This is an optimization exercise on Yosys and OpenROAD, whose aim is a short achievable clock period and few clock cycles, not a production implementation. Only simulation tests tie the RTL to the original design; equivalence was not proved. Some runs may be left out. An edit can pass the tests and still lose a function that they never use.

`design.v`:
```
module FemtoRV32(
   input          clk,
   output [31:0] mem_addr,   
   output [31:0] mem_wdata,  
   output  [3:0] mem_wmask,  
   input  [31:0] mem_rdata,  
   output        mem_rstrb,  
   input         mem_rbusy,  
   input         mem_wbusy,  
   input         interrupt_request,
   input         reset       
);
   localparam AW = 24;
   wire bus_free = !mem_rbusy & !mem_wbusy;
   reg [31:0] registerFile [31:0];
   reg [AW-1:2] fa;           
   reg          fskip;        
   reg          f_inflight;   
   reg          f_skip;       
   reg          f_kill;       
   reg   [15:0] q0, q1, q2, q3, q4, q5;
   reg    [2:0] qn;           
   reg [AW-1:1] dpc;          
   wire        f_arrive = f_inflight & !mem_rbusy & !f_kill;
   wire [15:0] inc0 = f_skip ? mem_rdata[31:16] : mem_rdata[15:0];
   wire [15:0] inc1 = mem_rdata[31:16];
   wire  [1:0] inc_n = f_arrive ? (f_skip ? 2'd1 : 2'd2) : 2'd0;
   wire [15:0] qa [0:5];
   assign qa[0] = q0; assign qa[1] = q1; assign qa[2] = q2;
   assign qa[3] = q3; assign qa[4] = q4; assign qa[5] = q5;
   wire [15:0] vw [0:7];
   genvar gj;
   generate
      for (gj = 0; gj < 8; gj = gj + 1) begin : g_view
         if (gj < 6) begin : g_q
            assign vw[gj] = (gj < qn) ? qa[gj] :
                            (gj == qn) ? inc0 : inc1;
         end else begin : g_i
            assign vw[gj] = (gj == qn) ? inc0 : inc1;
         end
      end
   endgenerate
   wire  [3:0] vn = {1'b0, qn} + {2'b0, inc_n};
   wire [15:0] v0 = vw[0];
   wire [15:0] v1 = vw[1];
   wire        d_long  = &v0[1:0];
   wire        d_valid = (vn != 0) & (!d_long | (vn > 4'd1));
   wire [31:0] dI;
   femto_decompressor _decomp ( .c({v1, v0}), .d(dI) );
   wire d_isLoad    =  (dI[6:2] == 5'b00000);
   wire d_isALUimm  =  (dI[6:2] == 5'b00100);
   wire d_isAUIPC   =  (dI[6:2] == 5'b00101);
   wire d_isStore   =  (dI[6:2] == 5'b01000);
   wire d_isALUreg  =  (dI[6:2] == 5'b01100);
   wire d_isLUI     =  (dI[6:2] == 5'b01101);
   wire d_isBranch  =  (dI[6:2] == 5'b11000);
   wire d_isJALR    =  (dI[6:2] == 5'b11001);
   wire d_isJAL     =  (dI[6:2] == 5'b11011);
   wire d_isSYSTEM  =  (dI[6:2] == 5'b11100);
   wire d_isMul     =  d_isALUreg & dI[25] & !dI[14];
   wire d_isDiv     =  d_isALUreg & dI[25] &  dI[14];
   wire [4:0] d_rs1 = dI[19:15];
   wire [4:0] d_rs2 = dI[24:20];
   wire [4:0] d_rd  = dI[11:7];
   wire [31:0] d_Uimm = {    dI[31],   dI[30:12], {12{1'b0}}};
   wire [31:0] d_Iimm = {{21{dI[31]}}, dI[30:20]};
   wire [31:0] d_Simm = {{21{dI[31]}}, dI[30:25], dI[11:7]};
   wire [31:0] d_Bimm = {{20{dI[31]}}, dI[7], dI[30:25], dI[11:8], 1'b0};
   wire [31:0] d_Jimm = {{12{dI[31]}}, dI[19:12], dI[20], dI[30:21], 1'b0};
   wire [AW-1:1] d_pcn = dpc + (d_long ? 2 : 1);
   wire [AW-1:0] d_tgt = {dpc, 1'b0} + (dI[3] ? d_Jimm[AW-1:0] :
                                        dI[4] ? d_Uimm[AW-1:0] :
                                                d_Bimm[AW-1:0]);
   reg          e_valid;
   reg   [31:0] e_ins;
   reg   [31:0] e_rs1, e_rs2, e_op2, e_imm;
   reg [AW-1:1] e_pcn;
   reg [AW-1:0] e_tgt;
   reg          e_isLoad, e_isStore, e_isBranch, e_isJAL, e_isJALR;
   reg          e_isALU, e_isLUI, e_isAUIPC, e_isSYSTEM, e_isMul, e_isDiv;
   reg          e_wb, e_mret, e_simple, e_csrw;
   reg          w_valid;      
   reg    [4:0] w_rd;
   reg    [2:0] w_f3;
   reg    [1:0] w_lo;
   wire         w_arr = w_valid & !mem_rbusy;
   wire [4:0] e_rd = e_ins[11:7];
   (* onehot *)
   wire [7:0] funct3Is = 8'b00000001 << e_ins[14:12];
   wire [31:0] aluIn1 = e_rs1;
   wire [31:0] aluIn2 = e_op2;
   wire [31:0] aluPlus = aluIn1 + aluIn2;
   wire [32:0] aluMinus = {1'b1, ~aluIn2} + {1'b0,aluIn1} + 33'b1;
   wire        LT  = (aluIn1[31] ^ aluIn2[31]) ? aluIn1[31] : aluMinus[32];
   wire        LTU = aluMinus[32];
   wire        EQ  = (aluIn1 == aluIn2);
   wire [31:0] shifter_in = funct3Is[1] ?
     {aluIn1[ 0], aluIn1[ 1], aluIn1[ 2], aluIn1[ 3], aluIn1[ 4], aluIn1[ 5],
      aluIn1[ 6], aluIn1[ 7], aluIn1[ 8], aluIn1[ 9], aluIn1[10], aluIn1[11],
      aluIn1[12], aluIn1[13], aluIn1[14], aluIn1[15], aluIn1[16], aluIn1[17],
      aluIn1[18], aluIn1[19], aluIn1[20], aluIn1[21], aluIn1[22], aluIn1[23],
      aluIn1[24], aluIn1[25], aluIn1[26], aluIn1[27], aluIn1[28], aluIn1[29],
      aluIn1[30], aluIn1[31]} : aluIn1;
   /*verilator lint_off WIDTH*/
   wire [31:0] shifter =
               $signed({e_ins[30] & aluIn1[31], shifter_in}) >>> aluIn2[4:0];
   /*verilator lint_on WIDTH*/
   wire [31:0] leftshift = {
     shifter[ 0], shifter[ 1], shifter[ 2], shifter[ 3], shifter[ 4],
     shifter[ 5], shifter[ 6], shifter[ 7], shifter[ 8], shifter[ 9],
     shifter[10], shifter[11], shifter[12], shifter[13], shifter[14],
     shifter[15], shifter[16], shifter[17], shifter[18], shifter[19],
     shifter[20], shifter[21], shifter[22], shifter[23], shifter[24],
     shifter[25], shifter[26], shifter[27], shifter[28], shifter[29],
     shifter[30], shifter[31]};
   wire [31:0] aluOut_base =
     (funct3Is[0]  ? e_ins[30] & e_ins[5] ? aluMinus[31:0] : aluPlus : 32'b0) |
     (funct3Is[1]  ? leftshift                                       : 32'b0) |
     (funct3Is[2]  ? {31'b0, LT}                                     : 32'b0) |
     (funct3Is[3]  ? {31'b0, LTU}                                    : 32'b0) |
     (funct3Is[4]  ? aluIn1 ^ aluIn2                                 : 32'b0) |
     (funct3Is[5]  ? shifter                                         : 32'b0) |
     (funct3Is[6]  ? aluIn1 | aluIn2                                 : 32'b0) |
     (funct3Is[7]  ? aluIn1 & aluIn2                                 : 32'b0) ;
   wire predicate =
        funct3Is[0] &  EQ  |  
        funct3Is[1] & !EQ  |  
        funct3Is[4] &  LT  |  
        funct3Is[5] & !LT  |  
        funct3Is[6] &  LTU |  
        funct3Is[7] & !LTU ;  
   reg         mul_ph;
   reg  [63:0] mul_s, mul_c;
   wire        sign1 = e_rs1[31] &  funct3Is[1];
   wire        sign2 = e_rs2[31] & (funct3Is[1] | funct3Is[2]);
   wire [63:0] csa_s, csa_c;
   femto_mul_csa _mul ( .a({sign1, e_rs1}), .b({sign2, e_rs2}),
                        .s(csa_s), .c(csa_c) );
   wire [63:0] mul_prod = mul_s + mul_c;
   wire [31:0] mul_res  = funct3Is[0] ? mul_prod[31:0] : mul_prod[63:32];
   always @(posedge clk) begin
      mul_s <= csa_s;
      mul_c <= csa_c;
      if (!reset)
         mul_ph <= 1'b0;
      else
         mul_ph <= e_valid & e_isMul & !mul_ph;
   end
   reg  [1:0] div_st;
   reg [31:0] div_a, div_b;      
   reg [31:0] div_r, div_q;
   reg [32:0] div_d, div_m;
   reg        div_sign;
   function [5:0] nbits(input [31:0] x);    
      integer k;
      begin
         nbits = 6'd0;
         for (k = 0; k < 32; k = k + 1)
            if (x[k]) nbits = k + 1;
      end
   endfunction
   wire [5:0] div_na = nbits(div_a);
   wire [5:0] div_nb = nbits(div_b);
   wire [6:0] div_k  = {1'b0, div_na} - {1'b0, div_nb};   
   wire [5:0] div_p  = div_k[5:0] + {5'b0, ~div_k[0]};
   wire        div_ge1 = {1'b0, div_r} >= div_d;
   wire [31:0] div_r1  = div_ge1 ? div_r - div_d[31:0] : div_r;
   wire [31:0] div_q1  = div_ge1 ? div_q | div_m[31:0] : div_q;
   wire [32:0] div_d2  = div_d >> 1;
   wire [32:0] div_m2  = div_m >> 1;
   wire        div_ge2 = {1'b0, div_r1} >= div_d2;
   wire [31:0] div_r2  = div_ge2 ? div_r1 - div_d2[31:0] : div_r1;
   wire [31:0] div_q2  = div_ge2 ? div_q1 | div_m2[31:0] : div_q1;
   wire [31:0] div_absa = ~e_ins[12] & e_rs1[31] ? -e_rs1 : e_rs1;
   always @(posedge clk) begin
      if (!reset) begin
         div_st <= 2'd0;
      end else if (e_valid & e_isDiv) begin
         case (div_st)
            2'd0: begin
               div_a <= div_absa;
               div_b <= ~e_ins[12] & e_rs2[31] ? -e_rs2 : e_rs2;
               div_sign <= ~e_ins[12] & (e_ins[13] ? e_rs1[31] :
                                          (e_rs1[31] != e_rs2[31]) & |e_rs2);
               div_r <= div_absa;
               div_q <= 32'hFFFFFFFF;
               div_st <= (e_rs2 == 32'b0) ? 2'd3 : 2'd1;
            end
            2'd1: begin
               div_q <= 32'b0;
               if (div_k[6]) begin
                  div_st <= 2'd3;
               end else begin
                  div_d <= {1'b0, div_b} << div_p;
                  div_m <= 33'b1 << div_p;
                  div_st <= 2'd2;
               end
            end
            2'd2: begin
               div_r <= div_r2;
               div_q <= div_q2;
               div_d <= div_d >> 2;
               div_m <= div_m >> 2;
               if (div_m[1]) div_st <= 2'd3;
            end
            default: begin
               div_st <= 2'd0;
            end
         endcase
      end
   end
   wire [31:0] div_raw = e_ins[13] ? div_r : div_q;
   wire [31:0] div_res = div_sign ? -div_raw : div_raw;
   reg  [AW-1:0] mepc;
   reg  [AW-1:0] mtvec;
   reg           mstatus;
   reg           mcause;
   reg           pending;
   reg  [63:0]   cycles;
   always @(posedge clk) cycles <= cycles + 1;
   wire sel_mstatus = (e_ins[31:20] == 12'h300);
   wire sel_mtvec   = (e_ins[31:20] == 12'h305);
   wire sel_mepc    = (e_ins[31:20] == 12'h341);
   wire sel_mcause  = (e_ins[31:20] == 12'h342);
   wire sel_cycles  = (e_ins[31:20] == 12'hC00);
   wire sel_cyclesh = (e_ins[31:20] == 12'hC80);
   /*verilator lint_off WIDTH*/
   wire [31:0] CSR_read =
     (sel_mstatus ? {28'b0, mstatus, 3'b0} : 32'b0) |
     (sel_mtvec   ? mtvec                  : 32'b0) |
     (sel_mepc    ? mepc                   : 32'b0) |
     (sel_mcause  ? {mcause, 31'b0}        : 32'b0) |
     (sel_cycles  ? cycles[31:0]           : 32'b0) |
     (sel_cyclesh ? cycles[63:32]          : 32'b0) ;
   /*verilator lint_on WIDTH*/
   wire [31:0] CSR_modifier = e_ins[14] ? {27'd0, e_ins[19:15]} : e_rs1;
   wire [31:0] CSR_write = (e_ins[13:12] == 2'b10) ? CSR_modifier | CSR_read  :
                           (e_ins[13:12] == 2'b11) ? ~CSR_modifier & CSR_read :
                                                     CSR_modifier ;
   wire irq_take = e_valid & e_simple & pending & mstatus & ~mcause;
   always @(posedge clk) begin
      pending <= reset & (interrupt_request | (pending & ~irq_take));
   end
   wire          br_taken = e_isBranch & predicate;
   wire [AW-1:0] jalr_tgt = {aluPlus[AW-1:1], 1'b0};
   wire [AW-1:0] e_next   = e_isJALR            ? jalr_tgt :
                            (e_isJAL | br_taken) ? e_tgt    :
                            e_mret               ? mepc     :
                                                   {e_pcn, 1'b0};
   wire          redirect = e_valid & (e_isJAL | e_isJALR | br_taken |
                                       e_mret | irq_take);
   wire [AW-1:0] tgt      = irq_take ? mtvec : e_next;
   wire          e_ctl    = e_valid & (e_isBranch | e_isJAL | e_mret | irq_take);
   wire [AW-1:0] ctl_tgt  = irq_take ? mtvec : e_mret ? mepc : e_tgt;
   wire          e_jalr   = e_valid & e_isJALR & !irq_take;
   wire [AW-1:0] ls_addr = e_rs1[AW-1:0] + e_imm[AW-1:0];
   wire mem_byteAccess     = e_ins[13:12] == 2'b00;
   wire mem_halfwordAccess = e_ins[13:12] == 2'b01;
   wire [15:0] LOAD_halfword = w_lo[1] ? mem_rdata[31:16] : mem_rdata[15:0];
   wire  [7:0] LOAD_byte     = w_lo[0] ? LOAD_halfword[15:8] : LOAD_halfword[7:0];
   wire        LOAD_sign =
        !w_f3[2] & ((w_f3[1:0] == 2'b00) ? LOAD_byte[7] : LOAD_halfword[15]);
   wire [31:0] LOAD_data =
     (w_f3[1:0] == 2'b00) ? {{24{LOAD_sign}},     LOAD_byte} :
     (w_f3[1:0] == 2'b01) ? {{16{LOAD_sign}}, LOAD_halfword} :
                            mem_rdata ;
   assign mem_wdata[ 7: 0] = e_rs2[7:0];
   assign mem_wdata[15: 8] = ls_addr[0] ? e_rs2[7:0]  : e_rs2[15: 8];
   assign mem_wdata[23:16] = ls_addr[1] ? e_rs2[7:0]  : e_rs2[23:16];
   assign mem_wdata[31:24] = ls_addr[0] ? e_rs2[7:0]  :
                             ls_addr[1] ? e_rs2[15:8] : e_rs2[31:24];
   wire [3:0] STORE_wmask =
              mem_byteAccess      ?
                    (ls_addr[1] ?
                          (ls_addr[0] ? 4'b1000 : 4'b0100) :
                          (ls_addr[0] ? 4'b0010 : 4'b0001)
                    ) :
              mem_halfwordAccess ?
                    (ls_addr[1] ? 4'b1100 : 4'b0011) :
              4'b1111;
   wire e_bus    = e_valid & (e_isLoad | e_isStore);
   wire ld_issue = e_valid & e_isLoad & bus_free;
   wire st_issue = e_valid & e_isStore & bus_free;
   wire e_done = e_valid & (
                   e_isLoad  ? bus_free :
                   e_isStore ? bus_free :
                   e_isMul   ? mul_ph :
                   e_isDiv   ? (div_st == 2'd3) :
                               1'b1 );
   /*verilator lint_off WIDTH*/
   wire [31:0] e_result =
      (e_isSYSTEM          ? CSR_read                : 32'b0) |
      (e_isLUI             ? {e_ins[31:12], 12'b0}   : 32'b0) |
      (e_isALU             ? aluOut_base             : 32'b0) |
      (e_isMul             ? mul_res                 : 32'b0) |
      (e_isDiv             ? div_res                 : 32'b0) |
      (e_isAUIPC           ? e_tgt                   : 32'b0) |
      (e_isJALR | e_isJAL  ? {e_pcn, 1'b0}           : 32'b0);
   /*verilator lint_on WIDTH*/
   wire e_wr = e_done & e_wb & !e_isLoad;
   wire w_wr = w_arr & !(e_wr & (e_rd == w_rd));
   always @(posedge clk) begin
      if (w_wr) registerFile[w_rd] <= LOAD_data;
      if (e_wr) registerFile[e_rd] <= e_result;
   end
   always @(posedge clk) begin
      if (!reset)
         w_valid <= 1'b0;
      else
         w_valid <= ld_issue ? e_wb :
                    w_valid & mem_rbusy & !(e_wr & (e_rd == w_rd));
      if (ld_issue) begin
         w_rd <= e_rd;
         w_f3 <= e_ins[14:12];
         w_lo <= ls_addr[1:0];
      end
   end
   always @(posedge clk) begin
      if (!reset) begin
         mstatus <= 1'b0;
         mcause  <= 1'b0;
      end else begin
         if (e_valid & e_csrw) begin
            if (sel_mstatus) mstatus <= CSR_write[3];
            if (sel_mtvec  ) mtvec   <= CSR_write[AW-1:0];
         end
         if (irq_take) begin
            mcause <= 1'b1;
            mepc   <= e_next;
         end else if (e_valid & e_mret) begin
            mcause <= 1'b0;
         end
      end
   end
   wire [31:0] rf1 = (d_rs1 == 5'd0) ? 32'b0 : registerFile[d_rs1];
   wire [31:0] rf2 = (d_rs2 == 5'd0) ? 32'b0 : registerFile[d_rs2];
   wire        fe1 = e_wr & (e_rd == d_rs1);
   wire        fe2 = e_wr & (e_rd == d_rs2);
   wire        fw1 = w_valid & (w_rd == d_rs1);
   wire        fw2 = w_valid & (w_rd == d_rs2);
   wire [31:0] d_op1 = fe1 ? e_result : fw1 & !mem_rbusy ? LOAD_data : rf1;
   wire [31:0] d_op2 = fe2 ? e_result : fw2 & !mem_rbusy ? LOAD_data : rf2;
   wire d_use1 = !(d_isLUI | d_isAUIPC | d_isJAL);
   wire d_use2 = d_isALUreg | d_isBranch | d_isStore;
   wire eld    = e_valid & e_isLoad & e_wb;
   wire hz     = d_use1 & (eld & (e_rd == d_rs1) | !fe1 & fw1 & mem_rbusy) |
                 d_use2 & (eld & (e_rd == d_rs2) | !fe2 & fw2 & mem_rbusy);
   wire e_accept = !e_valid | e_done;
   wire d_adv    = d_valid & e_accept & !redirect & !hz;
   wire f_want   = ({1'b0, qn} + (f_inflight ? 4'd2 : 4'd0)) <= 4'd4;
   wire f_issue  = bus_free & !e_bus & !e_jalr & (e_ctl | f_want);
   wire f_spec   = f_issue & e_ctl;   
   assign mem_rstrb = ld_issue | f_issue;
   assign mem_wmask = st_issue ? STORE_wmask : 4'b0000;
   assign mem_addr  = e_bus ? {8'b0, ls_addr} :
                      e_ctl ? {8'b0, ctl_tgt[AW-1:2], 2'b00} :
                              {8'b0, fa, 2'b00};
   wire [1:0] cons = d_adv ? (d_long ? 2'd2 : 2'd1) : 2'd0;
   wire [3:0] vn_next = vn - {2'b0, cons};
   always @(posedge clk) begin
      q0 <= vw[cons + 0];
      q1 <= vw[cons + 1];
      q2 <= vw[cons + 2];
      q3 <= vw[cons + 3];
      q4 <= vw[cons + 4];
      q5 <= vw[cons + 5];
   end
   always @(posedge clk) begin
      if (!reset) begin
         fa         <= 0;
         fskip      <= 1'b0;
         f_inflight <= 1'b0;
         f_skip     <= 1'b0;
         f_kill     <= 1'b0;
         qn         <= 3'd0;
         dpc        <= 0;
      end else begin
         f_inflight <= f_issue | (f_inflight & mem_rbusy);
         f_kill     <= f_issue ? f_spec & !redirect :
                       f_inflight & mem_rbusy & (f_kill | redirect);
         if (f_issue)
            f_skip  <= f_spec ? ctl_tgt[1] : fskip;
         if (redirect) begin
            qn    <= 3'd0;
            dpc   <= tgt[AW-1:1];
            fa    <= f_spec ? tgt[AW-1:2] + 1 : tgt[AW-1:2];
            fskip <= f_spec ? 1'b0 : tgt[1];
         end else begin
            qn    <= vn_next[2:0];
            if (d_adv) dpc <= d_pcn;
            if (f_issue & !f_spec) begin
               fa    <= fa + 1;
               fskip <= 1'b0;
            end
         end
      end
   end
   always @(posedge clk) begin
      if (!reset) begin
         e_valid  <= 1'b0;
      end else begin
         if (d_adv) e_valid <= 1'b1;
         else if (e_done) e_valid <= 1'b0;
      end
      if (d_adv) begin
         e_ins      <= dI;
         e_rs1      <= d_op1;
         e_rs2      <= d_op2;
         e_op2      <= (d_isALUreg | d_isBranch) ? d_op2 :
                       d_isStore ? d_Simm : d_Iimm;
         e_imm      <= d_isStore ? d_Simm : d_Iimm;
         e_pcn      <= d_pcn;
         e_tgt      <= d_tgt;
         e_isLoad   <= d_isLoad;
         e_isStore  <= d_isStore;
         e_isBranch <= d_isBranch;
         e_isJAL    <= d_isJAL;
         e_isJALR   <= d_isJALR;
         e_isALU    <= (d_isALUimm | d_isALUreg) & !d_isMul & !d_isDiv;
         e_isLUI    <= d_isLUI;
         e_isAUIPC  <= d_isAUIPC;
         e_isSYSTEM <= d_isSYSTEM;
         e_isMul    <= d_isMul;
         e_isDiv    <= d_isDiv;
         e_wb       <= !(d_isBranch | d_isStore) & (d_rd != 5'd0);
         e_mret     <= d_isSYSTEM & (dI[14:12] == 3'b000);
         e_csrw     <= d_isSYSTEM & (dI[14:12] != 3'b000);
         e_simple   <= !(d_isLoad | d_isStore | d_isMul | d_isDiv);
      end
   end
endmodule
module femto_decompressor(
   input  wire [31:0] c,
   output reg  [31:0] d
);
   localparam illegal = 32'h00000000;
   localparam unknown = 32'h00000000;
   wire [4:0] rcl = {2'b01, c[4:2]};
   wire [4:0] rch = {2'b01, c[9:7]};
   wire [4:0] rwl  = c[ 6:2];
   wire [4:0] rwh  = c[11:7];
   localparam x0 = 5'b00000;
   localparam x1 = 5'b00001;
   localparam x2 = 5'b00010;
   wire  [4:0]    shiftImm = c[6:2];
   wire [11:0] addi4spnImm = {2'b00, c[10:7], c[12:11], c[5], c[6], 2'b00};
   wire [11:0]     lwswImm = {5'b00000, c[5], c[12:10] , c[6], 2'b00};
   wire [11:0]     lwspImm = {4'b0000, c[3:2], c[12], c[6:4], 2'b00};
   wire [11:0]     swspImm = {4'b0000, c[8:7], c[12:9], 2'b00};
   wire [11:0] addi16spImm = {{ 3{c[12]}}, c[4:3], c[5], c[2], c[6], 4'b0000};
   wire [11:0]      addImm = {{ 7{c[12]}}, c[6:2]};
   /*verilator lint_off UNUSED*/
   wire [12:0]        bImm = {{ 5{c[12]}}, c[6:5], c[2], c[11:10], c[4:3], 1'b0};
   wire [20:0]      jalImm = {{10{c[12]}}, c[8], c[10:9], c[6], c[7], c[2], c[11], c[5:3], 1'b0};
   wire [31:0]      luiImm = {{15{c[12]}}, c[6:2], 12'b000000000000};
   /*verilator lint_on UNUSED*/
   always @*
   casez (c[15:0])
      16'b???___????????_???_11 : d =                                                                            c  ;
/*verilator lint_off CASEOVERLAP*/
      16'b000___00000000_000_00 : d =                                                                       illegal ;
      16'b000___????????_???_00 : d = {      addi4spnImm,             x2, 3'b000,                 rcl, 7'b00100_11} ;
/*verilator lint_on CASEOVERLAP*/
      16'b010_???_???_??_???_00 : d = {          lwswImm,            rch, 3'b010,                 rcl, 7'b00000_11} ;
      16'b110_???_???_??_???_00 : d = {    lwswImm[11:5],       rcl, rch, 3'b010,        lwswImm[4:0], 7'b01000_11} ;
      16'b000_???_???_??_???_01 : d = {           addImm,            rwh, 3'b000,                 rwh, 7'b00100_11} ;
      16'b001____???????????_01 : d = {     jalImm[20], jalImm[10:1], jalImm[11], jalImm[19:12],   x1, 7'b11011_11} ;
      16'b010__?_?????_?????_01 : d = {           addImm,             x0, 3'b000,                 rwh, 7'b00100_11} ;
      16'b011__?_00010_?????_01 : d = {      addi16spImm,            rwh, 3'b000,                 rwh, 7'b00100_11} ;
      16'b011__?_?????_?????_01 : d = {    luiImm[31:12],                                         rwh, 7'b01101_11} ;
      16'b100_?_00_???_?????_01 : d = {       7'b0000000,  shiftImm, rch, 3'b101,                 rch, 7'b00100_11} ;
      16'b100_?_01_???_?????_01 : d = {       7'b0100000,  shiftImm, rch, 3'b101,                 rch, 7'b00100_11} ;
      16'b100_?_10_???_?????_01 : d = {           addImm,            rch, 3'b111,                 rch, 7'b00100_11} ;
      16'b100_011_???_00_???_01 : d = {       7'b0100000,       rcl, rch, 3'b000,                 rch, 7'b01100_11} ;
      16'b100_011_???_01_???_01 : d = {       7'b0000000,       rcl, rch, 3'b100,                 rch, 7'b01100_11} ;
      16'b100_011_???_10_???_01 : d = {       7'b0000000,       rcl, rch, 3'b110,                 rch, 7'b01100_11} ;
      16'b100_011_???_11_???_01 : d = {       7'b0000000,       rcl, rch, 3'b111,                 rch, 7'b01100_11} ;
      16'b101____???????????_01 : d = {     jalImm[20], jalImm[10:1], jalImm[11], jalImm[19:12],   x0, 7'b11011_11} ;
      16'b110__???_???_?????_01 : d = {bImm[12], bImm[10:5],     x0, rch, 3'b000, bImm[4:1], bImm[11], 7'b11000_11} ;
      16'b111__???_???_?????_01 : d = {bImm[12], bImm[10:5],     x0, rch, 3'b001, bImm[4:1], bImm[11], 7'b11000_11} ;
      16'b000__?_?????_?????_10 : d = {        7'b0000000, shiftImm, rwh, 3'b001,                 rwh, 7'b00100_11} ;
      16'b010__?_?????_?????_10 : d = {           lwspImm,            x2, 3'b010,                 rwh, 7'b00000_11} ;
      16'b100__0_?????_00000_10 : d = {  12'b000000000000,           rwh, 3'b000,                  x0, 7'b11001_11} ;
      16'b100__0_?????_?????_10 : d = {        7'b0000000,      rwl,  x0, 3'b000,                 rwh, 7'b01100_11} ;
      16'b100__1_?????_00000_10 : d = {  12'b000000000000,           rwh, 3'b000,                  x1, 7'b11001_11} ;
      16'b100__1_?????_?????_10 : d = {        7'b0000000,      rwl, rwh, 3'b000,                 rwh, 7'b01100_11} ;
      16'b110__?_?????_?????_10 : d = {     swspImm[11:5],      rwl,  x2, 3'b010,        swspImm[4:0], 7'b01000_11} ;
      default:                    d =                                                                       unknown ;
   endcase
endmodule
module femto_mul_csa(input [32:0] a, input [32:0] b, output [63:0] s, output [63:0] c);
   wire [63:0] ax = {{31{a[32]}}, a};
   wire [63:0] pp0 = {64{b[0]}} & (ax << 0);
   wire [63:0] pp1 = {64{b[1]}} & (ax << 1);
   wire [63:0] pp2 = {64{b[2]}} & (ax << 2);
   wire [63:0] pp3 = {64{b[3]}} & (ax << 3);
   wire [63:0] pp4 = {64{b[4]}} & (ax << 4);
   wire [63:0] pp5 = {64{b[5]}} & (ax << 5);
   wire [63:0] pp6 = {64{b[6]}} & (ax << 6);
   wire [63:0] pp7 = {64{b[7]}} & (ax << 7);
   wire [63:0] pp8 = {64{b[8]}} & (ax << 8);
   wire [63:0] pp9 = {64{b[9]}} & (ax << 9);
   wire [63:0] pp10 = {64{b[10]}} & (ax << 10);
   wire [63:0] pp11 = {64{b[11]}} & (ax << 11);
   wire [63:0] pp12 = {64{b[12]}} & (ax << 12);
   wire [63:0] pp13 = {64{b[13]}} & (ax << 13);
   wire [63:0] pp14 = {64{b[14]}} & (ax << 14);
   wire [63:0] pp15 = {64{b[15]}} & (ax << 15);
   wire [63:0] pp16 = {64{b[16]}} & (ax << 16);
   wire [63:0] pp17 = {64{b[17]}} & (ax << 17);
   wire [63:0] pp18 = {64{b[18]}} & (ax << 18);
   wire [63:0] pp19 = {64{b[19]}} & (ax << 19);
   wire [63:0] pp20 = {64{b[20]}} & (ax << 20);
   wire [63:0] pp21 = {64{b[21]}} & (ax << 21);
   wire [63:0] pp22 = {64{b[22]}} & (ax << 22);
   wire [63:0] pp23 = {64{b[23]}} & (ax << 23);
   wire [63:0] pp24 = {64{b[24]}} & (ax << 24);
   wire [63:0] pp25 = {64{b[25]}} & (ax << 25);
   wire [63:0] pp26 = {64{b[26]}} & (ax << 26);
   wire [63:0] pp27 = {64{b[27]}} & (ax << 27);
   wire [63:0] pp28 = {64{b[28]}} & (ax << 28);
   wire [63:0] pp29 = {64{b[29]}} & (ax << 29);
   wire [63:0] pp30 = {64{b[30]}} & (ax << 30);
   wire [63:0] pp31 = {64{b[31]}} & (ax << 31);
   wire [63:0] pp32 = {64{b[32]}} & {~ax[31:0], 32'hFFFFFFFF};
   wire [63:0] pp33 = {63'b0, b[32]};
   wire [63:0] s0_0 = pp0 ^ pp1 ^ pp2;
   wire [63:0] c0_0_w = (pp0 & pp1) | (pp0 & pp2) | (pp1 & pp2);
   wire [63:0] c0_0 = {c0_0_w[62:0], 1'b0};
   wire [63:0] s0_1 = pp3 ^ pp4 ^ pp5;
   wire [63:0] c0_1_w = (pp3 & pp4) | (pp3 & pp5) | (pp4 & pp5);
   wire [63:0] c0_1 = {c0_1_w[62:0], 1'b0};
   wire [63:0] s0_2 = pp6 ^ pp7 ^ pp8;
   wire [63:0] c0_2_w = (pp6 & pp7) | (pp6 & pp8) | (pp7 & pp8);
   wire [63:0] c0_2 = {c0_2_w[62:0], 1'b0};
   wire [63:0] s0_3 = pp9 ^ pp10 ^ pp11;
   wire [63:0] c0_3_w = (pp9 & pp10) | (pp9 & pp11) | (pp10 & pp11);
   wire [63:0] c0_3 = {c0_3_w[62:0], 1'b0};
   wire [63:0] s0_4 = pp12 ^ pp13 ^ pp14;
   wire [63:0] c0_4_w = (pp12 & pp13) | (pp12 & pp14) | (pp13 & pp14);
   wire [63:0] c0_4 = {c0_4_w[62:0], 1'b0};
   wire [63:0] s0_5 = pp15 ^ pp16 ^ pp17;
   wire [63:0] c0_5_w = (pp15 & pp16) | (pp15 & pp17) | (pp16 & pp17);
   wire [63:0] c0_5 = {c0_5_w[62:0], 1'b0};
   wire [63:0] s0_6 = pp18 ^ pp19 ^ pp20;
   wire [63:0] c0_6_w = (pp18 & pp19) | (pp18 & pp20) | (pp19 & pp20);
   wire [63:0] c0_6 = {c0_6_w[62:0], 1'b0};
   wire [63:0] s0_7 = pp21 ^ pp22 ^ pp23;
   wire [63:0] c0_7_w = (pp21 & pp22) | (pp21 & pp23) | (pp22 & pp23);
   wire [63:0] c0_7 = {c0_7_w[62:0], 1'b0};
   wire [63:0] s0_8 = pp24 ^ pp25 ^ pp26;
   wire [63:0] c0_8_w = (pp24 & pp25) | (pp24 & pp26) | (pp25 & pp26);
   wire [63:0] c0_8 = {c0_8_w[62:0], 1'b0};
   wire [63:0] s0_9 = pp27 ^ pp28 ^ pp29;
   wire [63:0] c0_9_w = (pp27 & pp28) | (pp27 & pp29) | (pp28 & pp29);
   wire [63:0] c0_9 = {c0_9_w[62:0], 1'b0};
   wire [63:0] s0_10 = pp30 ^ pp31 ^ pp32;
   wire [63:0] c0_10_w = (pp30 & pp31) | (pp30 & pp32) | (pp31 & pp32);
   wire [63:0] c0_10 = {c0_10_w[62:0], 1'b0};
   wire [63:0] s1_0 = s0_0 ^ c0_0 ^ s0_1;
   wire [63:0] c1_0_w = (s0_0 & c0_0) | (s0_0 & s0_1) | (c0_0 & s0_1);
   wire [63:0] c1_0 = {c1_0_w[62:0], 1'b0};
   wire [63:0] s1_1 = c0_1 ^ s0_2 ^ c0_2;
   wire [63:0] c1_1_w = (c0_1 & s0_2) | (c0_1 & c0_2) | (s0_2 & c0_2);
   wire [63:0] c1_1 = {c1_1_w[62:0], 1'b0};
   wire [63:0] s1_2 = s0_3 ^ c0_3 ^ s0_4;
   wire [63:0] c1_2_w = (s0_3 & c0_3) | (s0_3 & s0_4) | (c0_3 & s0_4);
   wire [63:0] c1_2 = {c1_2_w[62:0], 1'b0};
   wire [63:0] s1_3 = c0_4 ^ s0_5 ^ c0_5;
   wire [63:0] c1_3_w = (c0_4 & s0_5) | (c0_4 & c0_5) | (s0_5 & c0_5);
   wire [63:0] c1_3 = {c1_3_w[62:0], 1'b0};
   wire [63:0] s1_4 = s0_6 ^ c0_6 ^ s0_7;
   wire [63:0] c1_4_w = (s0_6 & c0_6) | (s0_6 & s0_7) | (c0_6 & s0_7);
   wire [63:0] c1_4 = {c1_4_w[62:0], 1'b0};
   wire [63:0] s1_5 = c0_7 ^ s0_8 ^ c0_8;
   wire [63:0] c1_5_w = (c0_7 & s0_8) | (c0_7 & c0_8) | (s0_8 & c0_8);
   wire [63:0] c1_5 = {c1_5_w[62:0], 1'b0};
   wire [63:0] s1_6 = s0_9 ^ c0_9 ^ s0_10;
   wire [63:0] c1_6_w = (s0_9 & c0_9) | (s0_9 & s0_10) | (c0_9 & s0_10);
   wire [63:0] c1_6 = {c1_6_w[62:0], 1'b0};
   wire [63:0] s2_0 = s1_0 ^ c1_0 ^ s1_1;
   wire [63:0] c2_0_w = (s1_0 & c1_0) | (s1_0 & s1_1) | (c1_0 & s1_1);
   wire [63:0] c2_0 = {c2_0_w[62:0], 1'b0};
   wire [63:0] s2_1 = c1_1 ^ s1_2 ^ c1_2;
   wire [63:0] c2_1_w = (c1_1 & s1_2) | (c1_1 & c1_2) | (s1_2 & c1_2);
   wire [63:0] c2_1 = {c2_1_w[62:0], 1'b0};
   wire [63:0] s2_2 = s1_3 ^ c1_3 ^ s1_4;
   wire [63:0] c2_2_w = (s1_3 & c1_3) | (s1_3 & s1_4) | (c1_3 & s1_4);
   wire [63:0] c2_2 = {c2_2_w[62:0], 1'b0};
   wire [63:0] s2_3 = c1_4 ^ s1_5 ^ c1_5;
   wire [63:0] c2_3_w = (c1_4 & s1_5) | (c1_4 & c1_5) | (s1_5 & c1_5);
   wire [63:0] c2_3 = {c2_3_w[62:0], 1'b0};
   wire [63:0] s2_4 = s1_6 ^ c1_6 ^ c0_10;
   wire [63:0] c2_4_w = (s1_6 & c1_6) | (s1_6 & c0_10) | (c1_6 & c0_10);
   wire [63:0] c2_4 = {c2_4_w[62:0], 1'b0};
   wire [63:0] s3_0 = s2_0 ^ c2_0 ^ s2_1;
   wire [63:0] c3_0_w = (s2_0 & c2_0) | (s2_0 & s2_1) | (c2_0 & s2_1);
   wire [63:0] c3_0 = {c3_0_w[62:0], 1'b0};
   wire [63:0] s3_1 = c2_1 ^ s2_2 ^ c2_2;
   wire [63:0] c3_1_w = (c2_1 & s2_2) | (c2_1 & c2_2) | (s2_2 & c2_2);
   wire [63:0] c3_1 = {c3_1_w[62:0], 1'b0};
   wire [63:0] s3_2 = s2_3 ^ c2_3 ^ s2_4;
   wire [63:0] c3_2_w = (s2_3 & c2_3) | (s2_3 & s2_4) | (c2_3 & s2_4);
   wire [63:0] c3_2 = {c3_2_w[62:0], 1'b0};
   wire [63:0] s4_0 = s3_0 ^ c3_0 ^ s3_1;
   wire [63:0] c4_0_w = (s3_0 & c3_0) | (s3_0 & s3_1) | (c3_0 & s3_1);
   wire [63:0] c4_0 = {c4_0_w[62:0], 1'b0};
   wire [63:0] s4_1 = c3_1 ^ s3_2 ^ c3_2;
   wire [63:0] c4_1_w = (c3_1 & s3_2) | (c3_1 & c3_2) | (s3_2 & c3_2);
   wire [63:0] c4_1 = {c4_1_w[62:0], 1'b0};
   wire [63:0] s5_0 = s4_0 ^ c4_0 ^ s4_1;
   wire [63:0] c5_0_w = (s4_0 & c4_0) | (s4_0 & s4_1) | (c4_0 & s4_1);
   wire [63:0] c5_0 = {c5_0_w[62:0], 1'b0};
   wire [63:0] s5_1 = c4_1 ^ c2_4 ^ pp33;
   wire [63:0] c5_1_w = (c4_1 & c2_4) | (c4_1 & pp33) | (c2_4 & pp33);
   wire [63:0] c5_1 = {c5_1_w[62:0], 1'b0};
   wire [63:0] s6_0 = s5_0 ^ c5_0 ^ s5_1;
   wire [63:0] c6_0_w = (s5_0 & c5_0) | (s5_0 & s5_1) | (c5_0 & s5_1);
   wire [63:0] c6_0 = {c6_0_w[62:0], 1'b0};
   wire [63:0] s7_0 = s6_0 ^ c6_0 ^ c5_1;
   wire [63:0] c7_0_w = (s6_0 & c6_0) | (s6_0 & c5_1) | (c6_0 & c5_1);
   wire [63:0] c7_0 = {c7_0_w[62:0], 1'b0};
   assign s = s7_0;
   assign c = c7_0;
endmodule
```
`run.sh`:
```
#!/bin/bash
# synth_recipe.tcl (not shown) runs the flow's synth.tcl, then flattens the netlist and writes it again
# the make line also repeats each setting of config.mk as NAME=value (left out here)
make -C /OpenROAD-flow-scripts/flow DESIGN_CONFIG=/design/flow/config.mk WORK_HOME=/design/flow/orfs CLKGATE_MAP_FILE= SYNTH_SCRIPT=/design/flow/synth_recipe.tcl finish
```
`config.mk`:
```
export PLATFORM = sky130hd
export DESIGN_NAME = FemtoRV32
export DESIGN_NICKNAME = FemtoRV32
export VERILOG_FILES = /design/flow/design.v
export SDC_FILE = /design/flow/constraint.sdc
export NUM_CORES = 4
export LEC_CHECK = 0
export CAP_MARGIN = 20
export CORE_MARGIN = 2
export CORE_UTILIZATION = 40
export SETUP_SLACK_MARGIN = 5
export SLEW_MARGIN = 20
```
`constraint.sdc`:
```
create_clock -name core_clock -period 12.0 [get_ports {clk}]
set_input_delay 2.4000 -clock core_clock [delete_from_list [all_inputs] [get_ports {clk}]]
set_output_delay 2.4000 -clock core_clock [all_outputs]
set_load 0.01 [all_outputs]
```
==> impl_metrics.ini, run 1 <==
[sta]
hold_viol = 0
max_slew_margin_pct = 8.31
final-setup-viol-count = 0
drv_slew = 0
finClkSkew_ns = 0.110
period_minus_slack_ns = 7.44
tightest_slew_ns = 1.34
fin_tns_setup_ns = 0
min_period_over_period_pct = 62.0
rsz0062_at_grt = yes
max_freq_mhz = 134

[floorplanning]
rows = 229
start_util_pct = 40.2
die_w_um = 630
die_h_um = 630
die_area_um2 = 397000
coreArea_um2 = 390000
io_pins = 106

[cts]
cts_max_path_buffers = 4
htree_levels = 4
clock_sinks = 1810
cts_buffers = 205
path_clk_slew_ns = 0.06
cts_tree = built
cts-hold-fix-buffers = 0
clock_latency_ns = 0.98
clockRootBuffer = clkbuf_16

[global_route]
overflow = 0
grt_max_degree = 150
grt_pass1_vias = 137000
grt_pass1_wl_um = 988000
antenna_found_initial = 52
track_usage_pct = 34.0

[routing]
ant_nets = 0
drc = 0
drt_first_pass_iters = 13
via_per_inst = 6.28
avgRoutedWirePerCell_um = 30.3
drt_iter0_drc = 21900

[layout]
syn_to_final_growth_pct = 10.9
design_area_um2 = 174000
fin_util_pct = 44.6
stdcell_count = 23200
drive_gt1_share_pct = 9.16
fin_nets = 19400

[logic_synthesis]
synth_edf_count = 1464
syn_area_per_cell_um2 = 8.54
synth-warning-count = 2
synthCells = 18400
async_flop_share_pct = 0
ys_seq_area_share_pct = 32.5
yosysTopAreaCellShare_pct = 28.0
synth_area_leader_cell = edfxtp_1
synthFlopType = edfxtp_1
synth.distinct_cells = 116
ys_ff_latch = 1810
syn_area_um2 = 157000
synth.area.top_cells = edfxtp_1, fa_1, nand2_1

[placed_design]
gp_congestion = 1.06
port_buffers = 97
dp.cells = 22600
place_area_um2 = 164000
dp_hpwl_um = 470000

[worst_setup_path]
crit_path_start_kind = register
cp_max_fo = 2
crit_required_ns = 9.60
ff2ff_path_depth = 18
r2r_setup_slack_ns = 4.88
crit_arrival_ns = 5.04
r2r-end = fa[7]
critPathKind = register to output port
cp-end-kind = output port
worstReg2RegStart = e_rs1[6]

[min_path]
holdCritPathClass = register to register
whs_path_depth = 1
min-delay-start = cycles[0]
whs_endpoint = cycles[0]

[run]
cap_violations = 0

[run_status]
status = complete, no violations
Testbench counts for the RTL of run 1, summed over its fixed seeds: cycles 84,659.
[run 1: synthesized netlist by cell type, types with 48 or more instances]
cell and n:
a21oi_1 1273, nand3_1 793, mux2i_1 270, xnor2_1 277, nor2_1 1564, nand4_1 67, buf_1 121, o21ai_1 57
and2_1 650, dfxtp_1 346, o31ai_1 53, clkbuf_1 1144, nand2b_1 56, o211ai_1 58, a311oi_1 255, o221ai_1 49
nor4_1 52, o22ai_1 59, inv_1 1355, fa_1 1138, nor2b_1 68, ha_1 429, o21ai_0 1034, edfxtp_1 1464
mux4_2 49, nor3_1 219, xor2_1 161, o21a_1 48, a211oi_1 384, o21bai_1 48, a21o_1 127, a22oi_1 87
buf_2 203, and3_1 393, nand2_1 3052, mux2_2 71, a31oi_1 207, a221oi_1 58
[run 1: routing by layer]
metal	part of all wire, %	vias up	GRT usage, %
met5	0.027	-	0.423
met4	8.3	28	23.2
met3	13	2242	9.76
met2	42	10300	50.8
met1	36	71000	42.5
li1	-	62200	-
[run 1: layout by cell type, fill, tap and decap left out, types with 45 or more instances in the layout]
master and instances:
inv_1 1346, o21a_1 45, nand3_1 789, a211oi_1 376, a21oi_1 1230, nor3_1 197, a31oi_1 198, ha_1 414
o21ai_1 59, nor2_1 1508, o31ai_1 48, mux2_2 69, o221ai_1 45, nand4_1 67, clkinv_1 53, o21bai_1 46
and3_1 390, mux4_2 49, a311oi_1 242, a21o_1 124, o211ai_1 58, mux2i_1 254, nor2_2 45, clkdlybuf4s50_1 55
edfxtp_1 1464, clkbuf_16 215, a221oi_1 46, xor2_1 156, nand2_1 3036, o22ai_1 53, dfxtp_1 344, o21ai_0 975
buf_4 594, a22oi_1 82, xnor2_1 269, fa_1 1130, and2_1 649, nor2b_1 66, nand2b_1 55, nor4_1 46
[run 1: worst max path at each step]
stage	from	to	slack [ns]	cells past startpoint
6_report	e_rs1[0]	mem_addr[22]	4.56	18
5_1_grt	e_rs1[0]	mem_addr[22]	4.45	18
4_1_cts	e_rs1[0]	mem_addr[22]	4.55	18
3_5_place_dp	mem_rdata[16]	qn[2]	2.18	21
3_3_place_gp	mem_rdata[16]	qn[2]	2.26	21
2_1_floorplan	mem_rdata[1]	qn[1]	3.17	19
[run 1: registers in the layout (all words and copies together) (netlist names), 32 cells and up]
name and flops:
cycles 64, div_a 32, div_b 32, div_d 33, div_m 32, div_q 32, div_r 32, e_op2 32
e_rs1 32, e_rs2 32, mul_c 62, mul_s 64, registerFile 1024
[run 1: logic make-up (layout without fill, tap and decap cells)]
logic type                 Yosys count  count (layout)  share of synthesized area, %
AOI/OAI and AO/OA                 4131            4134                          16.5
xor gates and xnor gates           438             438                          2.45
adders and majority gates         1567            1567                          18.0
buffers and inverters             2915            2546                          7.26
DFF                               1810            1810                          32.5
muxes                              391             391                          2.95
other                                1              22                       0.00239
and+or+nand+nor                   7108            7110                          20.4
[run 1: timing repair]
action	4_1_cts	5_1_grt
setup buffers	96	71
cloned	11	13
pin swaps	72	62
gates resized for setup	341	200
setup endpoints to repair	576	229
[run 1: layout make-up]
type | instances | area, um2
Antenna cell | 13 | 32.5
Clock buffer | 259 | 5460
Clock inverter | 119 | 1210
Fill cell | 37900 | 216000
Inverter | 1401 | 5420
Multi-Input combinational cell | 13600 | 97600
Sequential cell | 1810 | 50900
Tap cell | 5197 | 6500
Timing Repair Buffer | 761 | 6690
Timing Repair inverter | 6 | 56.3
[run 1: critical path, cell delays in order (launching register included)]
cell and delay, ns:
edfxtp_1 0.43, buf_12 0.18, ha_4 0.17, fa_2 0.34
a21o_1 0.19, a21oi_2 0.17, o21bai_1 0.08, a21o_1 0.19
a21oi_2 0.19, o21ai_2 0.10, o41ai_4 0.29, o211ai_1 0.15
a31oi_1 0.26, nor2b_1 0.07, o21a_1 0.23, o41ai_4 0.34
xor2_4 0.36, mux2i_4 0.13, buf_2 0.17
[run 1: stage by stage]
step                hold WS (ns)  setup slack, ns
finish                     0.430             4.56
CTS                        0.434             4.55
floorplan                  0.394             3.17
detailed placement         0.420             2.18
global route               0.460             4.45
global placement           0.419             2.26
**Run 1: M1 wires**

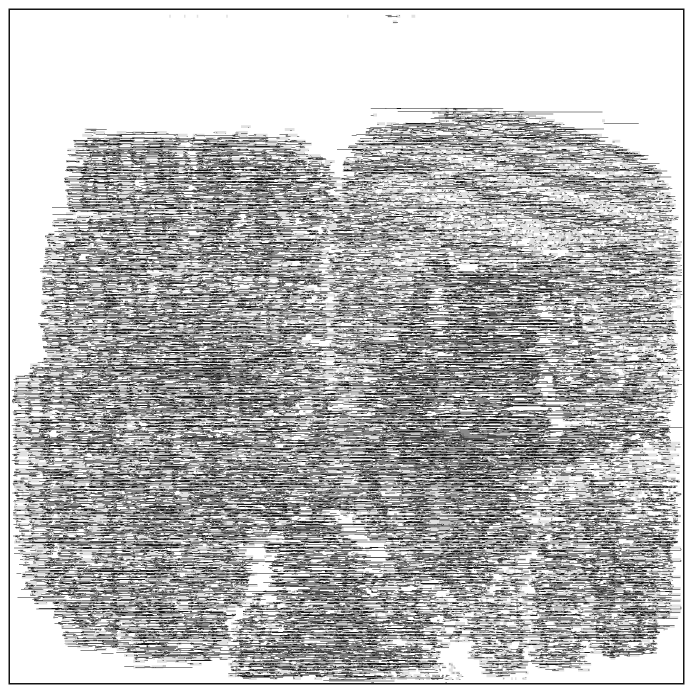
nets with wire on the layer = 18039
share of all routed wire = 36%
met1 Resource Use GR: 42.5%
Vias: 146k

**Run 1: signal wires on met2**

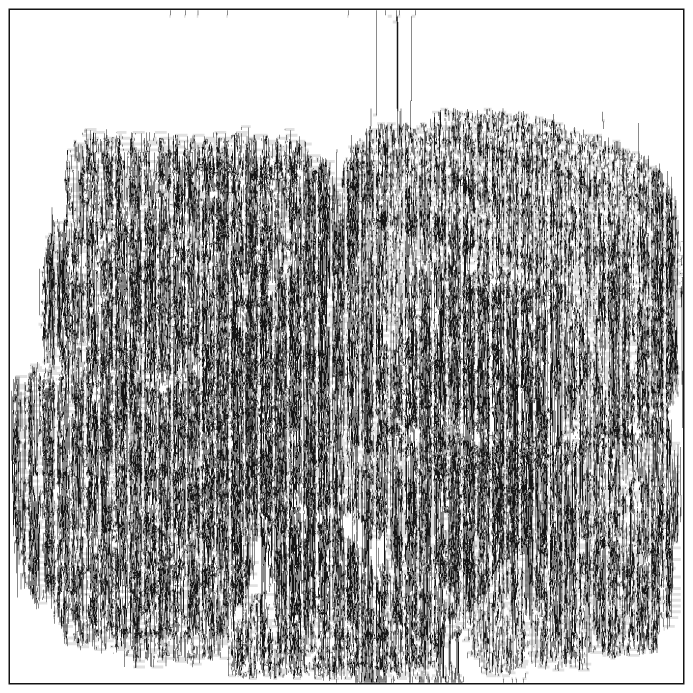
share of all routed wire = 42%
wire length on this layer = 298 mm
main direction = vertical
GRT met2 Usage: 50.8%
final WL: 703000 um

**Run 1: metal 3**

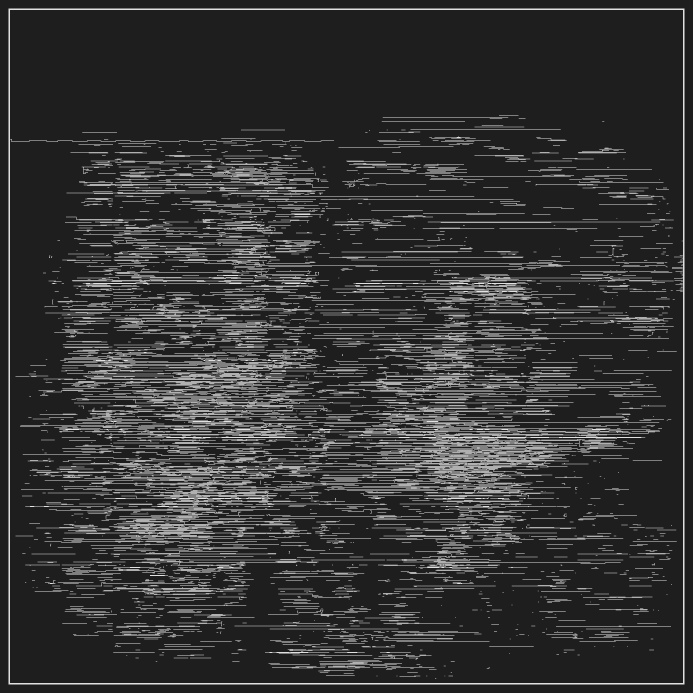
main direction = horizontal
wire length on this layer = 92.8 mm
longest straight run = 261 um
share of all routed wire = 13%
nets with wire on the layer = 2129
GRT met3 Usage: 9.76%

**Run 1: clock wiring as the flow saved it**

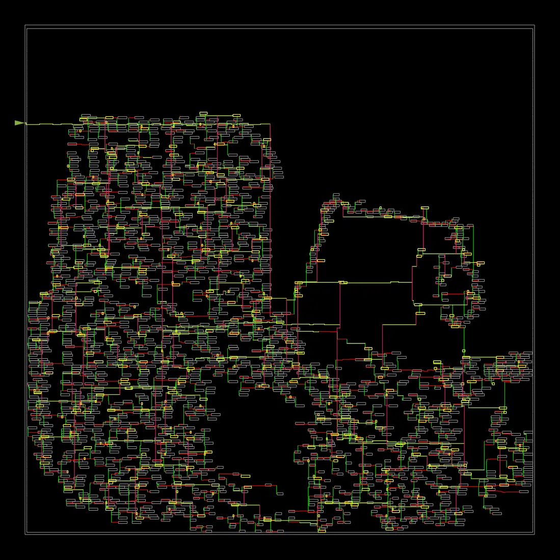

## Run 2: large edit since run 1, in outline
design.v: 625 -> 900 lines; modules unchanged: 1
  FemtoRV32: edited, 431 -> 683 lines
  femto_mul_csa: edited, 135 -> 158 lines
==> module femto_mul_csa as of run 2 <==
module femto_mul_csa(input [32:0] a, input [32:0] b, output [63:0] s, output [63:0] c);
   wire [63:0] ax  = {{31{a[32]}}, a};
   wire [63:0] ax2 = {ax[62:0], 1'b0};
   wire [34:0] bx  = {b[32], b, 1'b0};    
   wire ng0 = bx[2];
   wire on0 = bx[1] ^ bx[0];
   wire tw0 = (bx[2] & ~bx[1] & ~bx[0]) | (~bx[2] & bx[1] & bx[0]);
   wire [63:0] sl0 = ({64{on0}} & ax) | ({64{tw0}} & ax2);
   wire [63:0] pr0 = {64{ng0}} ^ sl0;
   wire [63:0] pp0 = pr0;
   wire ng1 = bx[4];
   wire on1 = bx[3] ^ bx[2];
   wire tw1 = (bx[4] & ~bx[3] & ~bx[2]) | (~bx[4] & bx[3] & bx[2]);
   wire [63:0] sl1 = ({64{on1}} & ax) | ({64{tw1}} & ax2);
   wire [63:0] pr1 = {64{ng1}} ^ sl1;
   wire [63:0] pp1 = {pr1[61:0], 2'b0};
   wire ng2 = bx[6];
   wire on2 = bx[5] ^ bx[4];
   wire tw2 = (bx[6] & ~bx[5] & ~bx[4]) | (~bx[6] & bx[5] & bx[4]);
   wire [63:0] sl2 = ({64{on2}} & ax) | ({64{tw2}} & ax2);
   wire [63:0] pr2 = {64{ng2}} ^ sl2;
   wire [63:0] pp2 = {pr2[59:0], 4'b0};
   wire ng3 = bx[8];
   wire on3 = bx[7] ^ bx[6];
   wire tw3 = (bx[8] & ~bx[7] & ~bx[6]) | (~bx[8] & bx[7] & bx[6]);
   wire [63:0] sl3 = ({64{on3}} & ax) | ({64{tw3}} & ax2);
   wire [63:0] pr3 = {64{ng3}} ^ sl3;
   wire [63:0] pp3 = {pr3[57:0], 6'b0};
   wire ng4 = bx[10];
   wire on4 = bx[9] ^ bx[8];
   wire tw4 = (bx[10] & ~bx[9] & ~bx[8]) | (~bx[10] & bx[9] & bx[8]);
   wire [63:0] sl4 = ({64{on4}} & ax) | ({64{tw4}} & ax2);
   wire [63:0] pr4 = {64{ng4}} ^ sl4;
   wire [63:0] pp4 = {pr4[55:0], 8'b0};
   wire ng5 = bx[12];
   wire on5 = bx[11] ^ bx[10];
   wire tw5 = (bx[12] & ~bx[11] & ~bx[10]) | (~bx[12] & bx[11] & bx[10]);
   wire [63:0] sl5 = ({64{on5}} & ax) | ({64{tw5}} & ax2);
   wire [63:0] pr5 = {64{ng5}} ^ sl5;
   wire [63:0] pp5 = {pr5[53:0], 10'b0};
   wire ng6 = bx[14];
   wire on6 = bx[13] ^ bx[12];
   wire tw6 = (bx[14] & ~bx[13] & ~bx[12]) | (~bx[14] & bx[13] & bx[12]);
   wire [63:0] sl6 = ({64{on6}} & ax) | ({64{tw6}} & ax2);
   wire [63:0] pr6 = {64{ng6}} ^ sl6;
   wire [63:0] pp6 = {pr6[51:0], 12'b0};
   wire ng7 = bx[16];
   wire on7 = bx[15] ^ bx[14];
   wire tw7 = (bx[16] & ~bx[15] & ~bx[14]) | (~bx[16] & bx[15] & bx[14]);
   wire [63:0] sl7 = ({64{on7}} & ax) | ({64{tw7}} & ax2);
   wire [63:0] pr7 = {64{ng7}} ^ sl7;
   wire [63:0] pp7 = {pr7[49:0], 14'b0};
   wire ng8 = bx[18];
   wire on8 = bx[17] ^ bx[16];
   wire tw8 = (bx[18] & ~bx[17] & ~bx[16]) | (~bx[18] & bx[17] & bx[16]);
   wire [63:0] sl8 = ({64{on8}} & ax) | ({64{tw8}} & ax2);
   wire [63:0] pr8 = {64{ng8}} ^ sl8;
   wire [63:0] pp8 = {pr8[47:0], 16'b0};
   wire ng9 = bx[20];
   wire on9 = bx[19] ^ bx[18];
   wire tw9 = (bx[20] & ~bx[19] & ~bx[18]) | (~bx[20] & bx[19] & bx[18]);
   wire [63:0] sl9 = ({64{on9}} & ax) | ({64{tw9}} & ax2);
   wire [63:0] pr9 = {64{ng9}} ^ sl9;
   wire [63:0] pp9 = {pr9[45:0], 18'b0};
   wire ng10 = bx[22];
   wire on10 = bx[21] ^ bx[20];
   wire tw10 = (bx[22] & ~bx[21] & ~bx[20]) | (~bx[22] & bx[21] & bx[20]);
   wire [63:0] sl10 = ({64{on10}} & ax) | ({64{tw10}} & ax2);
   wire [63:0] pr10 = {64{ng10}} ^ sl10;
   wire [63:0] pp10 = {pr10[43:0], 20'b0};
   wire ng11 = bx[24];
   wire on11 = bx[23] ^ bx[22];
   wire tw11 = (bx[24] & ~bx[23] & ~bx[22]) | (~bx[24] & bx[23] & bx[22]);
   wire [63:0] sl11 = ({64{on11}} & ax) | ({64{tw11}} & ax2);
   wire [63:0] pr11 = {64{ng11}} ^ sl11;
   wire [63:0] pp11 = {pr11[41:0], 22'b0};
   wire ng12 = bx[26];
   wire on12 = bx[25] ^ bx[24];
   wire tw12 = (bx[26] & ~bx[25] & ~bx[24]) | (~bx[26] & bx[25] & bx[24]);
   wire [63:0] sl12 = ({64{on12}} & ax) | ({64{tw12}} & ax2);
   wire [63:0] pr12 = {64{ng12}} ^ sl12;
   wire [63:0] pp12 = {pr12[39:0], 24'b0};
   wire ng13 = bx[28];
   wire on13 = bx[27] ^ bx[26];
   wire tw13 = (bx[28] & ~bx[27] & ~bx[26]) | (~bx[28] & bx[27] & bx[26]);
   wire [63:0] sl13 = ({64{on13}} & ax) | ({64{tw13}} & ax2);
   wire [63:0] pr13 = {64{ng13}} ^ sl13;
   wire [63:0] pp13 = {pr13[37:0], 26'b0};
   wire ng14 = bx[30];
   wire on14 = bx[29] ^ bx[28];
   wire tw14 = (bx[30] & ~bx[29] & ~bx[28]) | (~bx[30] & bx[29] & bx[28]);
   wire [63:0] sl14 = ({64{on14}} & ax) | ({64{tw14}} & ax2);
   wire [63:0] pr14 = {64{ng14}} ^ sl14;
   wire [63:0] pp14 = {pr14[35:0], 28'b0};
   wire ng15 = bx[32];
   wire on15 = bx[31] ^ bx[30];
   wire tw15 = (bx[32] & ~bx[31] & ~bx[30]) | (~bx[32] & bx[31] & bx[30]);
   wire [63:0] sl15 = ({64{on15}} & ax) | ({64{tw15}} & ax2);
   wire [63:0] pr15 = {64{ng15}} ^ sl15;
   wire [63:0] pp15 = {pr15[33:0], 30'b0};
   wire ng16 = bx[34];
   wire on16 = bx[33] ^ bx[32];
   wire tw16 = (bx[34] & ~bx[33] & ~bx[32]) | (~bx[34] & bx[33] & bx[32]);
   wire [63:0] sl16 = ({64{on16}} & ax) | ({64{tw16}} & ax2);
   wire [63:0] pr16 = {64{ng16}} ^ sl16;
   wire [63:0] pp16 = {pr16[31:0], 32'b0};
   wire [63:0] ppc = {1'b0, 1'b0, 1'b0, 1'b0, 1'b0, 1'b0, 1'b0, 1'b0, 1'b0, 1'b0, 1'b0, 1'b0, 1'b0, 1'b0, 1'b0, 1'b0, 1'b0, 1'b0, 1'b0, 1'b0, 1'b0, 1'b0, 1'b0, 1'b0, 1'b0, 1'b0, 1'b0, 1'b0, 1'b0, 1'b0, 1'b0, ng16, 1'b0, ng15, 1'b0, ng14, 1'b0, ng13, 1'b0, ng12, 1'b0, ng11, 1'b0, ng10, 1'b0, ng9, 1'b0, ng8, 1'b0, ng7, 1'b0, ng6, 1'b0, ng5, 1'b0, ng4, 1'b0, ng3, 1'b0, ng2, 1'b0, ng1, 1'b0, ng0};
   wire [63:0] s0_0 = pp0 ^ pp1 ^ pp2;
   wire [63:0] c0_0_w = (pp0 & pp1) | (pp0 & pp2) | (pp1 & pp2);
   wire [63:0] c0_0 = {c0_0_w[62:0], 1'b0};
   wire [63:0] s0_1 = pp3 ^ pp4 ^ pp5;
   wire [63:0] c0_1_w = (pp3 & pp4) | (pp3 & pp5) | (pp4 & pp5);
   wire [63:0] c0_1 = {c0_1_w[62:0], 1'b0};
   wire [63:0] s0_2 = pp6 ^ pp7 ^ pp8;
   wire [63:0] c0_2_w = (pp6 & pp7) | (pp6 & pp8) | (pp7 & pp8);
   wire [63:0] c0_2 = {c0_2_w[62:0], 1'b0};
   wire [63:0] s0_3 = pp9 ^ pp10 ^ pp11;
   wire [63:0] c0_3_w = (pp9 & pp10) | (pp9 & pp11) | (pp10 & pp11);
   wire [63:0] c0_3 = {c0_3_w[62:0], 1'b0};
   wire [63:0] s0_4 = pp12 ^ pp13 ^ pp14;
   wire [63:0] c0_4_w = (pp12 & pp13) | (pp12 & pp14) | (pp13 & pp14);
   wire [63:0] c0_4 = {c0_4_w[62:0], 1'b0};
   wire [63:0] s0_5 = pp15 ^ pp16 ^ ppc;
   wire [63:0] c0_5_w = (pp15 & pp16) | (pp15 & ppc) | (pp16 & ppc);
   wire [63:0] c0_5 = {c0_5_w[62:0], 1'b0};
   wire [63:0] s1_0 = s0_0 ^ c0_0 ^ s0_1;
   wire [63:0] c1_0_w = (s0_0 & c0_0) | (s0_0 & s0_1) | (c0_0 & s0_1);
   wire [63:0] c1_0 = {c1_0_w[62:0], 1'b0};
   wire [63:0] s1_1 = c0_1 ^ s0_2 ^ c0_2;
   wire [63:0] c1_1_w = (c0_1 & s0_2) | (c0_1 & c0_2) | (s0_2 & c0_2);
   wire [63:0] c1_1 = {c1_1_w[62:0], 1'b0};
   wire [63:0] s1_2 = s0_3 ^ c0_3 ^ s0_4;
   wire [63:0] c1_2_w = (s0_3 & c0_3) | (s0_3 & s0_4) | (c0_3 & s0_4);
   wire [63:0] c1_2 = {c1_2_w[62:0], 1'b0};
   wire [63:0] s1_3 = c0_4 ^ s0_5 ^ c0_5;
   wire [63:0] c1_3_w = (c0_4 & s0_5) | (c0_4 & c0_5) | (s0_5 & c0_5);
   wire [63:0] c1_3 = {c1_3_w[62:0], 1'b0};
   wire [63:0] s2_0 = s1_0 ^ c1_0 ^ s1_1;
   wire [63:0] c2_0_w = (s1_0 & c1_0) | (s1_0 & s1_1) | (c1_0 & s1_1);
   wire [63:0] c2_0 = {c2_0_w[62:0], 1'b0};
   wire [63:0] s2_1 = c1_1 ^ s1_2 ^ c1_2;
   wire [63:0] c2_1_w = (c1_1 & s1_2) | (c1_1 & c1_2) | (s1_2 & c1_2);
   wire [63:0] c2_1 = {c2_1_w[62:0], 1'b0};
   wire [63:0] s3_0 = s2_0 ^ c2_0 ^ s2_1;
   wire [63:0] c3_0_w = (s2_0 & c2_0) | (s2_0 & s2_1) | (c2_0 & s2_1);
   wire [63:0] c3_0 = {c3_0_w[62:0], 1'b0};
   wire [63:0] s3_1 = c2_1 ^ s1_3 ^ c1_3;
   wire [63:0] c3_1_w = (c2_1 & s1_3) | (c2_1 & c1_3) | (s1_3 & c1_3);
   wire [63:0] c3_1 = {c3_1_w[62:0], 1'b0};
   wire [63:0] s4_0 = s3_0 ^ c3_0 ^ s3_1;
   wire [63:0] c4_0_w = (s3_0 & c3_0) | (s3_0 & s3_1) | (c3_0 & s3_1);
   wire [63:0] c4_0 = {c4_0_w[62:0], 1'b0};
   wire [63:0] s5_0 = s4_0 ^ c4_0 ^ c3_1;
   wire [63:0] c5_0_w = (s4_0 & c4_0) | (s4_0 & c3_1) | (c4_0 & c3_1);
   wire [63:0] c5_0 = {c5_0_w[62:0], 1'b0};
   assign s = s5_0;
   assign c = c5_0;
endmodule
==> flow/run.sh (new file) <==
#!/bin/bash
set -euo pipefail
bash standard.sh SETUP_SLACK_MARGIN=6.5 finish > flow_standard.log 2>&1
==> standard.sh (new file) <==
#!/bin/bash
# synth_recipe.tcl (not shown) runs the flow's synth.tcl, then flattens the netlist and writes it again
# the make line also repeats each setting of config.mk as NAME=value (left out here)
make -C /OpenROAD-flow-scripts/flow DESIGN_CONFIG=/design/flow/config.mk WORK_HOME=/design/flow/orfs CLKGATE_MAP_FILE= SYNTH_SCRIPT=/design/flow/synth_recipe.tcl "${@:-finish}"
--- a/config.mk
+++ b/config.mk
@@ -6,7 +6,8 @@
 export NUM_CORES = 4
 export LEC_CHECK = 0
+export ABC_CLOCK_PERIOD_IN_PS = 3000
 export CAP_MARGIN = 20
 export CORE_MARGIN = 2
-export CORE_UTILIZATION = 40
-export SETUP_SLACK_MARGIN = 5
+export CORE_UTILIZATION = 25
+export PLACE_DENSITY = 0.4
 export SLEW_MARGIN = 20
removed: run.sh
**Run 2: clock wiring as the flow saved it**

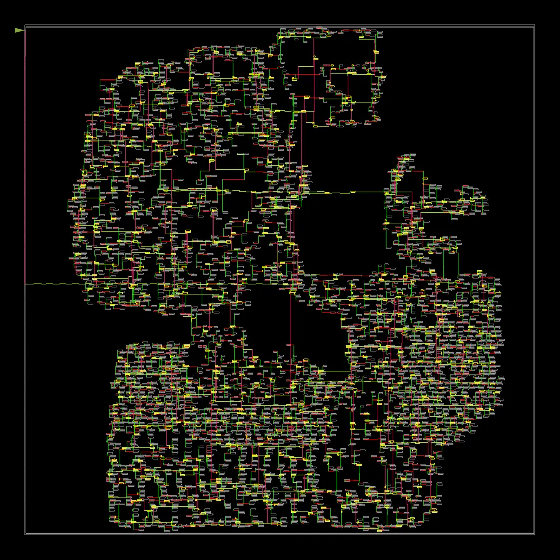
clock buf count: 712

**Run 2: signal wires on met2**

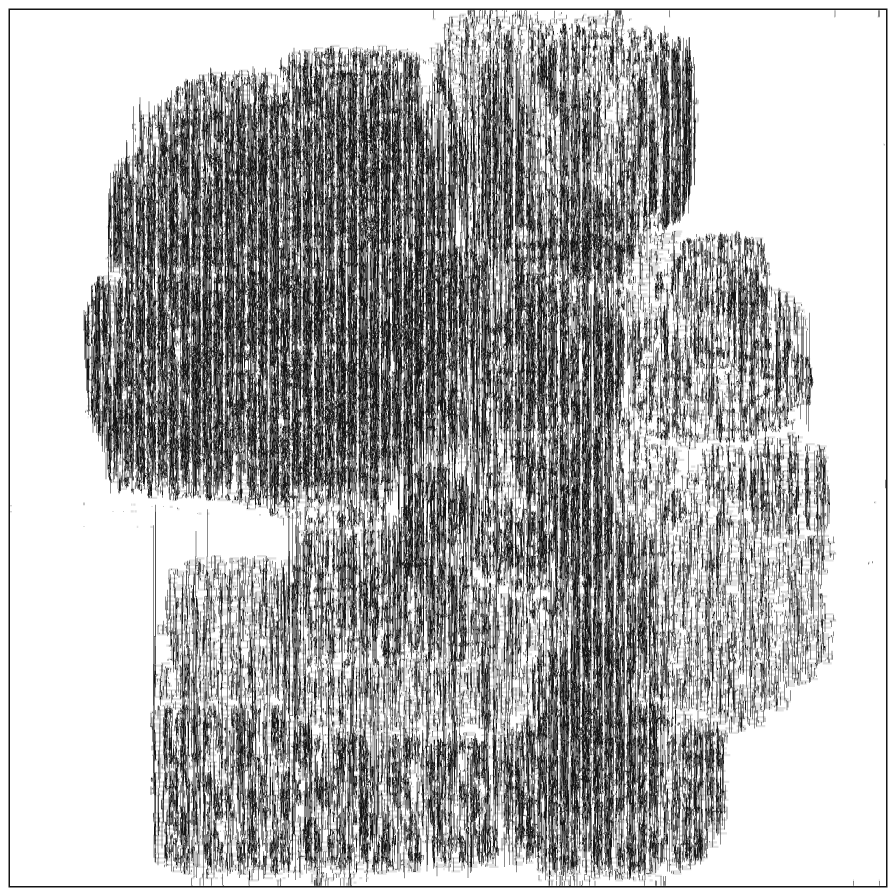
wire length on this layer = 678 mm
main direction = vertical
final WL: 1640000 um
GRT met2 Usage: 39.2%
Vias: 260k

==> impl_metrics.ini, run 2 <==
[run_status]
status = complete, no violations

[sta]
max_slew_margin_pct = 15.6
final-setup-viol-count = 0
holdWs_ns = 0.418
drv_slew = 0
min_period_over_period_pct = 52.6
max_freq_mhz = 158

[routing]
top_layer = met5
via_per_inst = 6.04

[placed_design]
dp_hpwl_um = 990000
port_buffers = 97
place_area_um2 = 303000

[layout]
layout_common_cells = nand2_1, edfxtp_1, buf_4, mux4_2, a21oi_1
regMostFlops = registerFile
reg_top3 = registerFile: 1024 flops, c_dat: 512 flops, c_tag: 288 flops
layout_commonest_cell = nand2_1
design_area_um2 = 352000
drive_gt1_share_pct = 22.5

[cts]
cts-hold-fix-buffers = 0
clockRootBuffer = clkbuf_16
cts_max_path_buffers = 5
htree_levels = 6
clock_sinks = 4208

[logic_synthesis]
synthCells = 27000
synthFlopType = edfxtp_1
yosysTopAreaCellShare_pct = 39.9
async_flop_share_pct = 0
syn_area_um2 = 281000
yosysMostFrequentCell = nand2_1

[worst_setup_path]
crit_required_ns = 9.60
critPathMaxStageDelay_ns = 0.57
cp_slowest_cell = o31ai_4
crit_path_start_kind = input pin

[floorplanning]
die_h_um = 1070
die_w_um = 1070
coreArea_um2 = 1120000
io_pins = 106
start_util_pct = 25.1

[global_route]
antenna_found_initial = 135
overflow = 0
track_usage_pct = 27.0

[min_path]
holdCritPathClass = register to register

[run]
cap_violations = 0
Testbench counts for the RTL of run 2, summed over its fixed seeds: cycles 72,653.
[run 2: cell families (layout without fill, tap and decap cells)]
logic type               after synthesis  count (layout)  synth area share (%)
AO/OA/AOI/OAI                       6279            6282                  15.5
AND/OR/NAND/NOR                     8504            8511                  13.2
adder cells (fa/ha/maj)             1122            1122                  6.55
flip-flops                          4208            4208                  43.2
other                                  1             122               0.00133
buffers and inverters               3527            4511                  4.83
XOR/XNOR                            1245            1245                  3.88
multiplexers                        2103            2103                  12.8
[run 2: area by class of cell]
| cell class | count | area (um2) |
|---|---|---|
| fillers | 114000 | 770000 |
| clock inverters | 245 | 2160 |
| flip-flops and latches | 4208 | 122000 |
| inverters | 1014 | 4330 |
| diodes | 113 | 283 |
| repair buffers | 2519 | 31100 |
| clock buffers | 712 | 15000 |
| well taps | 14900 | 18600 |
| repair inverters | 21 | 234 |
| multi-input cells | 19300 | 158000 |
[run 2: final timing paths]
kind,cells after the start,startpoint,slack (ns),endpoint
worst max-delay path,5,mem_rbusy,5.68,mem_rstrb
worst min-delay path,0,m_f3[1],0.42,w_f3[1]
worst max register to register,23,qn[3],5.97,e_rs2[10]
worst min register to register,0,m_f3[1],0.42,w_f3[1]
[run 2: worst reg2reg max path, cell delays in order, from the launching register on]
cell and delay, ns:
dfxtp_4 0.35, buf_12 0.13, or4_4 0.62, buf_6 0.16, buf_12 0.13, nand4_1 0.11, buf_4 0.14, a221oi_4 0.08
or3_4 0.44, buf_6 0.13, o211a_4 0.27, a211oi_4 0.27, buf_12 0.18, buf_6 0.15, buf_4 0.24, buf_6 0.25
inv_6 0.18, a211oi_1 0.23, a311oi_1 0.10, o21ai_2 0.50, a21oi_4 0.20, or4_4 0.61, nand3_2 0.13, o21ai_2 0.06
[run 2: repair_timing]
action | 4_1_cts | 5_1_grt
pin swaps | 310 | 477
buffers inserted | 600 | 508
gates resized for setup | 2163 | 1192
setup endpoints to repair | 3376 | 1772
endpoints found under the hold margin | 0 | 0
gates cloned | 174 | 90
[run 2: routing by layer]
metal  vias up  track usage [%]
met5         -            0.337
met4        43             17.5
met3      4892             8.10
met2     19200             39.2
met1    132000             35.0
li1     103000                -
[run 2: per-stage QoR]
stage	utilization [%]	std cells
3_3_place_gp	26.9	40500
3_5_place_dp	27.0	40500
4_1_cts	30.2	42200
2_1_floorplan	-	27000
5_1_grt	31.3	42900
6_report	31.4	43000

what the ideal ports hide:
In the flow no input, the clock included, has a driving cell. The finished layouts below were timed again as built, in two steps. Step 1, drivers: a clkbuf_16 drives clk and a buf_2 each remaining input, both assumed. Step 2, shift: input delay + t, output delay - t, t = (earliest + latest rising clock arrival at the registers) / 2. This alone moves slack from input paths to output paths. Slacks: ideal ports / drivers / drivers and shift; pairs: ideal ports / drivers.
run | t, ns | setup WS [ns] | slew at the worst register clock pin (ns) | cell pins on the clock port's net
run 1 | 1.046 | 4.563 / 4.441 / 3.954 | 0.08 / 0.08 | 1
run 2 | 1.211 | 5.683 / 5.516 / 5.293 | 0.08 / 0.08 | 1
After both steps setup and hold are still met in every run listed. The setup slack of run 1, which loses most, moves by -0.122 ns with the drivers and by -0.609 ns with both steps.
